What follows belongs to an exercise in optimizing a design on an open flow for small area and a short achievable clock period; a production flow would make more cautious choices. In this exercise RTL edits were held to simulation tests only and were not proved equivalent to the original. The series may have gaps, and a smaller design here may also do less where the tests do not look. Power and IR drop assume default switching activity.

### Routing congestion map, run 1

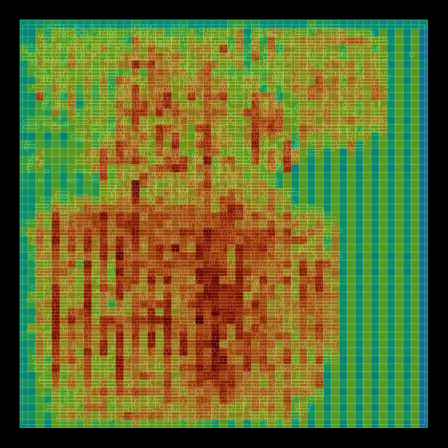
### M4 wires, run 1

Supply wires on this layer in grey. Cells faint in the background.
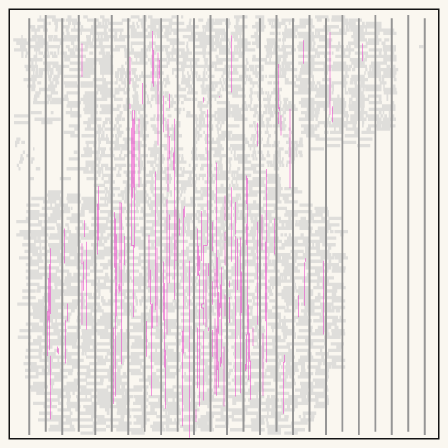
### The metal 1 layer, run 1

Supply wires on this layer in grey.
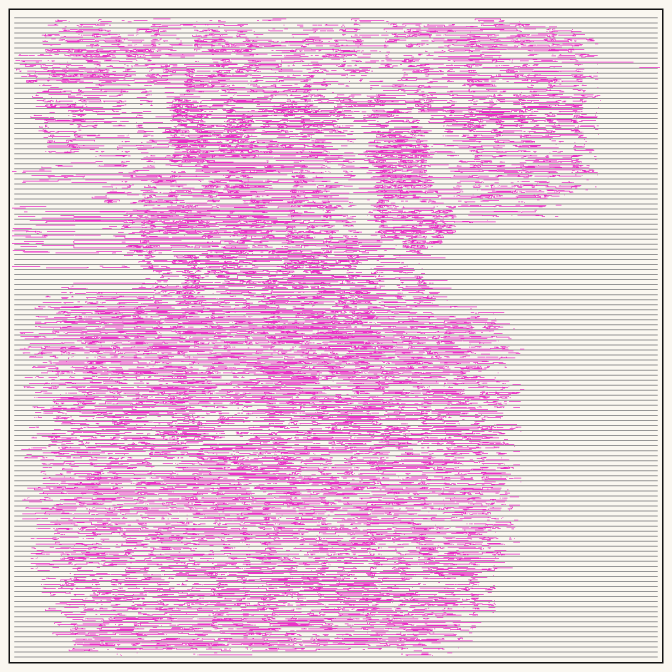
===== flow/config.mk =====
export PLATFORM = sky130hd
export DESIGN_NAME = Top
export DESIGN_NICKNAME = Top
export VERILOG_FILES = /design/flow/design.v
export SDC_FILE = /design/flow/constraint.sdc
export NUM_CORES = 4
export LEC_CHECK = 0
export ABC_AREA = 1
export CAP_MARGIN = 20
export CORE_MARGIN = 2
export CORE_UTILIZATION = 40
export CTS_BUF_LIST = sky130_fd_sc_hd__clkbuf_16
export CTS_CLUSTER_DIAMETER = 100
export CTS_CLUSTER_SIZE = 25
export SLEW_MARGIN = 20

===== flow/constraint.sdc =====
create_clock -name core_clock -period 70.0 [get_ports {iClk}]
set_input_delay 14.0000 -clock core_clock [delete_from_list [all_inputs] [get_ports {iClk}]]
set_output_delay 14.0000 -clock core_clock [all_outputs]
set_load 0.01 [all_outputs]

===== flow/design.v =====
`timescale 1ns / 1ps
module gen_clk (
  input        iClk,
  input        iRst,
  output       oTick100Hz,
  output       oTick1us,
  output       oTick16x,
  output [1:0] oPhase,      
  output [1:0] oFndSel,     
  output       oBlink       
);
  reg [9:0] rCnt;       
  reg       rStarted;   
  reg [3:0] rCnt10;     
  wire wTick10 = rCnt10[3] & rCnt10[1];
  always @(posedge iClk or posedge iRst) begin
    if (iRst) begin
      rCnt     <= 10'd0;
      rStarted <= 1'b0;
      rCnt10   <= 4'd0;
    end else begin
      rCnt     <= rCnt + 1'b1;
      rStarted <= 1'b1;
      rCnt10   <= wTick10 ? 4'd1 : rCnt10 + 1'b1;
    end
  end
  assign oTick100Hz = wTick10;
  assign oTick1us   = rStarted & ~rCnt[0];
  assign oTick16x   = rStarted & (rCnt[1:0] == 2'd0);
  assign oPhase     = rCnt[1:0];
  assign oFndSel    = rStarted ? (rCnt[6:5] - {1'b0, (rCnt[4:0] == 5'd0)}) : 2'd0;
  assign oBlink     = rCnt[9];
endmodule
`timescale 1ns / 1ps
module baud_rate_gen (
  input  wire iClk,
  input  wire iRst,
  output wire oTick16x
);
  assign oTick16x = 1'b0;
endmodule
`timescale 1ns / 1ps
module uart_rx (
  input  wire       iClk,
  input  wire       iRst,
  input  wire       iTick16x,
  input  wire [1:0] iPhase,    
  input  wire       iRx,
  output wire [7:0] oData,
  output wire       oValid
);
  localparam [1:0] IDLE  = 2'b00;
  localparam [1:0] START = 2'b01;
  localparam [1:0] DATA  = 2'b10;
  localparam [1:0] STOP  = 2'b11;
  reg [1:0] rState;
  reg [7:0] rData;
  reg [6:0] rCnt;      
  reg       rPend;     
  reg       rRxSync1, rRxSync2;
  wire wRx = rRxSync2;
  always @(posedge iClk or posedge iRst) begin
    if (iRst) begin
      rRxSync1 <= 1'b1;
      rRxSync2 <= 1'b1;
    end else begin
      rRxSync1 <= iRx;
      rRxSync2 <= rRxSync1;
    end
  end
  always @(posedge iClk or posedge iRst) begin
    if (iRst) begin
      rState <= IDLE;
      rPend  <= 1'b0;
    end else begin
      if (iPhase == 2'd3) rPend <= 1'b0;
      case (rState)
        IDLE:  if (!wRx) rState <= START;
        START: if (iTick16x && (rCnt[2:0] == 3'd7)) rState <= wRx ? IDLE : DATA;
        DATA:  if (iTick16x && (rCnt == 7'd127)) rState <= STOP;
        STOP: begin
          if (iTick16x && (rCnt[3:0] == 4'd15)) begin
            rState <= IDLE;
            if (wRx) rPend <= 1'b1;
          end
        end
      endcase
    end
  end
  always @(posedge iClk) begin
    case (rState)
      IDLE: rCnt <= 7'd0;
      START: begin
        if (iTick16x) begin
          if (rCnt[2:0] == 3'd7) rCnt <= 7'd0;
          else                   rCnt <= rCnt + 1'b1;
        end
      end
      default: begin
        if (iTick16x) begin
          rCnt <= rCnt + 1'b1;
          if ((rState == DATA) && (rCnt[3:0] == 4'd15)) rData <= {wRx, rData[7:1]};
        end
      end
    endcase
  end
  assign oData  = rData;
  assign oValid = rPend & (iPhase == 2'd3);
endmodule
`timescale 1ns / 1ps
module uart_tx (
  input  wire       iClk,
  input  wire       iRst,
  input  wire       iTick16x,
  input  wire [7:0] iData,
  input  wire       iValid,
  output wire       oTx,
  output wire       oBusy
);
  localparam [1:0] IDLE  = 2'b00;
  localparam [1:0] START = 2'b01;
  localparam [1:0] DATA  = 2'b10;
  localparam [1:0] STOP  = 2'b11;
  reg [1:0] rState;
  reg [7:0] rShift;
  reg [6:0] rCnt;    
  reg       rTx;
  wire wBitEnd = iTick16x & (rCnt[3:0] == 4'd15);
  always @(posedge iClk or posedge iRst) begin
    if (iRst) begin
      rState <= IDLE;
      rTx    <= 1'b1;
    end else begin
      case (rState)
        IDLE: begin
          rTx <= 1'b1;
          if (iValid) rState <= START;
        end
        START: begin
          rTx <= 1'b0;
          if (wBitEnd) rState <= DATA;
        end
        DATA: begin
          rTx <= rShift[0];
          if (wBitEnd && (rCnt[6:4] == 3'd7)) rState <= STOP;
        end
        STOP: begin
          rTx <= 1'b1;
          if (wBitEnd) rState <= IDLE;
        end
      endcase
    end
  end
  always @(posedge iClk) begin
    if (iTick16x) rCnt <= rCnt + 1'b1;
    case (rState)
      IDLE: begin
        rCnt <= 7'd0;
        if (iValid) rShift <= iData;
      end
      START: if (wBitEnd) rCnt <= 7'd0;
      DATA:  if (wBitEnd) rShift <= {1'b0, rShift[7:1]};
      default: ;
    endcase
  end
  assign oTx   = rTx;
  assign oBusy = (rState != IDLE);
endmodule
`timescale 1ns / 1ps
module Fifo (
  input  wire       iClk,
  input  wire       iRst,
  input  wire       iPush,
  input  wire [7:0] iPushData,
  output wire       oFull,
  input  wire       iPop,
  output wire [7:0] oPopData,
  output wire       oEmpty
);
  reg [7:0] rMem [0:15];
  reg [4:0] rWrPtr;
  reg [4:0] rRdPtr;
  assign oEmpty   = (rWrPtr == rRdPtr);
  assign oFull    = (rWrPtr == {~rRdPtr[4], rRdPtr[3:0]});
  assign oPopData = rMem[rRdPtr[3:0]];
  wire wPush = iPush & ~oFull;
  wire wPop  = iPop & ~oEmpty;
  always @(posedge iClk) begin
    if (wPush) rMem[rWrPtr[3:0]] <= iPushData;
  end
  always @(posedge iClk or posedge iRst) begin
    if (iRst) begin
      rWrPtr <= 5'd0;
      rRdPtr <= 5'd0;
    end else begin
      if (wPush) rWrPtr <= rWrPtr + 1'b1;
      if (wPop)  rRdPtr <= rRdPtr + 1'b1;
    end
  end
endmodule
`timescale 1ns / 1ps
module button_sync #(
  parameter P_BUTTON_WIDTH = 5
) (
  input wire                       iClk,
  input wire                       iRst,
  input wire  [P_BUTTON_WIDTH-1:0] iButtonRaw,
  output wire [P_BUTTON_WIDTH-1:0] oButtonEdge
);
  reg [P_BUTTON_WIDTH-1:0] rSync1;
  reg [P_BUTTON_WIDTH-1:0] rSync2;
  reg [P_BUTTON_WIDTH-1:0] rPrev;
  always @(posedge iClk or posedge iRst) begin
    if (iRst) begin
      rSync1 <= {P_BUTTON_WIDTH{1'b0}};
      rSync2 <= {P_BUTTON_WIDTH{1'b0}};
      rPrev  <= {P_BUTTON_WIDTH{1'b0}};
    end else begin
      rSync1 <= iButtonRaw;
      rSync2 <= rSync1;
      rPrev  <= rSync2;
    end
  end
  assign oButtonEdge = rSync2 & ~rPrev;
endmodule
`timescale 1ns / 1ps
module uart_ascii_decoder (
  input  wire [7:0] iRxData,
  input  wire       iRxValid,
  output wire       oBtnC,
  output wire       oBtnU,
  output wire       oBtnD,
  output wire       oBtnL,
  output wire       oBtnR,
  output wire       oTglSw0,
  output wire       oTglSw1,
  output wire       oTglSw2,
  output wire       oTglSw3,
  output wire       oClrSwTgl,
  output wire       oReqWatchRpt,
  output wire       oReqSr04Rpt,
  output wire       oReqTempRpt,
  output wire       oReqHumRpt
);
  wire       wLetter = iRxValid & (iRxData[7:6] == 2'b01);
  wire [4:0] wL      = iRxData[4:0];
  wire       wDigit  = iRxValid & (iRxData[7:3] == 5'b00110);  
  wire [2:0] wD      = iRxData[2:0];
  assign oBtnC        = wLetter & (wL == 5'h03);   
  assign oBtnU        = wLetter & (wL == 5'h15);   
  assign oBtnD        = wLetter & (wL == 5'h04);   
  assign oBtnL        = wLetter & (wL == 5'h0C);   
  assign oBtnR        = wLetter & (wL == 5'h12);   
  assign oClrSwTgl    = wLetter & (wL == 5'h18);   
  assign oReqWatchRpt = wLetter & (wL == 5'h17);   
  assign oReqSr04Rpt  = wLetter & (wL == 5'h13);   
  assign oReqTempRpt  = wLetter & (wL == 5'h14);   
  assign oReqHumRpt   = wLetter & (wL == 5'h08);   
  assign oTglSw0 = wDigit & (wD[2:1] == 2'd0);     
  assign oTglSw1 = wDigit & (wD[2:1] == 2'd1);     
  assign oTglSw2 = wDigit & (wD[2:1] == 2'd2);     
  assign oTglSw3 = wDigit & (wD == 3'd6);          
endmodule
`timescale 1ns / 1ps
module control_unit (
  input  wire       iClk,
  input  wire       iRst,
  input  wire [3:0] iSw,           
  input  wire [4:0] iPhysBtn,      
  input  wire [4:0] iDecBtn,       
  input  wire [3:0] iDecTglSw,
  input  wire       iDecClrSwTgl,
  output wire [3:0] oSwTgl,        
  output wire [3:0] oSwEff,        
  output wire [4:0] oBtn           
);
  reg [3:0] rSwTgl;
  always @(posedge iClk or posedge iRst) begin
    if (iRst)              rSwTgl <= 4'b0000;
    else if (iDecClrSwTgl) rSwTgl <= 4'b0000;
    else                   rSwTgl <= rSwTgl ^ iDecTglSw;
  end
  assign oSwTgl = rSwTgl;
  assign oSwEff = iSw ^ rSwTgl;
  assign oBtn   = iPhysBtn | iDecBtn;
endmodule
`timescale 1ns / 1ps
module clock_core (
  input            iClk,
  input            iRst,
  input            iTick,
  input            iBtnRunStop,
  input            iBtnInc,
  input            iBtnDec,
  input            iBtnLeft,
  input            iBtnRight,
  output reg       oHourT,      
  output reg [3:0] oHourO,      
  output reg [2:0] oMinT,
  output reg [3:0] oMinO,
  output reg [2:0] oSecT,
  output reg [3:0] oSecO,
  output reg [3:0] oCentiT,
  output reg [3:0] oCentiO,
  output reg [1:0] oEditState   
);
  localparam RUN       = 2'd0;
  localparam EDIT_SEC  = 2'd1;
  localparam EDIT_MIN  = 2'd2;
  localparam EDIT_HOUR = 2'd3;
  wire wCentiMax = (oCentiT == 4'd9) & (oCentiO == 4'd9);
  wire wSecMax   = (oSecT == 3'd5) & (oSecO == 4'd9);
  wire wMinMax   = (oMinT == 3'd5) & (oMinO == 4'd9);
  wire wSecZero  = (oSecT == 3'd0) & (oSecO == 4'd0);
  wire wMinZero  = (oMinT == 3'd0) & (oMinO == 4'd0);
  wire wHour12   = oHourT & (oHourO == 4'd2);
  wire wHour1    = ~oHourT & (oHourO == 4'd1);
  always @(posedge iClk or posedge iRst) begin
    if (iRst) begin
      oCentiT    <= 4'd0;
      oCentiO    <= 4'd0;
      oSecT      <= 3'd0;
      oSecO      <= 4'd0;
      oMinT      <= 3'd0;
      oMinO      <= 4'd0;
      oHourT     <= 1'b1;    
      oHourO     <= 4'd2;
      oEditState <= RUN;
    end else begin
      if (iBtnRunStop) oEditState <= (oEditState == RUN) ? EDIT_SEC : RUN;
      if (oEditState == RUN) begin
        if (iTick) begin
          if (oCentiO == 4'd9) begin
            oCentiO <= 4'd0;
            oCentiT <= (oCentiT == 4'd9) ? 4'd0 : oCentiT + 1'b1;
          end else begin
            oCentiO <= oCentiO + 1'b1;
          end
          if (wCentiMax) begin
            if (oSecO == 4'd9) begin
              oSecO <= 4'd0;
              oSecT <= (oSecT == 3'd5) ? 3'd0 : oSecT + 1'b1;
            end else begin
              oSecO <= oSecO + 1'b1;
            end
            if (wSecMax) begin
              if (oMinO == 4'd9) begin
                oMinO <= 4'd0;
                oMinT <= (oMinT == 3'd5) ? 3'd0 : oMinT + 1'b1;
              end else begin
                oMinO <= oMinO + 1'b1;
              end
              if (wMinMax) begin
                if (wHour12)                begin oHourT <= 1'b0; oHourO <= 4'd1; end
                else if (oHourO == 4'd9)    begin oHourT <= 1'b1; oHourO <= 4'd0; end
                else                        oHourO <= oHourO + 1'b1;
              end
            end
          end
        end
      end else begin
        if (iBtnLeft) begin
          case (oEditState)
            EDIT_SEC:  oEditState <= EDIT_MIN;
            EDIT_MIN:  oEditState <= EDIT_HOUR;
            default:   oEditState <= EDIT_SEC;
          endcase
        end else if (iBtnRight) begin
          case (oEditState)
            EDIT_SEC:  oEditState <= EDIT_HOUR;
            EDIT_MIN:  oEditState <= EDIT_SEC;
            default:   oEditState <= EDIT_MIN;
          endcase
        end
        if (iBtnInc) begin
          case (oEditState)
            EDIT_SEC: begin
              oCentiT <= 4'd0;
              oCentiO <= 4'd0;
              if (oSecO == 4'd9) begin
                oSecO <= 4'd0;
                oSecT <= (oSecT == 3'd5) ? 3'd0 : oSecT + 1'b1;
              end else begin
                oSecO <= oSecO + 1'b1;
              end
            end
            EDIT_MIN: begin
              if (oMinO == 4'd9) begin
                oMinO <= 4'd0;
                oMinT <= (oMinT == 3'd5) ? 3'd0 : oMinT + 1'b1;
              end else begin
                oMinO <= oMinO + 1'b1;
              end
            end
            default: begin
              if (wHour12)             begin oHourT <= 1'b0; oHourO <= 4'd1; end
              else if (oHourO == 4'd9) begin oHourT <= 1'b1; oHourO <= 4'd0; end
              else                     oHourO <= oHourO + 1'b1;
            end
          endcase
        end else if (iBtnDec) begin
          case (oEditState)
            EDIT_SEC: begin
              oCentiT <= 4'd0;
              oCentiO <= 4'd0;
              if (wSecZero) begin
                oSecT <= 3'd5;
                oSecO <= 4'd9;
              end else if (oSecO == 4'd0) begin
                oSecT <= oSecT - 1'b1;
                oSecO <= 4'd9;
              end else begin
                oSecO <= oSecO - 1'b1;
              end
            end
            EDIT_MIN: begin
              if (wMinZero) begin
                oMinT <= 3'd5;
                oMinO <= 4'd9;
              end else if (oMinO == 4'd0) begin
                oMinT <= oMinT - 1'b1;
                oMinO <= 4'd9;
              end else begin
                oMinO <= oMinO - 1'b1;
              end
            end
            default: begin
              if (wHour1)              begin oHourT <= 1'b1; oHourO <= 4'd2; end
              else if (oHourO == 4'd0) begin oHourT <= 1'b0; oHourO <= 4'd9; end
              else                     oHourO <= oHourO - 1'b1;
            end
          endcase
        end
      end
    end
  end
endmodule
`timescale 1ns / 1ps
module stopwatch (
  input            iClk,
  input            iRst,
  input            iTick,
  input            iRunStop,
  input            iClear,
  input            iRecordNext,
  input            iRecordPrev,
  output reg [6:0] oHour,
  output reg [6:0] oMin,
  output reg [6:0] oSec,
  output reg [6:0] oCentisec
);
  localparam [1:0] IDLE  = 2'b00;
  localparam [1:0] RUN   = 2'b01;
  localparam [1:0] STOP  = 2'b10;
  localparam [1:0] CLEAR = 2'b11;
  reg [1:0] rState;
  reg [6:0] rHour;
  reg [5:0] rMin;
  reg [5:0] rSec;
  reg [6:0] rCentisec;
  reg [5:0] rCntRow;
  reg [5:0] rCntCol;
  reg [4:0] rRdRow;
  reg [5:0] rRdCol;
  reg       rViewing;
  wire wInClear  = (rState == CLEAR);
  wire wCntFull  = rCntRow[5];                     
  wire wCntZero  = rCntRow[0] & rCntCol[0];
  wire wRdZero   = rRdRow[0] & rRdCol[0];
  wire wLapWrite = (rState == RUN) & iRunStop & ~iClear & ~wCntFull;
  wire [5:0] wRdIncCol = {rRdCol[4:0], rRdCol[5]};
  wire [5:0] wRdIncRow = rRdCol[5] ? {rRdRow, 1'b0} : {1'b0, rRdRow};
  wire       wRdLast   = (|(wRdIncRow & rCntRow)) & (|(wRdIncCol & rCntCol));
  always @(posedge iClk or posedge iRst) begin
    if (iRst) rState <= IDLE;
    else if (wInClear) begin
      if (wCntFull) rState <= IDLE;
    end
    else if (iClear)   rState <= CLEAR;
    else if (iRunStop) rState <= (rState == RUN) ? STOP : RUN;
  end
  always @(posedge iClk or posedge iRst) begin
    if (iRst) begin
      rHour     <= 7'd0;
      rMin      <= 6'd0;
      rSec      <= 6'd0;
      rCentisec <= 7'd0;
    end else if (iTick) begin
      if (rState == RUN) begin
        if (rCentisec == 7'd99) begin
          rCentisec <= 7'd0;
          if (rSec == 6'd59) begin
            rSec <= 6'd0;
            if (rMin == 6'd59) begin
              rMin  <= 6'd0;
              rHour <= (rHour == 7'd99) ? 7'd0 : rHour + 1'b1;
            end else begin
              rMin <= rMin + 1'b1;
            end
          end else begin
            rSec <= rSec + 1'b1;
          end
        end else begin
          rCentisec <= rCentisec + 1'b1;
        end
      end else if (rState != STOP) begin
        rHour     <= 7'd0;
        rMin      <= 6'd0;
        rSec      <= 6'd0;
        rCentisec <= 7'd0;
      end
    end
  end
  always @(posedge iClk or posedge iRst) begin
    if (iRst) begin
      rCntRow <= 6'b000001;
      rCntCol <= 6'b000001;
    end else if ((wInClear && wCntFull) || (!wInClear && iClear)) begin
      rCntRow <= 6'b000001;
      rCntCol <= 6'b000001;
    end else if (wInClear || wLapWrite) begin
      rCntCol <= {rCntCol[4:0], rCntCol[5]};
      if (rCntCol[5]) rCntRow <= {rCntRow[4:0], 1'b0};
    end
  end
  always @(posedge iClk or posedge iRst) begin
    if (iRst)                               rViewing <= 1'b0;
    else if (wInClear || iClear)            rViewing <= 1'b0;
    else if ((rState == RUN) || iRunStop)   rViewing <= 1'b0;
    else if (rState == STOP) begin
      if (iRecordNext) begin
        if (!rViewing && !wCntZero) rViewing <= 1'b1;
      end else if (iRecordPrev && rViewing && wRdZero) begin
        rViewing <= 1'b0;
      end
    end
  end
  always @(posedge iClk) begin
    if ((rState == STOP) && !iClear && !iRunStop) begin
      if (iRecordNext) begin
        if (!rViewing) begin
          rRdRow <= 5'b00001;
          rRdCol <= 6'b000001;
        end else if (!wRdLast) begin
          rRdCol <= wRdIncCol;
          rRdRow <= wRdIncRow[4:0];
        end
      end else if (iRecordPrev && rViewing && !wRdZero) begin
        rRdCol <= {rRdCol[0], rRdCol[5:1]};
        if (rRdCol[0]) rRdRow <= {1'b0, rRdRow[4:1]};
      end
    end
  end
  wire [25:0] wMemRData;
  stopwatch_mem u_mem (
    .iClk  (iClk),
    .iWE   (wLapWrite),
    .iWRow (rCntRow[4:0]),
    .iWCol (rCntCol),
    .iWData({rHour, rMin, rSec, rCentisec}),
    .iRRow (rRdRow),
    .iRCol (rRdCol),
    .oRData(wMemRData)
  );
  always @(*) begin
    if (wInClear) begin
      oHour     = 7'd99;
      oMin      = 7'd99;
      oSec      = 7'd99;
      oCentisec = 7'd99;
    end else if (rViewing) begin
      oHour     = wMemRData[25:19];
      oMin      = {1'b0, wMemRData[18:13]};
      oSec      = {1'b0, wMemRData[12:7]};
      oCentisec = wMemRData[6:0];
    end else begin
      oHour     = rHour;
      oMin      = {1'b0, rMin};
      oSec      = {1'b0, rSec};
      oCentisec = rCentisec;
    end
  end
endmodule
`timescale 1ns / 1ps
module stopwatch_mem (
  input  wire        iClk,
  input  wire        iWE,
  input  wire [4:0]  iWRow,     
  input  wire [5:0]  iWCol,     
  input  wire [25:0] iWData,
  input  wire [4:0]  iRRow,     
  input  wire [5:0]  iRCol,     
  output reg  [25:0] oRData
);
  reg [25:0] rMem [0:29];
  integer i, a, b;
  always @(posedge iClk) begin
    for (i = 0; i < 30; i = i + 1)
      if (iWE && iWRow[i / 6] && iWCol[i % 6]) rMem[i] <= iWData;
  end
  reg [25:0] wRow;
  always @(*) begin
    oRData = 26'd0;
    for (a = 0; a < 5; a = a + 1) begin
      wRow = 26'd0;
      for (b = 0; b < 6; b = b + 1)
        wRow = wRow | (rMem[a * 6 + b] & {26{iRCol[b]}});
      oRData = oRData | (wRow & {26{iRRow[a]}});
    end
  end
endmodule
`timescale 1ns / 1ps
module watch_top (
  input        iClk,
  input        iRst,
  input        iTick100Hz,
  input        iSw0,        
  input        iBtnCEdge,
  input        iBtnREdge,
  input        iBtnLEdge,
  input        iBtnUEdge,
  input        iBtnDEdge,
  output       oClkHourT,
  output [3:0] oClkHourO,
  output [2:0] oClkMinT,
  output [3:0] oClkMinO,
  output [2:0] oClkSecT,
  output [3:0] oClkSecO,
  output [3:0] oClkCentiT,
  output [3:0] oClkCentiO,
  output [1:0] oEditState,
  output [6:0] oSwHour,
  output [6:0] oSwMin,
  output [6:0] oSwSec,
  output [6:0] oSwCenti
);
  clock_core u_clock_core (
    .iClk       (iClk),
    .iRst       (iRst),
    .iTick      (iTick100Hz),
    .iBtnRunStop(iSw0 & iBtnCEdge),
    .iBtnInc    (iSw0 & iBtnUEdge),
    .iBtnDec    (iSw0 & iBtnDEdge),
    .iBtnLeft   (iSw0 & iBtnLEdge),
    .iBtnRight  (iSw0 & iBtnREdge),
    .oHourT     (oClkHourT),
    .oHourO     (oClkHourO),
    .oMinT      (oClkMinT),
    .oMinO      (oClkMinO),
    .oSecT      (oClkSecT),
    .oSecO      (oClkSecO),
    .oCentiT    (oClkCentiT),
    .oCentiO    (oClkCentiO),
    .oEditState (oEditState)
  );
  stopwatch u_stopwatch (
    .iClk       (iClk),
    .iRst       (iRst),
    .iTick      (iTick100Hz),
    .iRunStop   (~iSw0 & iBtnCEdge),
    .iClear     (~iSw0 & iBtnUEdge),
    .iRecordNext(~iSw0 & iBtnREdge),
    .iRecordPrev(~iSw0 & iBtnLEdge),
    .oHour      (oSwHour),
    .oMin       (oSwMin),
    .oSec       (oSwSec),
    .oCentisec  (oSwCenti)
  );
endmodule
`timescale 1ns / 1ps
module sr04_controller (
  input  wire        iClk,
  input  wire        iRst,
  input  wire        iTickUs,
  input  wire        iEcho,
  input  wire        iStart,
  output reg         oTrig,
  output wire [10:0] oDistBcd,    
  output reg         oDistanceValid
);
  localparam [2:0] IDLE      = 3'd0;
  localparam [2:0] START     = 3'd1;
  localparam [2:0] WAIT_ECHO = 3'd2;
  localparam [2:0] MEASURE   = 3'd3;
  localparam [2:0] DONE      = 3'd4;
  reg [2:0] rState;
  reg [5:0] rCnt58;    
  reg [2:0] rDistH;
  reg [3:0] rDistT;
  reg [3:0] rDistO;
  reg       rEchoSync1, rEchoSync2;
  always @(posedge iClk or posedge iRst) begin
    if (iRst) begin
      rEchoSync1 <= 1'b0;
      rEchoSync2 <= 1'b0;
    end else begin
      rEchoSync1 <= iEcho;
      rEchoSync2 <= rEchoSync1;
    end
  end
  wire wTimeout = (rDistH == 3'd5) & (rDistT == 4'd1) & (rDistO == 4'd7) & (rCnt58 == 6'd14);
  wire wTrigEnd = (rCnt58 == 6'd11);
  wire wNonZero = (rCnt58 != 6'd0) | (rDistH != 3'd0) | (rDistT != 4'd0) | (rDistO != 4'd0);
  reg wCount;    
  reg wClear;    
  always @(*) begin
    wCount = 1'b0;
    wClear = 1'b0;
    case (rState)
      START:     begin wClear = wTrigEnd; wCount = iTickUs; end
      WAIT_ECHO: begin wClear = rEchoSync2; wCount = iTickUs & ~wTimeout; end
      MEASURE:   wCount = iTickUs & rEchoSync2 & ~wTimeout;
      default:   ;
    endcase
  end
  always @(posedge iClk or posedge iRst) begin
    if (iRst) begin
      rState         <= IDLE;
      oTrig          <= 1'b0;
      oDistanceValid <= 1'b0;
    end else begin
      oTrig <= 1'b0;
      case (rState)
        IDLE: begin
          if (iStart) begin
            rState         <= START;
            oDistanceValid <= 1'b0;
          end
        end
        START: begin
          if (wTrigEnd) rState <= WAIT_ECHO;
          else          oTrig  <= 1'b1;
        end
        WAIT_ECHO: begin
          if (rEchoSync2)    rState <= MEASURE;
          else if (wTimeout) rState <= IDLE;
        end
        MEASURE: begin
          if (!rEchoSync2)   rState <= DONE;
          else if (wTimeout) rState <= IDLE;
        end
        DONE: begin
          rState <= IDLE;
          if (wNonZero) oDistanceValid <= 1'b1;
        end
        default: rState <= IDLE;
      endcase
    end
  end
  always @(posedge iClk) begin
    if ((rState == IDLE) || wClear) begin
      rCnt58 <= 6'd0;
      if (wClear) begin
        rDistH <= 3'd0;
        rDistT <= 4'd0;
        rDistO <= 4'd0;
      end
    end else if (wCount) begin
      if ((rState != START) && (rCnt58 == 6'd57)) begin
        rCnt58 <= 6'd0;
        if (rDistO == 4'd9) begin
          rDistO <= 4'd0;
          if (rDistT == 4'd9) begin
            rDistT <= 4'd0;
            rDistH <= rDistH + 1'b1;
          end else begin
            rDistT <= rDistT + 1'b1;
          end
        end else begin
          rDistO <= rDistO + 1'b1;
        end
      end else begin
        rCnt58 <= rCnt58 + 1'b1;
      end
    end
  end
  assign oDistBcd = {rDistH, rDistT, rDistO};
endmodule
`timescale 1ns / 1ps
module dht11_controller #(
  parameter integer START_LOW_US          = 1000,
  parameter integer START_RELEASE_US      = 30,
  parameter integer RESP_TIMEOUT_US       = 200,
  parameter integer BIT_TIMEOUT_US        = 120,
  parameter integer BIT_LOW_US            = 50,
  parameter integer BIT_HIGH_THRESHOLD_US = 40
)(
  input  wire      iClk,
  input  wire      iRst,
  input  wire      iTickUs,
  input  wire      iStart,
  input  wire      iData,
  output wire      oDataLow,
  output reg [7:0] oHumInt,
  output reg [7:0] oTempInt,
  output reg       oDataValid
);
  localparam [2:0] IDLE       = 3'd0;
  localparam [2:0] START_LOW  = 3'd1;
  localparam [2:0] START_HIGH = 3'd2;
  localparam [2:0] WAIT_LOW   = 3'd3;
  localparam [2:0] WAIT_HIGH  = 3'd4;
  localparam [2:0] LOW_BIT    = 3'd5;
  localparam [2:0] HIGH_BIT   = 3'd6;
  localparam [2:0] DONE       = 3'd7;
  reg [2:0] rState;
  reg [2:0] rNxt;
  reg [9:0] rStepUsCnt;
  reg [5:0] rHighUsCnt;     
  reg [5:0] rBitIdx;
  reg [7:0] rShift;         
  reg [7:0] rRxHum;
  reg [7:0] rRxTemp;
  reg [7:0] rSum;           
  reg       rSeen;          
  reg       rDataSync1, rDataSync2;
  wire wD        = rDataSync2;
  wire wBitValue = (rHighUsCnt == BIT_HIGH_THRESHOLD_US);
  wire wRespTo   = (rStepUsCnt >= RESP_TIMEOUT_US);
  assign oDataLow = (rState == START_LOW);
  always @(posedge iClk or posedge iRst) begin
    if (iRst) begin
      rDataSync1 <= 1'b1;
      rDataSync2 <= 1'b1;
    end else begin
      rDataSync1 <= iData;
      rDataSync2 <= rDataSync1;
    end
  end
  always @(*) begin
    rNxt = rState;
    case (rState)
      IDLE:       if (iStart) rNxt = START_LOW;
      START_LOW:  if (rStepUsCnt >= START_LOW_US) rNxt = START_HIGH;
      START_HIGH: if (rStepUsCnt >= START_RELEASE_US) rNxt = WAIT_LOW;
      WAIT_LOW: begin
        if (!wD)          rNxt = WAIT_HIGH;
        else if (wRespTo) rNxt = IDLE;
      end
      WAIT_HIGH: begin
        if (!rSeen) begin
          if (!wD && wRespTo) rNxt = IDLE;
        end else begin
          if (!wD)          rNxt = LOW_BIT;
          else if (wRespTo) rNxt = IDLE;
        end
      end
      LOW_BIT:    if (rStepUsCnt >= BIT_LOW_US) rNxt = HIGH_BIT;
      HIGH_BIT: begin
        if (rSeen && !wD)                 rNxt = (rBitIdx == 6'd39) ? DONE : LOW_BIT;
        else if (rStepUsCnt >= BIT_TIMEOUT_US) rNxt = IDLE;
      end
      default:    rNxt = IDLE;
    endcase
  end
  wire wStay    = (rNxt == rState);
  wire wCapture = (rState == HIGH_BIT) & rSeen & ~wD;    
  wire [7:0] wByte = {rShift[6:0], wBitValue};
  always @(posedge iClk or posedge iRst) begin
    if (iRst) begin
      rState     <= IDLE;
      oDataValid <= 1'b0;
    end else begin
      rState <= rNxt;
      if ((rState == DONE) && (rSum == rShift)) oDataValid <= 1'b1;
    end
  end
  always @(posedge iClk) begin
    if (!wStay)       rStepUsCnt <= 10'd0;
    else if (iTickUs) rStepUsCnt <= rStepUsCnt + 1'b1;
    if ((rState == WAIT_LOW) || (rState == LOW_BIT)) rSeen <= 1'b0;
    if (((rState == WAIT_HIGH) || (rState == HIGH_BIT)) && wStay && wD) rSeen <= 1'b1;
    if (rState == WAIT_HIGH) rBitIdx <= 6'd0;
    if (rState == LOW_BIT) rHighUsCnt <= 6'd0;
    if ((rState == HIGH_BIT) && wStay && wD && iTickUs && !wBitValue)
      rHighUsCnt <= rHighUsCnt + 1'b1;
    if (wCapture) begin
      rShift  <= wByte;
      rBitIdx <= rBitIdx + 1'b1;
      if (rBitIdx[2:0] == 3'd7) begin
        case (rBitIdx[5:3])
          3'd0: begin rRxHum <= wByte; rSum <= wByte; end
          3'd2: begin rRxTemp <= wByte; rSum <= rSum + wByte; end
          3'd4: ;                               
          default: rSum <= rSum + wByte;
        endcase
      end
    end
    if ((rState == DONE) && (rSum == rShift)) begin
      oHumInt  <= rRxHum;
      oTempInt <= rRxTemp;
    end
  end
endmodule
`timescale 1ns / 1ps
module uart_ascii_sender (
  input  wire       iClk,
  input  wire       iRst,
  input  wire       iTxFifoFull,
  output wire [7:0] oTxData,
  output wire       oTxPushValid,
  input  wire [7:0] iLoopData,
  input  wire       iLoopValid,
  input  wire       iReqWatchReport,
  input  wire       iReqSr04Report,
  input  wire       iReqTempReport,
  input  wire       iReqHumReport,
  input  wire       iWatchBcd,       
  input  wire [6:0] iWatchHour,
  input  wire [6:0] iWatchMin,
  input  wire [6:0] iWatchSec,
  input  wire [10:0] iSr04Bcd,       
  input  wire       iSr04Valid,
  input  wire [7:0] iDhtHumInt,
  input  wire [7:0] iDhtTempInt,
  input  wire       iDhtDataValid
);
  localparam [1:0] ST_IDLE   = 2'd0;
  localparam [1:0] ST_LOAD   = 2'd1;
  localparam [1:0] ST_ASSERT = 2'd2;
  localparam [2:0] SRC_LOOP  = 3'd0;
  localparam [2:0] SRC_WATCH = 3'd1;
  localparam [2:0] SRC_SR04  = 3'd2;
  localparam [2:0] SRC_TEMP  = 3'd3;
  localparam [2:0] SRC_HUM   = 3'd4;
  reg [1:0]  rState;
  reg [2:0]  rSrc;
  reg [4:0]  rIdx;
  reg        rPush;
  reg        rLoopPending, rWatchPending, rSr04Pending, rTempPending, rHumPending;
  reg [7:0]  rLoopBuf;
  reg [21:0] rSnap;
  reg [4:0] wLast;
  always @(*) begin
    case (rSrc)
      SRC_WATCH: wLast = 5'd17;
      SRC_SR04:  wLast = 5'd13;
      SRC_TEMP:  wLast = 5'd11;
      SRC_HUM:   wLast = 5'd10;
      default:   wLast = 5'd0;
    endcase
  end
  wire wMore = (rIdx != wLast);
  wire wAnyPending = rLoopPending | rWatchPending | rSr04Pending | rTempPending | rHumPending;
  always @(posedge iClk or posedge iRst) begin
    if (iRst) begin
      rState        <= ST_IDLE;
      rPush         <= 1'b0;
      rLoopPending  <= 1'b0;
      rWatchPending <= 1'b0;
      rSr04Pending  <= 1'b0;
      rTempPending  <= 1'b0;
      rHumPending   <= 1'b0;
    end else begin
      rPush <= 1'b0;
      if (iLoopValid)      rLoopPending  <= 1'b1;
      if (iReqWatchReport) rWatchPending <= 1'b1;
      if (iReqSr04Report)  rSr04Pending  <= 1'b1;
      if (iReqTempReport)  rTempPending  <= 1'b1;
      if (iReqHumReport)   rHumPending   <= 1'b1;
      case (rState)
        ST_IDLE: begin
          if (wAnyPending) rState <= ST_LOAD;
          if (rLoopPending)       rLoopPending  <= 1'b0;
          else if (rWatchPending) rWatchPending <= 1'b0;
          else if (rSr04Pending)  rSr04Pending  <= 1'b0;
          else if (rTempPending)  rTempPending  <= 1'b0;
          else if (rHumPending)   rHumPending   <= 1'b0;
        end
        ST_LOAD: rState <= ST_ASSERT;
        default: begin
          if (!iTxFifoFull) begin
            rPush  <= 1'b1;
            rState <= wMore ? ST_LOAD : ST_IDLE;
          end
        end
      endcase
    end
  end
  always @(posedge iClk) begin
    if (iLoopValid) rLoopBuf <= iLoopData;
    if (rPush && wMore) rIdx <= rIdx + 1'b1;
    if (rState == ST_IDLE) begin
      if (wAnyPending) rIdx <= 5'd0;
      if (rLoopPending) begin
        rSrc       <= SRC_LOOP;
        rSnap[7:0] <= iLoopValid ? iLoopData : rLoopBuf;
      end else if (rWatchPending) begin
        rSrc  <= SRC_WATCH;
        rSnap <= {iWatchBcd, iWatchHour, iWatchMin, iWatchSec};
      end else if (rSr04Pending) begin
        rSrc        <= SRC_SR04;
        rSnap[11:0] <= {iSr04Valid, iSr04Bcd};
      end else if (rTempPending) begin
        rSrc       <= SRC_TEMP;
        rSnap[8:0] <= {iDhtDataValid, iDhtTempInt};
      end else if (rHumPending) begin
        rSrc       <= SRC_HUM;
        rSnap[8:0] <= {iDhtDataValid, iDhtHumInt};
      end
    end
  end
  reg [6:0] wWatchField;
  always @(*) begin
    case (rIdx)
      5'd8, 5'd9:   wWatchField = rSnap[20:14];
      5'd11, 5'd12: wWatchField = rSnap[13:7];
      default:      wWatchField = rSnap[6:0];
    endcase
  end
  wire [7:0] wConvIn = (rSrc == SRC_WATCH) ? {1'b0, wWatchField} : rSnap[7:0];
  wire [3:0] wConvT  = (wConvIn / 8'd10) % 8'd10;
  wire [3:0] wConvO  = wConvIn % 8'd10;
  reg wTens;
  always @(*) begin
    case (rSrc)
      SRC_WATCH: wTens = (rIdx == 5'd8) | (rIdx == 5'd11) | (rIdx == 5'd14);
      SRC_TEMP:  wTens = (rIdx == 5'd7);
      default:   wTens = (rIdx == 5'd6);
    endcase
  end
  wire       wBcd   = (rSrc == SRC_WATCH) & rSnap[21];
  wire [3:0] wDigit = wBcd  ? (wTens ? {1'b0, wWatchField[6:4]} : wWatchField[3:0])
                            : (wTens ? wConvT : wConvO);
  wire [7:0] wAsc   = {4'h3, wDigit};
  reg [7:0] rChar;
  always @(*) begin
    rChar = " ";
    case (rSrc)
      SRC_LOOP: rChar = rSnap[7:0];
      SRC_WATCH: begin
        case (rIdx)
          5'd0:  rChar = 8'h0D;
          5'd1:  rChar = 8'h0A;
          5'd2:  rChar = "W";
          5'd3:  rChar = "A";
          5'd4:  rChar = "T";
          5'd5:  rChar = "C";
          5'd6:  rChar = "H";
          5'd7:  rChar = " ";
          5'd10: rChar = ":";
          5'd13: rChar = ":";
          5'd16: rChar = 8'h0D;
          5'd17: rChar = 8'h0A;
          5'd8, 5'd9, 5'd11, 5'd12, 5'd14, 5'd15: rChar = wAsc;
          default: rChar = " ";
        endcase
      end
      SRC_SR04: begin
        case (rIdx)
          5'd0:  rChar = 8'h0D;
          5'd1:  rChar = 8'h0A;
          5'd2:  rChar = "S";
          5'd3:  rChar = "R";
          5'd4:  rChar = "0";
          5'd5:  rChar = "4";
          5'd6:  rChar = " ";
          5'd7:  rChar = rSnap[11] ? {5'b00110, rSnap[10:8]} : "-";
          5'd8:  rChar = rSnap[11] ? {4'h3, rSnap[7:4]} : "-";
          5'd9:  rChar = rSnap[11] ? {4'h3, rSnap[3:0]} : "-";
          5'd10: rChar = "c";
          5'd11: rChar = "m";
          5'd12: rChar = 8'h0D;
          5'd13: rChar = 8'h0A;
          default: rChar = " ";
        endcase
      end
      SRC_TEMP: begin
        case (rIdx)
          5'd0:  rChar = 8'h0D;
          5'd1:  rChar = 8'h0A;
          5'd2:  rChar = "T";
          5'd3:  rChar = "E";
          5'd4:  rChar = "M";
          5'd5:  rChar = "P";
          5'd6:  rChar = " ";
          5'd7, 5'd8: rChar = rSnap[8] ? wAsc : "-";
          5'd9:  rChar = "C";
          5'd10: rChar = 8'h0D;
          5'd11: rChar = 8'h0A;
          default: rChar = " ";
        endcase
      end
      default: begin
        case (rIdx)
          5'd0:  rChar = 8'h0D;
          5'd1:  rChar = 8'h0A;
          5'd2:  rChar = "H";
          5'd3:  rChar = "U";
          5'd4:  rChar = "M";
          5'd5:  rChar = " ";
          5'd6, 5'd7: rChar = rSnap[8] ? wAsc : "-";
          5'd8:  rChar = "%";
          5'd9:  rChar = 8'h0D;
          5'd10: rChar = 8'h0A;
          default: rChar = " ";
        endcase
      end
    endcase
  end
  assign oTxData      = rChar;
  assign oTxPushValid = rPush;
endmodule
`timescale 1ns / 1ps
module fnd_controller (
  input  [1:0] iSel,
  input  [3:0] iSwEff,        
  input        iBlink,
  input  [1:0] iEditState,
  input        iClkHourT,
  input  [3:0] iClkHourO,
  input  [2:0] iClkMinT,
  input  [3:0] iClkMinO,
  input  [2:0] iClkSecT,
  input  [3:0] iClkSecO,
  input  [3:0] iClkCentiT,
  input  [3:0] iClkCentiO,
  input  [6:0] iSwHour,
  input  [6:0] iSwMin,
  input  [6:0] iSwSec,
  input  [6:0] iSwCenti,
  input        iSr04Valid,
  input [10:0] iSr04Bcd,
  input        iDhtValid,
  input  [6:0] iDhtTemp,
  input  [6:0] iDhtHum,
  output [7:0] oFndFont,
  output [3:0] oFndCom
);
  function [3:0] f_digit;    
    input [6:0] v;
    input       tens;
    begin
      f_digit = tens ? (v / 7'd10) : (v % 7'd10);
    end
  endfunction
  function [6:0] f_seg;      
    input [3:0] d;
    begin
      case (d)
        4'd0: f_seg = 7'h40;
        4'd1: f_seg = 7'h79;
        4'd2: f_seg = 7'h24;
        4'd3: f_seg = 7'h30;
        4'd4: f_seg = 7'h19;
        4'd5: f_seg = 7'h12;
        4'd6: f_seg = 7'h02;
        4'd7: f_seg = 7'h78;
        4'd8: f_seg = 7'h00;
        4'd9: f_seg = 7'h10;
        default: f_seg = 7'h7F;
      endcase
    end
  endfunction
  reg [3:0] wClkHm, wClkSc, wSr04;
  always @(*) begin
    case (iSel)
      2'd0: begin wClkHm = iClkMinO;            wClkSc = iClkCentiO;          wSr04 = iSr04Bcd[3:0]; end
      2'd1: begin wClkHm = {1'b0, iClkMinT};    wClkSc = iClkCentiT;          wSr04 = iSr04Bcd[7:4]; end
      2'd2: begin wClkHm = iClkHourO;           wClkSc = iClkSecO;            wSr04 = {1'b0, iSr04Bcd[10:8]}; end
      default: begin wClkHm = {3'b0, iClkHourT}; wClkSc = {1'b0, iClkSecT};   wSr04 = 4'd0; end
    endcase
  end
  wire [3:0] wSwHm = f_digit(iSel[1] ? iSwHour : iSwMin,   iSel[0]);
  wire [3:0] wSwSc = f_digit(iSel[1] ? iSwSec  : iSwCenti, iSel[0]);
  wire [3:0] wDht  = iDhtValid ? f_digit(iSel[1] ? iDhtTemp : iDhtHum, iSel[0]) : 4'd0;
  wire [3:0] wSr   = iSr04Valid ? wSr04 : 4'd0;
  wire [6:0] wSegClkHm = f_seg(wClkHm);
  wire [6:0] wSegClkSc = f_seg(wClkSc);
  wire [6:0] wSegSwHm  = f_seg(wSwHm);
  wire [6:0] wSegSwSc  = f_seg(wSwSc);
  wire [6:0] wSegDht   = f_seg(wDht);
  wire [6:0] wSegSr    = f_seg(wSr);
  wire [6:0] wSegClk   = iSwEff[1] ? wSegClkHm : wSegClkSc;
  wire [6:0] wSegSw    = iSwEff[1] ? wSegSwHm  : wSegSwSc;
  wire [6:0] wSegWatch = iSwEff[0] ? wSegClk   : wSegSw;
  wire [6:0] wSegSens  = iSwEff[3] ? wSegDht   : wSegSr;
  assign oFndFont = {(iSel != 2'd2), (iSwEff[2] ? wSegSens : wSegWatch)};
  wire wBlinkOn = ~iSwEff[2] & iSwEff[0] & iBlink;
  wire wHi = wBlinkOn & (((iEditState == 2'd1) & ~iSwEff[1]) | ((iEditState == 2'd3) & iSwEff[1]));
  wire wLo = wBlinkOn & (iEditState == 2'd2) & iSwEff[1];
  wire [3:0] wCom = ~(4'b0001 << iSel);
  assign oFndCom = wCom | {wHi, wHi, wLo, wLo};
endmodule
`timescale 1ns / 1ps
module Top (
  input        iClk,
  input        iRst,
  input        iRx,
  output       oTx,
  input        iSw0,
  input        iSw1,
  input        iSw2,
  input        iSw3,
  input        iBtnC,
  input        iBtnU,
  input        iBtnD,
  input        iBtnL,
  input        iBtnR,
  input        iSr04Echo,
  output       oSr04Trig,
  input        iDht11Data,
  output       oDht11DataLow,
  output [3:0] oFndCom,
  output [7:0] oFndFont
);
  wire       wTick100Hz, wTick1us, wTick16x, wBlink;
  wire [1:0] wPhase, wFndSel;
  gen_clk u_gen_clk (
    .iClk      (iClk),
    .iRst      (iRst),
    .oTick100Hz(wTick100Hz),
    .oTick1us  (wTick1us),
    .oTick16x  (wTick16x),
    .oPhase    (wPhase),
    .oFndSel   (wFndSel),
    .oBlink    (wBlink)
  );
  wire [7:0] wRxData;
  wire       wRxValid;
  uart_rx u_uart_rx (
    .iClk    (iClk),
    .iRst    (iRst),
    .iTick16x(wTick16x),
    .iPhase  (wPhase),
    .iRx     (iRx),
    .oData   (wRxData),
    .oValid  (wRxValid)
  );
  wire [4:0] wDecBtn;
  wire [3:0] wDecTgl;
  wire       wDecClr, wReqW, wReqS, wReqT, wReqH;
  uart_ascii_decoder u_dec (
    .iRxData     (wRxData),
    .iRxValid    (wRxValid),
    .oBtnC       (wDecBtn[4]),
    .oBtnU       (wDecBtn[3]),
    .oBtnD       (wDecBtn[2]),
    .oBtnL       (wDecBtn[1]),
    .oBtnR       (wDecBtn[0]),
    .oTglSw0     (wDecTgl[0]),
    .oTglSw1     (wDecTgl[1]),
    .oTglSw2     (wDecTgl[2]),
    .oTglSw3     (wDecTgl[3]),
    .oClrSwTgl   (wDecClr),
    .oReqWatchRpt(wReqW),
    .oReqSr04Rpt (wReqS),
    .oReqTempRpt (wReqT),
    .oReqHumRpt  (wReqH)
  );
  wire [4:0] wPhysBtn;
  button_sync #(.P_BUTTON_WIDTH(5)) u_button_sync (
    .iClk       (iClk),
    .iRst       (iRst),
    .iButtonRaw ({iBtnC, iBtnU, iBtnD, iBtnL, iBtnR}),
    .oButtonEdge(wPhysBtn)
  );
  wire [3:0] wSwTgl, wSwEff;
  wire [4:0] wBtn;    
  control_unit u_control_unit (
    .iClk        (iClk),
    .iRst        (iRst),
    .iSw         ({iSw3, iSw2, iSw1, iSw0}),
    .iPhysBtn    (wPhysBtn),
    .iDecBtn     (wDecBtn),
    .iDecTglSw   (wDecTgl),
    .iDecClrSwTgl(wDecClr),
    .oSwTgl      (wSwTgl),
    .oSwEff      (wSwEff),
    .oBtn        (wBtn)
  );
  wire wSr04Start  = wBtn[4] &  wSwEff[2] & ~wSwEff[3];
  wire wDht11Start = wBtn[4] &  wSwEff[2] &  wSwEff[3];
  wire       wClkHourT;
  wire [3:0] wClkHourO, wClkMinO, wClkSecO, wClkCentiT, wClkCentiO;
  wire [2:0] wClkMinT, wClkSecT;
  wire [1:0] wEditState;
  wire [6:0] wSwHour, wSwMin, wSwSec, wSwCenti;
  watch_top u_watch_top (
    .iClk      (iClk),
    .iRst      (iRst),
    .iTick100Hz(wTick100Hz),
    .iSw0      (wSwEff[0]),
    .iBtnCEdge (wBtn[4]),
    .iBtnUEdge (wBtn[3]),
    .iBtnDEdge (wBtn[2]),
    .iBtnLEdge (wBtn[1]),
    .iBtnREdge (wBtn[0]),
    .oClkHourT (wClkHourT),
    .oClkHourO (wClkHourO),
    .oClkMinT  (wClkMinT),
    .oClkMinO  (wClkMinO),
    .oClkSecT  (wClkSecT),
    .oClkSecO  (wClkSecO),
    .oClkCentiT(wClkCentiT),
    .oClkCentiO(wClkCentiO),
    .oEditState(wEditState),
    .oSwHour   (wSwHour),
    .oSwMin    (wSwMin),
    .oSwSec    (wSwSec),
    .oSwCenti  (wSwCenti)
  );
  wire [10:0] wSr04Bcd;
  wire        wSr04Valid;
  sr04_controller u_sr04_controller (
    .iClk          (iClk),
    .iRst          (iRst),
    .iTickUs       (wTick1us),
    .iEcho         (iSr04Echo),
    .iStart        (wSr04Start),
    .oTrig         (oSr04Trig),
    .oDistBcd      (wSr04Bcd),
    .oDistanceValid(wSr04Valid)
  );
  wire [7:0] wDhtHumInt, wDhtTempInt;
  wire       wDhtDataValid;
  dht11_controller #(.START_LOW_US(1000)) u_dht11_controller (
    .iClk      (iClk),
    .iRst      (iRst),
    .iTickUs   (wTick1us),
    .iStart    (wDht11Start),
    .iData     (iDht11Data),
    .oDataLow  (oDht11DataLow),
    .oHumInt   (wDhtHumInt),
    .oTempInt  (wDhtTempInt),
    .oDataValid(wDhtDataValid)
  );
  wire [7:0] wTxData, wTxFifoData;
  wire       wTxPush, wTxFifoFull, wTxFifoEmpty, wTxBusy;
  wire       wTxFifoPop = ~wTxFifoEmpty & ~wTxBusy;
  uart_ascii_sender u_sender (
    .iClk           (iClk),
    .iRst           (iRst),
    .iTxFifoFull    (wTxFifoFull),
    .oTxData        (wTxData),
    .oTxPushValid   (wTxPush),
    .iLoopData      (wRxData),
    .iLoopValid     (wRxValid),
    .iReqWatchReport(wReqW),
    .iReqSr04Report (wReqS),
    .iReqTempReport (wReqT),
    .iReqHumReport  (wReqH),
    .iWatchBcd      (wSwEff[0]),
    .iWatchHour     (wSwEff[0] ? {2'b00, wClkHourT, wClkHourO} : wSwHour),
    .iWatchMin      (wSwEff[0] ? {wClkMinT, wClkMinO} : wSwMin),
    .iWatchSec      (wSwEff[0] ? {wClkSecT, wClkSecO} : wSwSec),
    .iSr04Bcd       (wSr04Bcd),
    .iSr04Valid     (wSr04Valid),
    .iDhtHumInt     (wDhtHumInt),
    .iDhtTempInt    (wDhtTempInt),
    .iDhtDataValid  (wDhtDataValid)
  );
  Fifo u_uart_tx_fifo (
    .iClk     (iClk),
    .iRst     (iRst),
    .iPush    (wTxPush),
    .iPushData(wTxData),
    .oFull    (wTxFifoFull),
    .iPop     (wTxFifoPop),
    .oPopData (wTxFifoData),
    .oEmpty   (wTxFifoEmpty)
  );
  uart_tx u_uart_tx (
    .iClk    (iClk),
    .iRst    (iRst),
    .iTick16x(wTick16x),
    .iData   (wTxFifoData),
    .iValid  (wTxFifoPop),
    .oTx     (oTx),
    .oBusy   (wTxBusy)
  );
  fnd_controller u_fnd_controller (
    .iSel      (wFndSel),
    .iSwEff    (wSwEff),
    .iBlink    (wBlink),
    .iEditState(wEditState),
    .iClkHourT (wClkHourT),
    .iClkHourO (wClkHourO),
    .iClkMinT  (wClkMinT),
    .iClkMinO  (wClkMinO),
    .iClkSecT  (wClkSecT),
    .iClkSecO  (wClkSecO),
    .iClkCentiT(wClkCentiT),
    .iClkCentiO(wClkCentiO),
    .iSwHour   (wSwHour),
    .iSwMin    (wSwMin),
    .iSwSec    (wSwSec),
    .iSwCenti  (wSwCenti),
    .iSr04Valid(wSr04Valid),
    .iSr04Bcd  (wSr04Bcd),
    .iDhtValid (wDhtDataValid),
    .iDhtTemp  (wDhtTempInt[6:0]),
    .iDhtHum   (wDhtHumInt[6:0]),
    .oFndFont  (oFndFont),
    .oFndCom   (oFndCom)
  );
endmodule

===== flow/flow/run.sh =====
#!/bin/bash
# Layout flow:
#  1. the standard synthesis (standard.sh synth), unchanged.
#  2. Area re-mapping of the combinational logic only: the synthesized
#     netlist's flip-flops are kept as they are (same instances, names and
#     cell types); all other cells are flattened to their logic functions and
#     mapped again with ABC (flow/abc_resynth.script: AIG optimisation with
#     a 60 s deepsyn run, then area-oriented mapping), avoiding the
#     platform's don't-use cells; then tie cells and pass-through buffers as
#     in ORFS synthesis.
set -euo pipefail
WD=$(pwd)
RES=$WD/orfs/results/$FLOW_PLATFORM/Top/base
LIB=$FLOW_HOME/platforms/$FLOW_PLATFORM/lib/sky130_fd_sc_hd__tt_025C_1v80.lib

bash standard.sh synth > standard_synth.log 2>&1

cp $RES/1_2_yosys.v $WD/standard_synth_netlist.v
DONT_USE=$(sed -n '/^export DONT_USE_CELLS += \\/,/^#/p' $FLOW_HOME/platforms/$FLOW_PLATFORM/config.mk \
  | grep -o 'sky130_fd_sc_hd__[a-z0-9_]*' | sed 's/^/-dont_use /' | tr '\n' ' ')
cat > $WD/resynth.ys <<EOT
read_liberty -ignore_miss_func $LIB
blackbox sky130_fd_sc_hd__df* sky130_fd_sc_hd__edf* sky130_fd_sc_hd__sdf* sky130_fd_sc_hd__sedf* sky130_fd_sc_hd__dl* sky130_fd_sc_hd__sdl*
read_verilog $WD/standard_synth_netlist.v
hierarchy -top $FLOW_TOP
flatten
opt_clean
abc -liberty $LIB -script $WD/flow/abc_resynth.script $DONT_USE
opt_clean -purge
setundef -zero
hilomap -singleton -hicell sky130_fd_sc_hd__conb_1 HI -locell sky130_fd_sc_hd__conb_1 LO
splitnets
opt_clean -purge
insbuf -buf sky130_fd_sc_hd__buf_4 A X
stat -liberty $LIB
write_verilog -noattr -noexpr -nohex -nodec $WD/resynth_netlist.v
EOT
yosys -l $WD/resynth.log -q $WD/resynth.ys > /dev/null 2>&1
cp $WD/resynth_netlist.v $RES/1_2_yosys.v
touch $RES/1_2_yosys.v

bash standard.sh SETUP_SLACK_MARGIN=41 finish > standard.log 2>&1

===== flow/flow/abc_resynth.script =====
strash
&get -n
&fraig -x
&put
scorr
dc2
strash
&get -n
&deepsyn -T 60
&put
strash
&get -n
&dch -f
&nf -R 1000
&put
strash
&get -n
&dch -f
&nf -R 1000
&put

===== flow/standard.sh =====
#!/bin/bash
# synth_recipe.tcl (not shown) runs the flow's synth.tcl, then flattens the netlist and writes it again
# the make line also repeats each setting of config.mk as NAME=value (left out here)
make -C /OpenROAD-flow-scripts/flow DESIGN_CONFIG=/design/flow/config.mk WORK_HOME=/design/flow/orfs CLKGATE_MAP_FILE= SYNTH_SCRIPT=/design/flow/synth_recipe.tcl "${@:-finish}"

==> impl_metrics.ini, run 1 <==
[detailed_routing]
finalWirelength_um = 155000
drtAntennaViolNets = 0
first_pass_iters = 8
drt_iter0_drc = 4918
route.vias.total = 33300
route.detailed.drc = 0
vias_per_cell = 6.26

[sta]
fin_worst_skew_ns = 0.0768
worst_pin_slew_ns = 1.21
rsz0062_at_grt = yes
timing.slew.headroom_pct = 19.2
finalCritPeriodShare_pct = 42.8
report.final.slew_viol_count = 0
hold_ws_ns = 0.356
setup_viol = 0
max_freq_mhz = 33.4
layout_min_cycle_time_ns = 29.96
hold_viol_final = 0
fin_tns_setup_ns = 0

[global_routing]
grt_pass1_vias = 31300
grt_antenna_before_repair = 3
grt_max_degree = 75
grt-ovfl-total = 0
grt_pass1_wl_um = 223000

[placed_design]
globalplace.congestion = 0.871
placed_area_um2 = 52000
io_buffers = 28
dpl.hpwl_um = 90600

[cells_and_area]
area_growth_pct = 11.6
layout-drive-gt1-share_pct = 8.75
regArea_um2 = 35500
fin_nets = 3682
multi_input_area_um2 = 13300
postLayoutCoreUtil_pct = 45.1
n_antenna_cell = 0
design_area_um2 = 54200
fill_cells = 10800

[critical_path]
timing_worst_setup_path_type = in2out
critPathLaunchType = input pin
crit_required_ns = 56.00
cp-end-kind = primary output
crit_arrival_ns = 15.96
cp_max_fo = 5

[die]
core_um2 = 120000
initial_core_util_pct = 40.4
dieHeight_um = 352
ios = 29
num_rows = 127
dieWidth_um = 352
die_area_um2 = 124000

[clock_network]
clk_latency_ns = 0.74
cts_num_sinks = 1218
cts.htree.levels = 2
cts_tree = done
postCtsHoldBufs = 0
cts_max_path_buffers = 3
path_clk_slew_ns = 0.09
clk_root_buffer_cell = clkbuf_16
cts_made_buffers = 55

[power]
switching_share_pct = 31.8
power.combinational.fraction_pct = 22.4
pwr-share-clk_pct = 23.4
leakage_uw = 0.0181
pwr-share-seq_pct = 54.2
p_sw_uw = 512
power_density_nw_per_um2 = 29.7
p_int_uw = 1100
ir_drop_uv = 25.7

[yosys]
syn_nets = 3448
synth_warnings = 14
syn_avg_cell_area_um2 = 14.1
syn_inst = 3434
synthesis.area_um2 = 48600

[run_status]
status = timing/DRC/antenna clean

[flow_run]
drv_cap = 0

[hold_path]
hp-class = reg2reg
## Picture notes: 'Routing congestion map'
WL/cell: 29.0 um
M3 GR Usage: 3.96%
global route hottest layer: met2
Tot GR Track Use: 24.3%

## Picture notes: 'M4 wires'
- longest straight run: 159 um
- share of all routed wire: 4.0%

## Picture notes: 'The metal 1 layer'
- main direction: horizontal
- wire length on this layer: 62.1 mm

## run 1: metal layers
metal | vias up | track usage (%) | routed length (um)
li1 | 14300 | - | -
met1 | 16900 | 34.6 | 62100
met2 | 1819 | 37.9 | 70100
met3 | 314 | 3.96 | 16100
met4 | 2 | 8.63 | 6190
met5 | - | 0 | 12
## run 1: stage by stage
step | std cells | setup slack [ns] | power (uW)
3_5_place_dp | 5196 | 38.87 | 1220
5_1_grt | 5327 | 39.99 | 1680
2_1_floorplan | 3434 | 40.54 | 1100
6_report | 5327 | 40.04 | 1610
3_3_place_gp | 5194 | 38.87 | 1220
4_1_cts | 5324 | 40.06 | 1600
## run 1: worst paths after layout
check	slack (ns)	to	startpoint	depth (start not counted)
min reg2reg	0.36	u_sr04_controller.rEchoSync2	u_sr04_controller.rEchoSync1	0
max in group asynchronous	54.97	u_watch_top.u_stopwatch.rViewing	iRst	3
max reg2reg	63.94	u_uart_tx_fifo.rMem[9][1]	u_sender.rIdx[2]	21
max	40.04	oFndFont[3]	iSw1	12
min in group asynchronous	13.76	u_button_sync.rSync1[4]	iRst	2
min	0.36	u_sr04_controller.rEchoSync2	u_sr04_controller.rEchoSync1	0
## run 1: state kept, by name, indices dropped and copies added, names as in the netlist, 10 cells and up, named ones only
signal	cells
u_dht11_controller.rStepUsCnt	10
u_gen_clk.rCnt	10
u_sender.rSnap	22
u_uart_tx_fifo.rMem	128
u_watch_top.u_stopwatch.u_mem.rMem	780
## run 1: cell type report
cell class	count	area share, %
Inverter	48	0.390
Multi-Input combinational cell	2168	24.6
Sequential cell	1218	65.5
Timing Repair Buffer	176	2.74
Tap cell	1612	3.72
Clock buffer	55	2.54
Timing Repair inverter	1	0.0300
Clock inverter	49	0.490
## run 1: timing repair
action | in CTS | in global routing
pin swaps | 32 | 16
cloned | 3 | 0
resized for setup | 106 | 12
endpoints found under the setup margin | 11 | 11
setup buffers | 21 | 3
## run 1: cells in the final DEF, fill, tap and decap left out, drive strengths merged, types with 12 or more instances in the layout
master         instances
a211oi                13
a21o                  12
a21oi                195
a221oi                62
a222oi               130
a22o                  45
a22oi                141
a31oi                 26
and2                  64
and3                  72
buf                  159
clkbuf                55
clkdlybuf4s50         13
clkinv                52
dfrtp                134
dfxtp                 37
edfxtp              1038
inv                   46
nand2                356
nand2b                38
nand3                 79
nand4                 78
nor2                 289
nor2b                 27
nor3                  93
nor4                  15
o21a                  15
o21ai                114
o22ai                 47
or2                   18
xnor2                 51
xor2                  33
## run 1: worst max-delay path, cell delays in order
cell and delay, ns:
buf_8 0.10, xor2_4 0.19, buf_12 0.17, nor3_4 0.26, buf_4 0.16, a21oi_2 0.05
and3_1 0.19, a21boi_2 0.16, a21oi_1 0.12, nor2_1 0.08, a211o_1 0.30, buf_2 0.16
## run 1: power groups by stage
stage | sequential (uW) | clock [uW] | combinational (uW)
3_3_place_gp | 886 | 0 | 329
4_1_cts | 871 | 381 | 351
5_1_grt | 878 | 404 | 397
6_report | 873 | 377 | 362
2_1_floorplan | 875 | 0 | 227
3_5_place_dp | 887 | 0 | 332
### Close-up of the layout, run 1

Window x 166 to 186, y 166 to 186 um. Cells in grey, sequential cells in the stronger grey; small squares are vias.
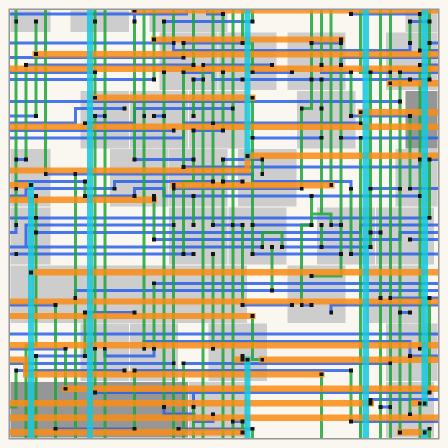

==> run 2: changes to the inputs <==
--- a/flow/flow/run.sh
+++ b/flow/flow/run.sh
@@ -7,3 +7,3 @@
 #     mapped again with ABC (flow/abc_resynth.script: AIG optimisation with
-#     a 60 s deepsyn run, then area-oriented mapping), avoiding the
+#     a 240 s deepsyn run, then area-oriented mapping), avoiding the
 #     platform's don't-use cells; then tie cells and pass-through buffers as
--- a/flow/flow/abc_resynth.script
+++ b/flow/flow/abc_resynth.script
@@ -8,3 +8,3 @@
 &get -n
-&deepsyn -T 60
+&deepsyn -T 240
 &put
### Close-up of the layout, run 2

Window x 166 to 186, y 166 to 186 um. Cells in grey, sequential cells in the stronger grey; small squares are vias.
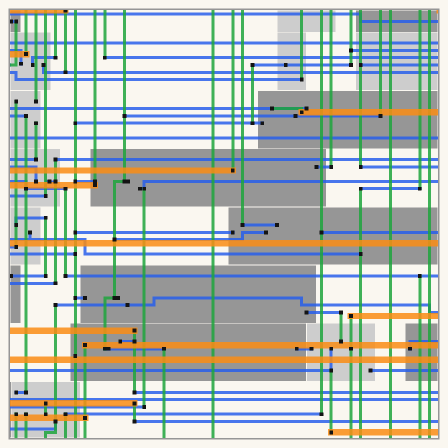
- met2: green
- met3: orange
- met1: blue
- netlist names of flops here include: u_watch_top.u_stopwatch.u_mem.rMem (5)
- cells with their middle in the window: 12
- sequential cells in the window: 5
- most frequent: edfxtp_1 (5), a22oi_1 (2)

==> run 2 against run 1 <==
Compared with the run above:
- still clean on timing, DRC and antenna
- global-route usage shrank 0.28 points
- non-clock buffer count increased by 7
- worst hold slack better by 0.0063 ns
- design area is 0.57% lower
- die area is 0.41% lower
- sequential power decreased by 0.5%
- power rose by 1.1%
- sequential cell count is the same
- combinational power is 8.6% higher
- critical endpoint unchanged
- largest cell class unchanged
- highest routed layer unchanged
==> impl_metrics.ini, run 2 <==
[sta]
worst_pin_slew_ns = 1.26
finalCritPeriodShare_pct = 43.0
rsz0062_at_grt = yes
fin_worst_skew_ns = 0.0257
max_freq_mhz = 33.2
fin_tns_setup_ns = 0
timing.slew.headroom_pct = 15.8
hold_viol_final = 0
layout_min_cycle_time_ns = 30.13
report.final.slew_viol_count = 0
setup_viol = 0

[clock_network]
cts_num_sinks = 1218
cts_max_path_buffers = 3
cts.htree.levels = 2
clk_root_buffer_cell = clkbuf_16
clk_latency_ns = 0.69
cts_tree = done
path_clk_slew_ns = 0.10
cts_made_buffers = 54
postCtsHoldBufs = 0

[cells_and_area]
largestRegisters = u_watch_top.u_stopwatch.u_mem.rMem (780), u_uart_tx_fifo.rMem (128), u_sender.rSnap (22)
layout_common_cells = edfxtp_1 (1038), nand2_1 (288), nor2_1 (272), a21oi_1 (163), buf_4 (145)
largest_reg_flops = 780
layout-drive-gt1-share_pct = 9.27
fin_nets = 3627
top_register = u_watch_top.u_stopwatch.u_mem.rMem
area_growth_pct = 11.4
final_common_cell = edfxtp_1

[critical_path]
timing_worst_setup_path_type = in2out
critPathMaxStageDelay_ns = 0.33
critPathSlowestCell = xnor2_1
crit_arrival_ns = 16.13
worst_path_most_repeated_cell = buf_4
cp-end-kind = primary output
cp_max_fo = 2
reg2reg_slack_ns = 62.85
crit_chain = buf_12 > buf_4 > xnor2_1 > a31oi_2 > a22oi_2 > nand2b_1 > and3_1 > o211ai_1 > buf_4 > nand4_1 > buf_2
crit_required_ns = 56.00
critPathLaunchType = input pin
cp_top_family = buffers and inverters
worst-path-buf-inv = 4

[die]
num_rows = 127
die_area_um2 = 124000
ios = 29
dieHeight_um = 352
dieWidth_um = 352
core_um2 = 120000
initial_core_util_pct = 40.3

[placed_design]
dpl.hpwl_um = 87100
io_buffers = 28
globalplace.congestion = 0.901

[detailed_routing]
first_pass_iters = 6
wl_per_cell_um = 28.7
vias_per_cell = 6.22
finalWirelength_um = 151000
route.vias.total = 32800
drtAntennaViolNets = 0
route.detailed.drc = 0
drt_iter0_drc = 5207

[hold_path]
hp-class = reg2reg

[global_routing]
grt.met1_usage_pct = 35.0
grt_max_degree = 77
grt_use_met3_pct = 3.99
busiest_layer = met2
met2_usage_pct = 37.1
grt_pass1_wl_um = 216000
grt-ovfl-total = 0
grt_pass1_vias = 30600
track_usage_pct = 24.0
grt_antenna_before_repair = 1

[flow_run]
drv_cap = 0

[power]
ir_drop_uv = 20.3
leakage_uw = 0.0180
power_density_nw_per_um2 = 30.2
finalPower_uw = 1630

[run_status]
status = timing/DRC/antenna clean

[yosys]
syn_inst = 3374
syn_nets = 3388
syn_avg_cell_area_um2 = 14.3
synth_warnings = 14
synthesis.area_um2 = 48400
### Wires at chosen ports, followed through buffers, run 2

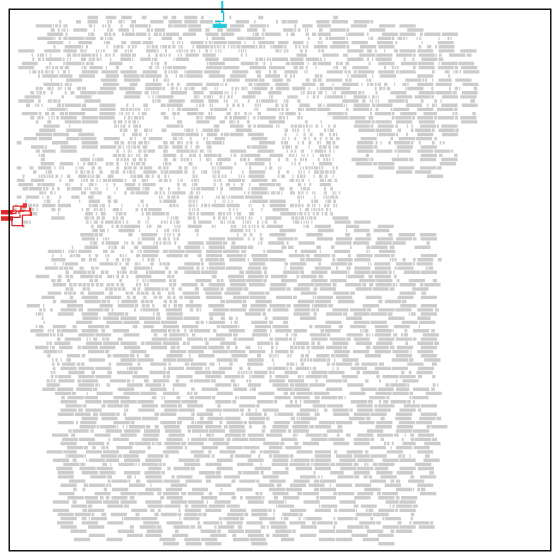
- iSr04Echo: cyan (bits 1; direction input; end cells 1; buffers 1; wire 18.3 um)
- oFndCom: red (bits 4; direction output; end cells 4; buffers 4; wire 71.7 um)

run 2: worst paths after layout:
check | from | to | depth (start not counted)
hold / removal | u_button_sync.rSync1[1] | u_button_sync.rSync2[1] | 0
max in group asynchronous | iRst | u_sr04_controller.rEchoSync2 | 3
min in group asynchronous | iRst | u_watch_top.u_clock_core.oCentiT[2] | 2
hold reg to reg | u_button_sync.rSync1[1] | u_button_sync.rSync2[1] | 0
setup reg to reg | u_gen_clk.rCnt[0] | u_watch_top.u_clock_core.oHourO[2] | 27
setup / recovery | iSw3 | oFndFont[3] | 11
run 2: layout make-up:
type,count,area (um^2)
inverters,47,184
clock buffers,54,1350
fillers,10700,66100
diodes,1,2.50
repair buffers,183,1500
multi-input cells,2109,13100
flip-flops and latches,1218,35500
well taps,1612,2020
clock inverters,47,210
run 2: per-stage QoR:
stage	setup slack, ns	area [um^2]	hold WS, ns	instances	utilization, %
2_1_floorplan	40.34	48500	0.331	3374	-
3_3_place_gp	38.73	51700	0.335	5131	43.1
3_5_place_dp	38.73	51700	0.336	5131	43.1
4_1_cts	40.02	53700	0.365	5259	44.7
5_1_grt	39.75	53900	0.370	5270	44.9
6_report	39.87	53900	0.362	5271	44.9
run 2: report_power, final:
part / internal, uW / switching (uW)
logic: 140 / 254
clock network: 143 / 224
registers: 822 / 46.8
total: 1100 / 524
run 2: what timing repair did:
item | 4_1_cts | 5_1_grt
gates resized for setup | 109 | 25
pin swaps | 20 | 15
setup buffers | 26 | 7
gates cloned | 1 | 0
setup endpoints to repair | 11 | 11
run 2: per-layer routing:
layer | wire length, um | vias up
li1 | - | 14100
met1 | 61900 | 16600
met2 | 67900 | 1827
met3 | 16500 | 255
met4 | 5010 | 2
met5 | 13 | -
### The metal 1 layer, run 2

Supply wires on this layer in grey.
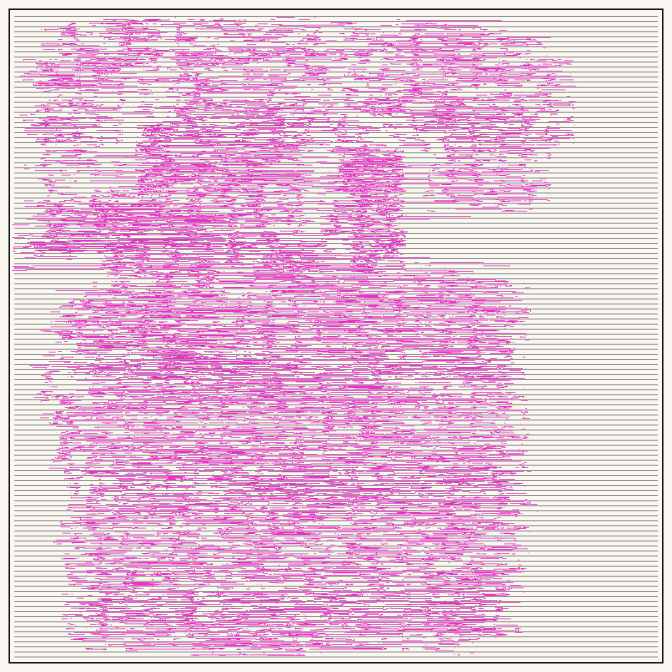

==> run 3: changes to the inputs <==
--- a/flow/flow/run.sh
+++ b/flow/flow/run.sh
@@ -6,4 +6,4 @@
 #     cell types); all other cells are flattened to their logic functions and
-#     mapped again with ABC (flow/abc_resynth.script: AIG optimisation with
-#     a 240 s deepsyn run, then area-oriented mapping), avoiding the
+#     mapped again with ABC (flow/abc_resynth.script: AIG optimisation,
+#     then area-oriented mapping), avoiding the
 #     platform's don't-use cells; then tie cells and pass-through buffers as
==> flow/flow/abc_resynth.script (replaced) <==
strash
&get -n
&fraig -x
&put
scorr
dc2
strash
&get -n
&dch -f
&nf -R 1000
&put
strash
&get -n
&dch -f
&nf -R 1000
&put
### The metal 1 layer, run 3

Supply wires on this layer in grey.
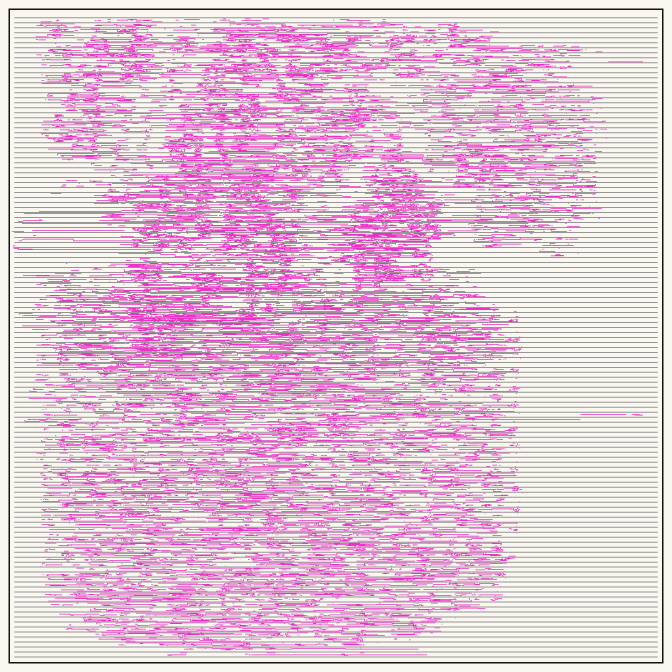
met1 Usage GRT: 30.1%
vias: 31900
routed wire length: 135000 um

### Close-up of the layout, run 3

Window x 168 to 188, y 168 to 188 um. Cells in grey, sequential cells in the stronger grey; small squares are vias.
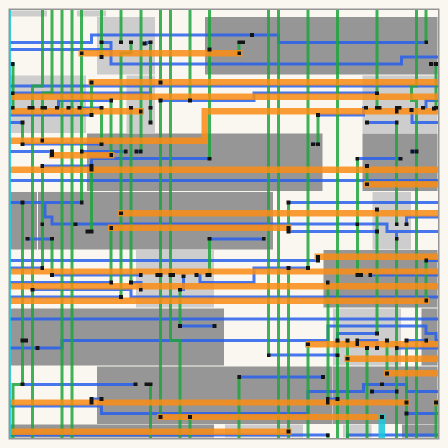
- met3: orange
- met1: blue
- met4: cyan
- met2: green
- netlist names of flops here include: u_watch_top.u_stopwatch.u_mem.rMem (5)
- most frequent: edfxtp_1 (5), a222oi_1 (3)
- sequential cells in the window: 5
- cells with their middle in the window: 12

==> run 3 against run 2 <==
Compared with the run above:
- still clean
- global-route usage fell by 3.0 points
- worst hold slack got worse by 0.019 ns
- core utilization fell by 0.28 points
- register-to-register slack got worse by 0.81 ns
- sequential share of layout area fell by 0.70 points
- cell count barely moved
- clock power rose by 3%
- sequential cell count did not move
- via count fell by 2.8%
- first-iteration DRC count fell by 13%
- critical path depth did not move
- largest cell class unchanged
==> impl_metrics.ini, run 3 <==
[run_status]
status = timing/DRC/antenna clean

[die]
die_area_um2 = 126000
dieWidth_um = 355
dieHeight_um = 355
initial_core_util_pct = 40.4
num_rows = 128
ios = 29

[critical_path]
reg2reg_depth = 33
timing.rr.end = u_uart_tx_fifo.rMem[7][2]
cp_max_fo = 6
critical_path.endpoint = oFndFont[0]
crit_required_ns = 56.00
crit_arrival_ns = 15.30
timing_worst_setup_path_type = in2out
cp-end-kind = primary output

[cells_and_area]
top_register = u_watch_top.u_stopwatch.u_mem.rMem
n_antenna_cell = 0
layout_common_cells = edfxtp_1 (1038), nand2_1 (377), nor2_1 (271), a222oi_1 (269), a21oi_1 (231)
largest_reg_flops = 780
fill_cells = 10900
largestRegisters = u_watch_top.u_stopwatch.u_mem.rMem (780), u_uart_tx_fifo.rMem (128), u_sender.rSnap (22)
area_growth_pct = 10.4
layout-drive-gt1-share_pct = 7.62
design_area_um2 = 54500
postLayoutCoreUtil_pct = 44.6
final_common_cell = edfxtp_1
fin_nets = 3617

[power]
switching_share_pct = 30.0
leakage_uw = 0.0179
p_int_uw = 1100
pwr-share-seq_pct = 56.5
ir_drop_uv = 21.4
pwr-share-clk_pct = 24.1
p_sw_uw = 471
power_density_nw_per_um2 = 28.9
power.combinational.fraction_pct = 19.4

[global_routing]
grt_antenna_before_repair = 1
grt_pass1_wl_um = 202000
grt-ovfl-total = 0
grt_max_degree = 125

[detailed_routing]
route.detailed.drc = 0
drt-met1-wl_um = 58300
drt_iter0_drc = 4505
wl_met3_um = 10100
vias_per_cell = 6.04
wl_per_cell_um = 25.6
dr_wl_met2_um = 62500
drtAntennaViolNets = 0
first_pass_iters = 9

[yosys]
syn_nets = 3446
syn_avg_cell_area_um2 = 14.4
synthesis.area_um2 = 49300
synth_warnings = 14
syn_inst = 3432

[placed_design]
dpl.hpwl_um = 76500
placed_area_um2 = 52300
io_buffers = 28
globalplace.congestion = 0.897

[sta]
report.final.slew_viol_count = 0
fin_worst_skew_ns = 0.0356
hold_viol_final = 0
layout_min_cycle_time_ns = 29.30
max_freq_mhz = 34.1
setup_viol = 0
worst_pin_slew_ns = 1.18
rsz0062_at_grt = yes
finalCritPeriodShare_pct = 41.9

[clock_network]
cts_made_buffers = 56
path_clk_slew_ns = 0.10
postCtsHoldBufs = 0
clk_root_buffer_cell = clkbuf_16

[hold_path]
hp-class = reg2reg
hold_start = u_button_sync.rSync1[0]
[run 3: final cells by class]
type                            instances  area [um^2]  share of cell area, %
Clock buffer                           56         1400                   2.57
Clock inverter                         49          268                  0.492
Inverter                               54          236                  0.434
Multi-Input combinational cell       2160        13900                   25.6
Sequential cell                      1218        35500                   65.2
Tap cell                             1625         2030                   3.73
Timing Repair Buffer                  112         1060                   1.95
Timing Repair inverter                  1         16.3                 0.0299
[run 3: per-stage QoR]
step                      cells  worst slack, ns  total power [uW]
after detailed placement   5147            39.18              1200
after floorplan            3432            40.47              1090
after global routing       5275            40.64              1640
after CTS                  5273            40.72              1570
after global placement     5147            39.16              1200
final                      5275            40.70              1570
[run 3: worst max-delay path: stages]
cell	delay (ns)
buf_8	0.10
xnor2_4	0.19
buf_12	0.18
clkinv_16	0.07
nand2_8	0.06
nor2_4	0.04
a21oi_2	0.15
a21oi_2	0.05
a31oi_2	0.17
o21ai_1	0.10
buf_2	0.16
[run 3: metal layers]
layer  vias to the layer above  global-route usage [%]
li1                      14300                       -
met1                     16000                    30.1
met2                      1347                    33.5
met3                       204                    2.91
met4                         2                    6.63
met5                         -                       0
[run 3: worst min path at each step]
stage	to	slack, ns	depth (start not counted)
after floorplan	u_button_sync.rSync2[0]	0.33	0
after global placement	u_button_sync.rSync2[4]	0.33	0
after detailed placement	u_button_sync.rSync2[4]	0.34	0
after CTS	u_button_sync.rSync2[0]	0.36	0
after global routing	u_dht11_controller.rDataSync2	0.37	0
final	u_button_sync.rSync2[0]	0.34	0
[run 3: what timing repair did]
| action | 4_1_cts | 5_1_grt |
|---|---|---|
| pin swaps | 18 | 17 |
| resized for setup | 114 | 18 |
| endpoints found under the setup margin | 11 | 11 |
| setup buffers | 18 | 2 |
| cloned | 3 | 0 |
[run 3: power groups by stage]
stage / registers, uW / logic (uW) / clock network (uW)
finish: 888 / 306 / 378
global route: 895 / 334 / 409
CTS: 887 / 301 / 386
detailed placement: 903 / 295 / 0
global placement: 902 / 294 / 0
floorplan: 903 / 189 / 0
### Routing congestion map, run 3

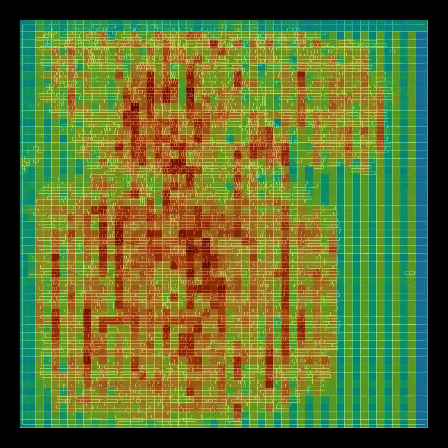

==> run 4: changes to the inputs <==
--- a/flow/flow/run.sh
+++ b/flow/flow/run.sh
@@ -6,4 +6,3 @@
 #     cell types); all other cells are flattened to their logic functions and
-#     mapped again with ABC (flow/abc_resynth.script: AIG optimisation,
-#     then area-oriented mapping), avoiding the
+#     mapped again with ABC (flow/abc_resynth.script), avoiding the
 #     platform's don't-use cells; then tie cells and pass-through buffers as
==> flow/flow/abc_resynth.script (replaced) <==
strash
&get -n
&fraig -x
&put
scorr
dc2
strash
&get -n
&dch -f
&nf
&put
strash
&get -n
&dch -f
&nf
&put
--- a/flow/config.mk
+++ b/flow/config.mk
@@ -11,5 +11,5 @@
 export CORE_UTILIZATION = 40
-export CTS_BUF_LIST = sky130_fd_sc_hd__clkbuf_16
-export CTS_CLUSTER_DIAMETER = 100
-export CTS_CLUSTER_SIZE = 25
+export CTS_BUF_LIST = sky130_fd_sc_hd__clkbuf_8
+export CTS_CLUSTER_DIAMETER = 80
+export CTS_CLUSTER_SIZE = 16
 export SLEW_MARGIN = 20
### Routing congestion map, run 4

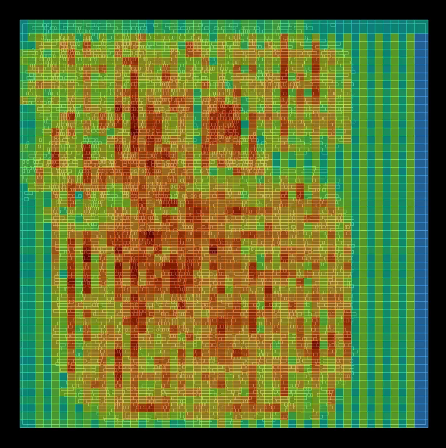
M3 GR Usage: 3.34%
met2 Use GR: 34.4%

### M4 wires, run 4

Supply wires on this layer in grey. Cells faint in the background.
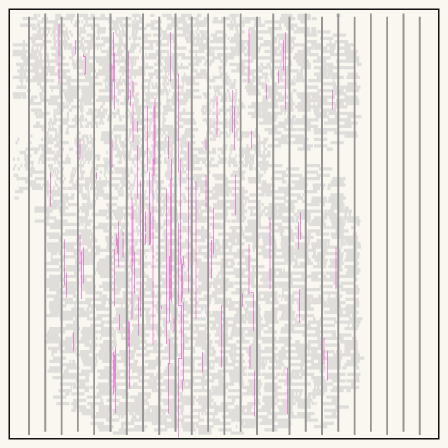
routed wire length: 139000 um
vias: 33000

==> run 4 against run 3 <==
Compared with the run above:
- synthesized cell count up 2.7%
- via count up 3.7%
- global-route usage up 0.47 points
- critical path depth down 1
- core utilization down 0.15 points
- maximum frequency down 0.13%
- first-iteration DRC count down 8.9%
- critical path type unchanged
- critical endpoint is now oFndFont[2]
- largest cell class unchanged
- largest power group unchanged
==> impl_metrics.ini, run 4 <==
[run_status]
status = timing/DRC/antenna clean

[critical_path]
setup.worst_path.start = iSw0
cp_max_fo = 5
crit_arrival_ns = 15.34
r2r-start = u_sender.rIdx[0]
critPathLaunchType = input pin
timing_worst_setup_path_type = in2out
crit_required_ns = 56.00
cp-end-kind = primary output
reg2reg_slack_ns = 62.90
timing.rr.end = u_uart_tx_fifo.rMem[14][2]
reg2reg_depth = 19

[clock_network]
postCtsHoldBufs = 0
clk_latency_ns = 0.77
path_clk_slew_ns = 0.08
cts_num_sinks = 1218
cts_made_buffers = 88
clk_root_buffer_cell = clkbuf_8
cts.htree.levels = 3
cts_tree = done
cts_max_path_buffers = 3

[hold_path]
hp-class = reg2reg
hold_start = u_button_sync.rSync1[3]
whs_endpoint = u_button_sync.rSync2[3]
hold_path_depth = 0

[sta]
worst_pin_slew_ns = 1.16
fin_tns_setup_ns = 0
rsz0062_at_grt = yes
fin_worst_skew_ns = 0.0544
finalCritPeriodShare_pct = 41.9
max_freq_mhz = 34.1
hold_viol_final = 0
setup_slack_ns = 40.66
layout_min_cycle_time_ns = 29.34
report.final.slew_viol_count = 0
setup_viol = 0
timing.slew.headroom_pct = 22.9

[power]
ir_drop_uv = 14.9
power_density_nw_per_um2 = 28.5
leakage_uw = 0.0182

[detailed_routing]
wl_per_cell_um = 25.5
first_pass_iters = 6
drt_iter0_drc = 4105
route.detailed.drc = 0
drtAntennaViolNets = 0
vias_per_cell = 6.06

[placed_design]
io_buffers = 28
dp_worst_setup_slack_ns = 39.06
placed_area_um2 = 52800
dpl.hpwl_um = 79200
globalplace.congestion = 0.901

[yosys]
syn_inst = 3526
synthesis.area_um2 = 49800
syn_nets = 3540
syn_avg_cell_area_um2 = 14.1
synth_warnings = 14

[cells_and_area]
largest_reg_flops = 780
design_area_um2 = 55000
area_growth_pct = 10.4
top_register = u_watch_top.u_stopwatch.u_mem.rMem
fin_nets = 3757
final_common_cell = edfxtp_1
largestRegisters = u_watch_top.u_stopwatch.u_mem.rMem (780), u_uart_tx_fifo.rMem (128), u_sender.rSnap (22)
postLayoutCoreUtil_pct = 44.5
layout_common_cells = edfxtp_1 (1038), nand2_1 (342), nor2_1 (275), a21oi_1 (206), a222oi_1 (154)
layout-drive-gt1-share_pct = 9.05

[global_routing]
grt_antenna_before_repair = 2
grt_max_degree = 100
grt_pass1_vias = 31500
grt_pass1_wl_um = 207000
track_usage_pct = 21.5
grt-ovfl-total = 0

[die]
num_rows = 129
dieWidth_um = 357
die_area_um2 = 127000
ios = 29
initial_core_util_pct = 40.3
dieHeight_um = 357
core_um2 = 124000

[flow_run]
drv_cap = 0
[run 4: cell types whose count changed in the layout (fill, tap and decap cells not counted), sizes merged, moves of 27 or more]
cell and delta:
a31oi +105, a222oi -115, clkbuf +34, nand2 -36, a22oi +103, a21oi -27
[run 4: worst max path at each step]
stage,depth (start not counted),slack [ns],to
after global placement,10,39.05,oFndFont[2]
after global routing,10,40.59,oFndFont[6]
final,10,40.66,oFndFont[2]
after CTS,10,40.60,oFndFont[2]
after detailed placement,10,39.06,oFndFont[2]
after floorplan,7,40.52,oFndFont[0]
[run 4: metal layers]
| layer | vias up | GRT usage (%) | wire, um |
|---|---|---|---|
| met2 | 1447 | 34.4 | 64400 |
| met4 | 2 | 6.39 | 3870 |
| met1 | 16600 | 30.6 | 59000 |
| li1 | 14800 | - | - |
| met3 | 220 | 3.34 | 11600 |
| met5 | - | 0 | 13 |
[run 4: what timing repair did]
action | CTS | global route
endpoints found under the setup margin | 11 | 11
cloned | 2 | 0
pin swaps | 19 | 10
setup buffers | 16 | 3
gates resized for setup | 120 | 12
[run 4: area by class of cell]
type	instances	area (um^2)
Fill cell	11200	68700
Sequential cell	1218	35500
Clock inverter	70	348
Multi-Input combinational cell	2252	14500
Timing Repair Buffer	126	1110
Inverter	56	243
Antenna cell	2	5.00
Timing Repair inverter	1	16.3
Clock buffer	89	1220
Tap cell	1637	2050
[run 4: where the power goes]
group          switching [uW]  leakage, uW  internal [uW]
Combinational             200      0.00570            116
Clock                     232      0.00101            122
Sequential               53.9       0.0115            841
[run 4: worst max-delay path, stage by stage]
cell and delay, ns:
buf_8 0.10, xnor2_4 0.12, buf_12 0.16, clkinv_16 0.06
and2_4 0.16, nand3_2 0.07, a22oi_2 0.17, a21oi_2 0.07
o22ai_4 0.26, buf_6 0.15
[run 4: stage by stage]
step                      instances  total power (uW)  hold slack (ns)
after floorplan                3526              1100            0.331
after global placement         5263              1210            0.333
after detailed placement       5263              1210            0.337
after CTS                      5440              1560            0.357
after global routing           5450              1630            0.371
final                          5451              1570            0.354
### Wires at chosen ports, followed through buffers, run 4

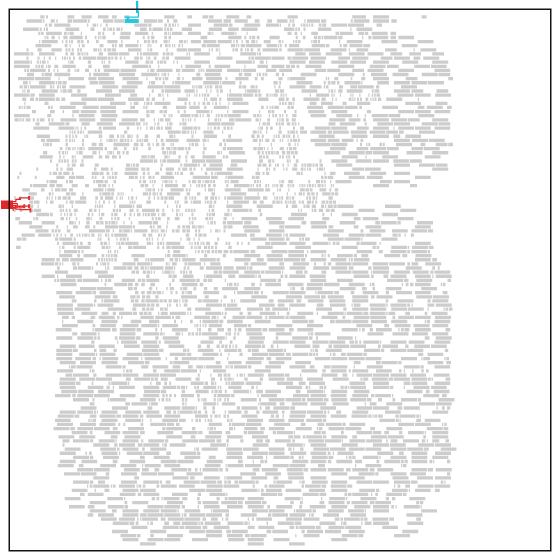

==> run 5: changes to the inputs <==
--- a/flow/flow/run.sh
+++ b/flow/flow/run.sh
@@ -3,6 +3,9 @@
 #  1. the standard synthesis (standard.sh synth), unchanged.
-#  2. Area re-mapping of the combinational logic only: the synthesized
-#     netlist's flip-flops are kept as they are (same instances, names and
-#     cell types); all other cells are flattened to their logic functions and
-#     mapped again with ABC (flow/abc_resynth.script), avoiding the
+#  2. Area re-mapping of the combinational logic: the synthesized netlist's
+#     flip-flops are kept as they are (same instances, names and cell types),
+#     and so are the cells on the combinational paths from the switch inputs
+#     (iSw0..3) to the display outputs (oFndFont, oFndCom), which set the
+#     achieved period. All other cells are flattened to their logic functions
+#     and mapped again with ABC (flow/abc_resynth.script: AIG optimisation
+#     with a 60 s deepsyn run, then area-oriented mapping), avoiding the
 #     platform's don't-use cells; then tie cells and pass-through buffers as
@@ -19,3 +22,4 @@
   | grep -o 'sky130_fd_sc_hd__[a-z0-9_]*' | sed 's/^/-dont_use /' | tr '\n' ' ')
-cat > $WD/resynth.ys <<EOT
+{
+cat <<EOT
 read_liberty -ignore_miss_func $LIB
@@ -24,5 +28,20 @@
 hierarchy -top $FLOW_TOP
+cd $FLOW_TOP
+select -set ff t:sky130_fd_sc_hd__df* t:sky130_fd_sc_hd__edf*
+select -set bwd w:oFndFont w:oFndCom
+select -set fwd w:iSw0 w:iSw1 w:iSw2 w:iSw3
+EOT
+# combinational cones, not crossing flip-flops
+for i in $(seq 1 100); do echo "select -set bwd @bwd %ci1 @ff %d"; done
+for i in $(seq 1 100); do echo "select -set fwd @fwd %co1 @ff %d"; done
+cat <<EOT
+select -set cone @fwd @bwd %i t:sky130_fd_sc_hd__* %i
+select -count @cone
+setattr -set keep_hierarchy 1 @cone
+cd
 flatten
 opt_clean
+cd $FLOW_TOP
 abc -liberty $LIB -script $WD/flow/abc_resynth.script $DONT_USE
+cd
 opt_clean -purge
@@ -34,4 +53,6 @@
 stat -liberty $LIB
+blackbox sky130_fd_sc_hd__*
 write_verilog -noattr -noexpr -nohex -nodec $WD/resynth_netlist.v
 EOT
+} > $WD/resynth.ys
 yosys -l $WD/resynth.log -q $WD/resynth.ys > /dev/null 2>&1
==> flow/flow/abc_resynth.script (replaced) <==
strash
&get -n
&fraig -x
&put
scorr
dc2
strash
&get -n
&deepsyn -T 60
&put
strash
&get -n
&dch -f
&nf -R 1000
&put
strash
&get -n
&dch -f
&nf -R 1000
&put
--- a/flow/config.mk
+++ b/flow/config.mk
@@ -11,5 +11,5 @@
 export CORE_UTILIZATION = 40
-export CTS_BUF_LIST = sky130_fd_sc_hd__clkbuf_8
-export CTS_CLUSTER_DIAMETER = 80
-export CTS_CLUSTER_SIZE = 16
+export CTS_BUF_LIST = sky130_fd_sc_hd__clkbuf_16
+export CTS_CLUSTER_DIAMETER = 100
+export CTS_CLUSTER_SIZE = 25
 export SLEW_MARGIN = 20
### Wires at chosen ports, followed through buffers, run 5

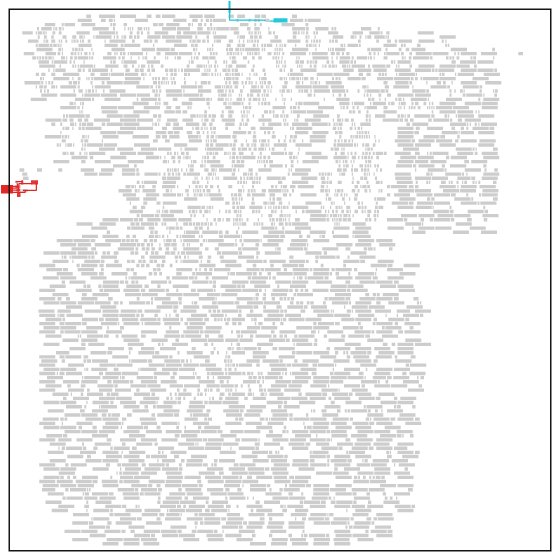
- oFndCom: red (bits 4; direction output; end cells 4; buffers 4; wire 67.4 um)
- iSr04Echo: cyan (bits 1; direction input; end cells 1; buffers 1; wire 33.8 um)
port bufs: 28
I/O Pins: 29

### M4 wires, run 5

Supply wires on this layer in grey. Cells faint in the background.
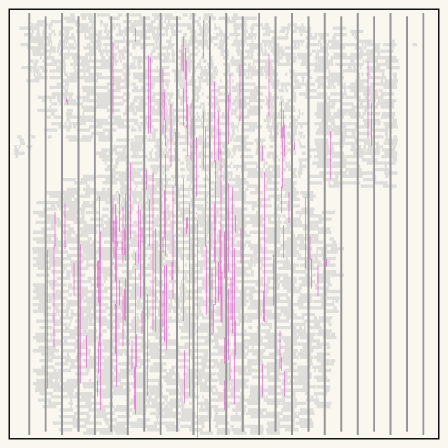
- longest straight run: 180 um
- nets with wire on the layer: 88
- wire length on this layer: 6210 um
- share of all routed wire: 4.1%
vias: 33200
routed wire length: 153000 um

==> run 5 against run 4 <==
Compared with the run above:
- clock skew increased by 0.024 ns
- non-clock buffer count grew 44
- first-iteration DRC count grew 26%
- clock power up 5.9%
- sequential share of layout area rose by 0.77 points
- maximum frequency rose by 0.37%
- critical path type unchanged
==> impl_metrics.ini, run 5 <==
[placed_design]
dp_worst_setup_slack_ns = 39.33
globalplace.congestion = 0.875
dpl.hpwl_um = 88900

[critical_path]
cp-end-kind = primary output
critPathLaunchType = input pin
crit_required_ns = 56.00
critPathMaxStageDelay_ns = 0.21
worst_path_most_repeated_cell = buf_6
timing_worst_setup_path_type = in2out
crit_chain = buf_6 > xnor2_2 > buf_6 > buf_6 > or2_4 > o211ai_1 > buf_4 > nand2_2 > buf_6
cp_top_family = buffers and inverters
crit_arrival_ns = 15.23
worst-path-buf-inv = 5
critPathSlowestCell = or2_4
cp_max_fo = 6

[sta]
rsz0062_at_grt = yes
fin_tns_setup_ns = 0
layout_min_cycle_time_ns = 29.23
setup_slack_ns = 40.77
setup_viol = 0
finalCritPeriodShare_pct = 41.8
worst_pin_slew_ns = 1.18
max_freq_mhz = 34.2
fin_worst_skew_ns = 0.0780
report.final.slew_viol_count = 0
timing.slew.headroom_pct = 21.1
hold_viol_final = 0

[detailed_routing]
wl_per_cell_um = 28.5
drtAntennaViolNets = 0
first_pass_iters = 9
vias_per_cell = 6.17
drt_iter0_drc = 5177
route.detailed.drc = 0

[clock_network]
cts_num_sinks = 1218
path_clk_slew_ns = 0.09
clk_root_buffer_cell = clkbuf_16
cts_made_buffers = 55
cts.htree.levels = 2
cts_tree = done
clk_latency_ns = 0.72
cts_max_path_buffers = 3

[cells_and_area]
fill_cells = 10700
layout_common_cells = edfxtp_1 (1038), nand2_1 (297), nor2_1 (292), a21oi_1 (177), a22oi_1 (166)
area_growth_pct = 11.1
top_register = u_watch_top.u_stopwatch.u_mem.rMem
largest_reg_flops = 780
n_antenna_cell = 0
layout-drive-gt1-share_pct = 8.44
final_common_cell = edfxtp_1
largestRegisters = u_watch_top.u_stopwatch.u_mem.rMem (780), u_uart_tx_fifo.rMem (128), u_sender.rSnap (22)

[global_routing]
grt_pass1_vias = 31300
grt_pass1_wl_um = 221000
grt_max_degree = 99
grt_antenna_before_repair = 1
grt-ovfl-total = 0
track_usage_pct = 23.9

[yosys]
synth_warnings = 14
syn_nets = 3511
syn_inst = 3487
synthesis.area_um2 = 48900
syn_avg_cell_area_um2 = 14.0

[flow_run]
drv_cap = 0

[run_status]
status = timing/DRC/antenna clean

[hold_path]
hp-class = reg2reg

[power]
finalPower_uw = 1620
power_density_nw_per_um2 = 29.9
leakage_uw = 0.0191
ir_drop_uv = 23.9

[die]
dieWidth_um = 354
core_um2 = 122000
initial_core_util_pct = 40.2
dieHeight_um = 354
num_rows = 128
-- run 5: metal layers --
metal	track usage, %	share of wire (%)
met1	33.7	40
met2	37.8	46
met3	3.70	10
met4	8.45	4.1
met5	0	0.0078
-- run 5: power breakdown --
group          internal, uW  leakage [uW]  switching, uW  total, uW
clock                   147      0.000954            228        375
sequential              820        0.0125           43.3        863
combinational           132       0.00558            255        387
-- run 5: worst reg2reg max path: stages (launching register included) --
cell      delay, ns
dfxtp_1        0.72
nor2b_1        0.18
nor3_1         0.35
a21oi_1        0.17
nor2_1         0.20
o21ai_0        0.21
nand2b_1       0.30
nand2_1        0.16
o21ai_0        0.55
clkinv_1       0.24
o21ai_0        0.22
nand2_1        0.08
a21oi_1        0.25
or3_1          0.18
nand2_1        0.05
a31oi_1        0.27
mux2i_1        0.32
nor2b_1        0.08
a21oi_1        0.15
xor2_1         0.19
a211oi_1       0.13
nor3_1         0.26
nand2_1        0.38
-- run 5: timing repair --
item                                    in CTS  in global routing
setup buffers                               18                  2
cloned                                       3                  0
hold buffers                                 0                  0
gates resized for setup                    128                  9
endpoints found under the setup margin      11                 10
hold endpoints to repair                     0                  0
pin swaps                                   31                 15
-- run 5: final timing paths --
path	slack (ns)	end	cells after the start	start
setup / recovery	40.77	oFndCom[3]	9	iSw1
setup reg to reg	63.98	u_uart_tx_fifo.rMem[8][1]	22	u_sender.rIdx[1]
max in group asynchronous	54.80	u_watch_top.u_stopwatch.rHour[5]	3	iRst
min in group asynchronous	13.94	u_button_sync.rSync1[2]	2	iRst
hold reg to reg	0.35	u_button_sync.rSync2[0]	0	u_button_sync.rSync1[0]
hold / removal	0.35	u_button_sync.rSync2[0]	0	u_button_sync.rSync1[0]
-- run 5: stage by stage --
step	hold slack, ns	util (%)	std cells	cell area (um^2)
2_1_floorplan	0.331	-	3487	48900
3_3_place_gp	0.333	43.0	5254	52200
3_5_place_dp	0.336	43.0	5255	52200
4_1_cts	0.356	44.6	5380	54300
5_1_grt	0.363	44.7	5383	54300
6_report	0.354	44.7	5383	54300
-- run 5: final cells by class --
type	instances	area, um^2	share of cell area [%]
clock buffers	55	1380	2.53
clock inverters	49	275	0.507
inverters	93	383	0.705
multi-input cells	2172	13400	24.6
flip-flops and latches	1218	35500	65.3
well taps	1625	2030	3.74
repair buffers	170	1360	2.51
repair inverters	1	8.76	0.0161
==> run 6: changes to the inputs <==
--- a/flow/flow/run.sh
+++ b/flow/flow/run.sh
@@ -9,3 +9,3 @@
 #     and mapped again with ABC (flow/abc_resynth.script: AIG optimisation
-#     with a 60 s deepsyn run, then area-oriented mapping), avoiding the
+#     with a 150 s deepsyn run, then area-oriented mapping), avoiding the
 #     platform's don't-use cells; then tie cells and pass-through buffers as
--- a/flow/flow/abc_resynth.script
+++ b/flow/flow/abc_resynth.script
@@ -8,3 +8,3 @@
 &get -n
-&deepsyn -T 60
+&deepsyn -T 150
 &put
### Routing congestion map, run 6

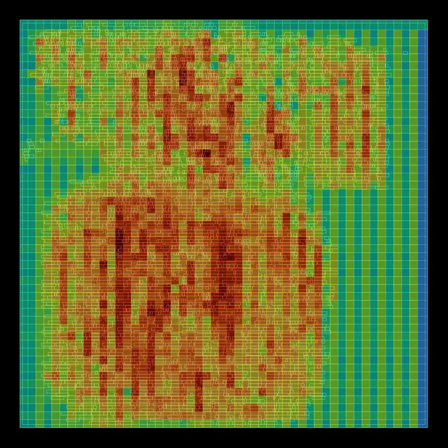
M3 GR Usage: 3.70%
met2 Use GR: 37.8%

==> run 6 against run 5 <==
Compared with the run above:
- still clean
- clock skew unchanged
- first-iteration DRC count unchanged
- global-route usage unchanged
- design area unchanged
- clock-buffer cell count unchanged
- non-clock buffer count unchanged
- die area unchanged
- maximum frequency unchanged
- register-to-register slack about the same
- largest cell class unchanged
- largest power group unchanged
- highest routed layer unchanged
==> impl_metrics.ini, run 6 <==
[run_status]
status = timing/DRC/antenna clean

[sta]
rsz0062_at_grt = yes
layout_min_cycle_time_ns = 29.23
hold_viol_final = 0
max_freq_mhz = 34.2
worst_pin_slew_ns = 1.18
hold_ws_ns = 0.354
fin_worst_skew_ns = 0.0780
report.final.slew_viol_count = 0
fin_tns_setup_ns = 0
finalCritPeriodShare_pct = 41.8
timing.slew.headroom_pct = 21.1
setup_viol = 0
setup_slack_ns = 40.77

[placed_design]
globalplace.congestion = 0.875
io_buffers = 28
dp_worst_setup_slack_ns = 39.33
dpl.hpwl_um = 88900

[die]
initial_core_util_pct = 40.2
num_rows = 128
dieWidth_um = 354
ios = 29
dieHeight_um = 354
core_um2 = 122000
die_area_um2 = 125000

[critical_path]
critPathLaunchType = input pin
cp_max_fo = 6
crit_required_ns = 56.00
timing_worst_setup_path_type = in2out
cp-end-kind = primary output
crit_arrival_ns = 15.23

[global_routing]
track_usage_pct = 23.9
grt_antenna_before_repair = 1
grt_pass1_wl_um = 221000
grt_pass1_vias = 31300
grt_max_degree = 99
grt-ovfl-total = 0

[clock_network]
cts.htree.levels = 2
cts_max_path_buffers = 3
clk_root_buffer_cell = clkbuf_16
cts_made_buffers = 55
path_clk_slew_ns = 0.09
cts_num_sinks = 1218
postCtsHoldBufs = 0
clk_latency_ns = 0.72
cts_tree = done

[yosys]
synthesis.area_um2 = 48900
syn_avg_cell_area_um2 = 14.0
syn_nets = 3511
syn_inst = 3487
synth_warnings = 14

[cells_and_area]
postLayoutCoreUtil_pct = 44.7
fin_nets = 3735
layout_common_cells = edfxtp_1 (1038), nand2_1 (297), nor2_1 (292), a21oi_1 (177), a22oi_1 (166)
layout-drive-gt1-share_pct = 8.44
n_antenna_cell = 0
area_growth_pct = 11.1
largestRegisters = u_watch_top.u_stopwatch.u_mem.rMem (780), u_uart_tx_fifo.rMem (128), u_sender.rSnap (22)
top_register = u_watch_top.u_stopwatch.u_mem.rMem
largest_reg_flops = 780
final_common_cell = edfxtp_1

[detailed_routing]
route.detailed.drc = 0
vias_per_cell = 6.17
route.vias.total = 33200
first_pass_iters = 9
finalWirelength_um = 153000
wl_per_cell_um = 28.5
drtAntennaViolNets = 0
drt_iter0_drc = 5177

[hold_path]
hp-class = reg2reg

[power]
power_density_nw_per_um2 = 29.9
leakage_uw = 0.0191
ir_drop_uv = 23.9

[flow_run]
drv_cap = 0
### The metal 1 layer, run 6

Supply wires on this layer in grey.
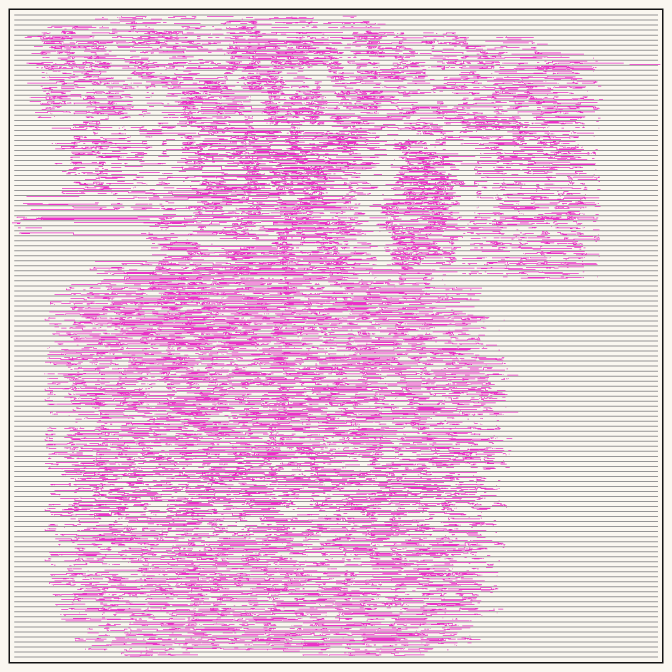
- share of all routed wire: 40%
- main direction: horizontal
- longest straight run: 81.4 um
- nets with wire on the layer: 3601
- wire length on this layer: 61.5 mm

==> run 6: worst max-delay path: stages <==
cell	delay (ns)
buf_6	0.09
xnor2_2	0.12
buf_6	0.14
buf_6	0.12
or2_4	0.21
o211ai_1	0.09
buf_4	0.21
nand2_2	0.07
buf_6	0.15
==> run 6: timing repair <==
action,in CTS,in global routing
setup endpoints to repair,11,10
cloned,3,0
pin swaps,31,15
buffers inserted,18,2
resized for setup,128,9
==> run 6: metal layers <==
layer  share of wire, %  up-vias  global-route usage [%]
met5             0.0078        -                       0
met4                4.1        2                    8.45
met3                 10      303                    3.70
met2                 46     1843                    37.8
met1                 40    16700                    33.7
li1                   -    14400                       -
==> run 6: area by class of cell <==
cell class	instances	area, um^2
clock buffers	55	1380
repair inverters	1	8.76
flip-flops and latches	1218	35500
multi-input cells	2172	13400
clock inverters	49	275
repair buffers	170	1360
well taps	1625	2030
fillers	10700	67200
inverters	93	383
==> run 6: per-stage QoR <==
step / power, uW / area (um^2) / std cells
floorplan: 1120 / 48900 / 3487
global placement: 1250 / 52200 / 5254
detailed placement: 1250 / 52200 / 5255
CTS: 1620 / 54300 / 5380
global route: 1700 / 54300 / 5383
finish: 1620 / 54300 / 5383
==> run 6: worst paths after layout <==
| check | startpoint | endpoint | slack (ns) | cells past startpoint |
|---|---|---|---|---|
| setup reg to reg | u_sender.rIdx[1] | u_uart_tx_fifo.rMem[8][1] | 63.98 | 22 |
| hold / removal | u_button_sync.rSync1[0] | u_button_sync.rSync2[0] | 0.35 | 0 |
| min in group asynchronous | iRst | u_button_sync.rSync1[2] | 13.94 | 2 |
| max in group asynchronous | iRst | u_watch_top.u_stopwatch.rHour[5] | 54.80 | 3 |
| setup / recovery | iSw1 | oFndCom[3] | 40.77 | 9 |
| hold reg to reg | u_button_sync.rSync1[0] | u_button_sync.rSync2[0] | 0.35 | 0 |
==> run 6: power breakdown <==
part	switching (uW)	internal, uW	leakage, uW
sequential	43.3	820	0.0125
combinational	255	132	0.00558
clock	228	147	0.000954
total	526	1100	0.0191
### Close-up of the layout, run 6

Window x 167 to 187, y 167 to 187 um. Cells in grey, sequential cells in the stronger grey; small squares are vias.
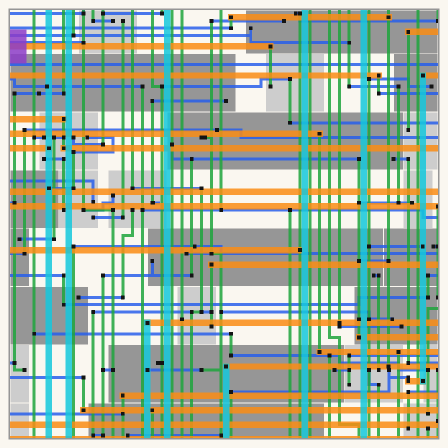

==> run 7: changes to the inputs <==
--- a/flow/flow/run.sh
+++ b/flow/flow/run.sh
@@ -9,3 +9,3 @@
 #     and mapped again with ABC (flow/abc_resynth.script: AIG optimisation
-#     with a 150 s deepsyn run, then area-oriented mapping), avoiding the
+#     with a 300 s deepsyn run, then area-oriented mapping), avoiding the
 #     platform's don't-use cells; then tie cells and pass-through buffers as
--- a/flow/flow/abc_resynth.script
+++ b/flow/flow/abc_resynth.script
@@ -8,3 +8,3 @@
 &get -n
-&deepsyn -T 150
+&deepsyn -T 300
 &put
### Close-up of the layout, run 7

Window x 167 to 187, y 167 to 187 um. Cells in grey, sequential cells in the stronger grey; small squares are vias.
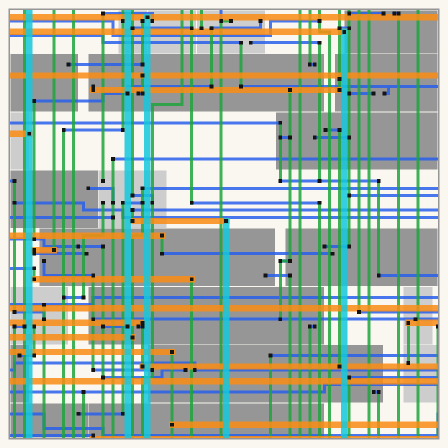
- met4: cyan
- met1: blue
- met2: green
- met3: orange
- netlist names of flops here include: u_watch_top.u_stopwatch.u_mem.rMem (7)
- most frequent: edfxtp_1 (7)
- sequential cells in the window: 7
- cells with their middle in the window: 13

### M4 wires, run 7

Supply wires on this layer in grey. Cells faint in the background.
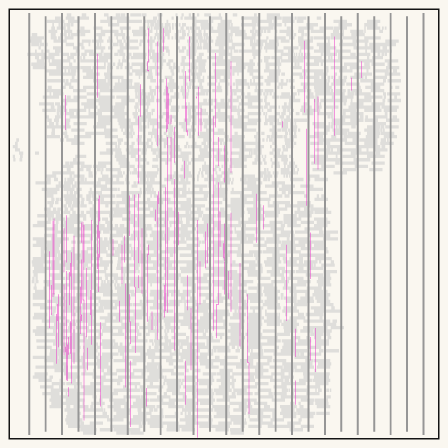
- wire length on this layer: 5320 um
- nets with wire on the layer: 74

==> run 7 against run 6 <==
Compared with the run above:
- still clean
- design area down 0.12%
- area after synthesis about the same
- cell count down 0.33%
- sequential share of layout area up 0.084 points
- via count about the same
- critical path depth unchanged
- highest routed layer unchanged
==> impl_metrics.ini, run 7 <==
[power]
leakage_uw = 0.0180
ir_drop_uv = 20.0
power_density_nw_per_um2 = 30.4

[hold_path]
hp-class = reg2reg
hold_path_depth = 0
whs_endpoint = u_button_sync.rSync2[2]
hold_start = u_button_sync.rSync1[2]

[critical_path]
worst-path-buf-inv = 5
reg2reg_depth = 21
cp_max_fo = 5
cp_top_family = buffers and inverters
crit_required_ns = 56.00
reg2reg_slack_ns = 64.40
critPathMaxStageDelay_ns = 0.21
cp-end-kind = primary output
worst_path_most_repeated_cell = buf_6
timing_worst_setup_path_type = in2out
critPathSlowestCell = or2_4
crit_chain = buf_8 > xnor2_4 > buf_6 > buf_6 > or2_4 > o211ai_1 > buf_4 > nand2_2 > buf_6
r2r-start = u_sender.rSrc[0]
timing.rr.end = u_uart_tx_fifo.rMem[13][2]
critPathLaunchType = input pin
crit_arrival_ns = 15.21

[sta]
worst_pin_slew_ns = 1.09
setup_slack_ns = 40.79
hold_ws_ns = 0.324
setup_viol = 0
fin_worst_skew_ns = 0.0751
hold_viol_final = 0
fin_tns_setup_ns = 0
max_freq_mhz = 34.2
layout_min_cycle_time_ns = 29.21
timing.slew.headroom_pct = 26.9
finalCritPeriodShare_pct = 41.7
report.final.slew_viol_count = 0
rsz0062_at_grt = yes

[global_routing]
grt-ovfl-total = 0
grt_pass1_vias = 31200
track_usage_pct = 24.1
grt_pass1_wl_um = 221000
grt_max_degree = 80
grt_antenna_before_repair = 1

[cells_and_area]
largestRegisters = u_watch_top.u_stopwatch.u_mem.rMem (780), u_uart_tx_fifo.rMem (128), u_sender.rSnap (22)
area_growth_pct = 11.0
final_common_cell = edfxtp_1
n_antenna_cell = 0
postLayoutCoreUtil_pct = 44.6
largest_reg_flops = 780
fill_cells = 10700
layout_common_cells = edfxtp_1 (1038), nand2_1 (297), nor2_1 (279), a21oi_1 (180), a222oi_1 (138)
layout-drive-gt1-share_pct = 8.74
design_area_um2 = 54300
fin_nets = 3716
top_register = u_watch_top.u_stopwatch.u_mem.rMem

[detailed_routing]
route.vias.total = 33200
drt_iter0_drc = 4993
vias_per_cell = 6.19
wl_per_cell_um = 28.7
drtAntennaViolNets = 0
route.detailed.drc = 0
finalWirelength_um = 154000
first_pass_iters = 11

[die]
dieWidth_um = 354
initial_core_util_pct = 40.2
ios = 29
dieHeight_um = 354
core_um2 = 122000
num_rows = 128
die_area_um2 = 125000

[clock_network]
cts_max_path_buffers = 3
clk_latency_ns = 0.74
clk_root_buffer_cell = clkbuf_16
cts.htree.levels = 2
path_clk_slew_ns = 0.10
cts_tree = done
cts_num_sinks = 1218
cts_made_buffers = 56
postCtsHoldBufs = 0

[placed_design]
dpl.hpwl_um = 87700
io_buffers = 28
globalplace.congestion = 0.884
placed_area_um2 = 52100
dp_worst_setup_slack_ns = 39.21

[yosys]
synth_warnings = 14
synthesis.area_um2 = 48900
syn_nets = 3505
syn_inst = 3481
syn_avg_cell_area_um2 = 14.0

[flow_run]
drv_cap = 0

[run_status]
status = timing/DRC/antenna clean
[run 7: worst max path at each step]
stage,from,endpoint,cells past startpoint
after CTS,iSw1,oFndCom[3],9
after global routing,iSw1,oFndFont[0],12
after floorplan,iSw0,oFndFont[5],7
after global placement,iSw0,oFndFont[5],8
final,iSw1,oFndCom[3],9
after detailed placement,iSw0,oFndFont[5],8
[run 7: what timing repair did]
action                                  in CTS  in global routing
resized for setup                          131                 11
gates cloned                                 5                  0
endpoints found under the setup margin      11                 11
pin swaps                                   32                 18
setup buffers                               16                  3
[run 7: layout make-up]
type	instances	area (um^2)	share of cell area, %
timing repair inverter	2	17.5	0.0323
sequential	1218	35500	65.4
multi-input combinational	2155	13400	24.7
clock inverter	49	263	0.484
inverter	105	428	0.789
clock buffer	57	1430	2.63
tap	1625	2030	3.75
timing repair buffer	154	1190	2.20
[run 7: through the flow]
step	power, uW	instances
finish	1650	5365
global route	1720	5365
CTS	1650	5360
detailed placement	1270	5233
global placement	1270	5233
floorplan	1140	3481
[run 7: where the power goes]
part           switching (uW)  internal, uW
Sequential               55.5           827
Combinational             254           134
Clock                     230           152
[run 7: metal layers]
layer | global-route usage (%) | part of all wire, %
met5 | 0 | 0.0078
met4 | 7.63 | 3.5
met3 | 3.34 | 10
met2 | 39.0 | 47
met1 | 33.7 | 40

==> afterwards: timing with drivers on the ports <==
Ports are ideal in the flow. The routed layouts listed here were re-timed in OpenROAD.
Step 1 assumes that a clkbuf_16 drives the clock port and a buf_2 every other input.
Step 2, shift: input delay + t, output delay - t, t = (earliest + latest rising clock arrival at the registers) / 2. This alone moves slack from input paths to output paths.
Slacks: ideal / step 1 / step 2; pairs: ideal / step 1.
run | shift t [ns] | setup WS [ns] | hold slack, ns | latest minus earliest clock arrival (ns)
run 1 | 0.770 | 40.044 / 40.003 / 40.003 | 0.356 / 0.356 / 0.356 | 0.077 / 0.078
run 2 | 0.744 | 39.870 / 39.820 / 39.820 | 0.362 / 0.362 / 0.362 | 0.029 / 0.029
run 3 | 0.764 | 40.702 / 40.662 / 40.662 | 0.343 / 0.343 / 0.343 | 0.050 / 0.049
run 4 | 0.811 | 40.664 / 40.625 / 40.625 | 0.354 / 0.354 / 0.354 | 0.059 / 0.058
run 5 | 0.750 | 40.773 / 40.742 / 40.742 | 0.354 / 0.354 / 0.354 | 0.078 / 0.079
run 6 | 0.750 | 40.773 / 40.742 / 40.742 | 0.354 / 0.354 / 0.354 | 0.078 / 0.079
run 7 | 0.768 | 40.794 / 40.755 / 40.755 | 0.324 / 0.324 / 0.324 | 0.081 / 0.081
After both steps setup and hold are still met in every run listed. The setup slack of run 2, which loses most, moves by -0.050 ns with the drivers and by -0.050 ns with both steps.
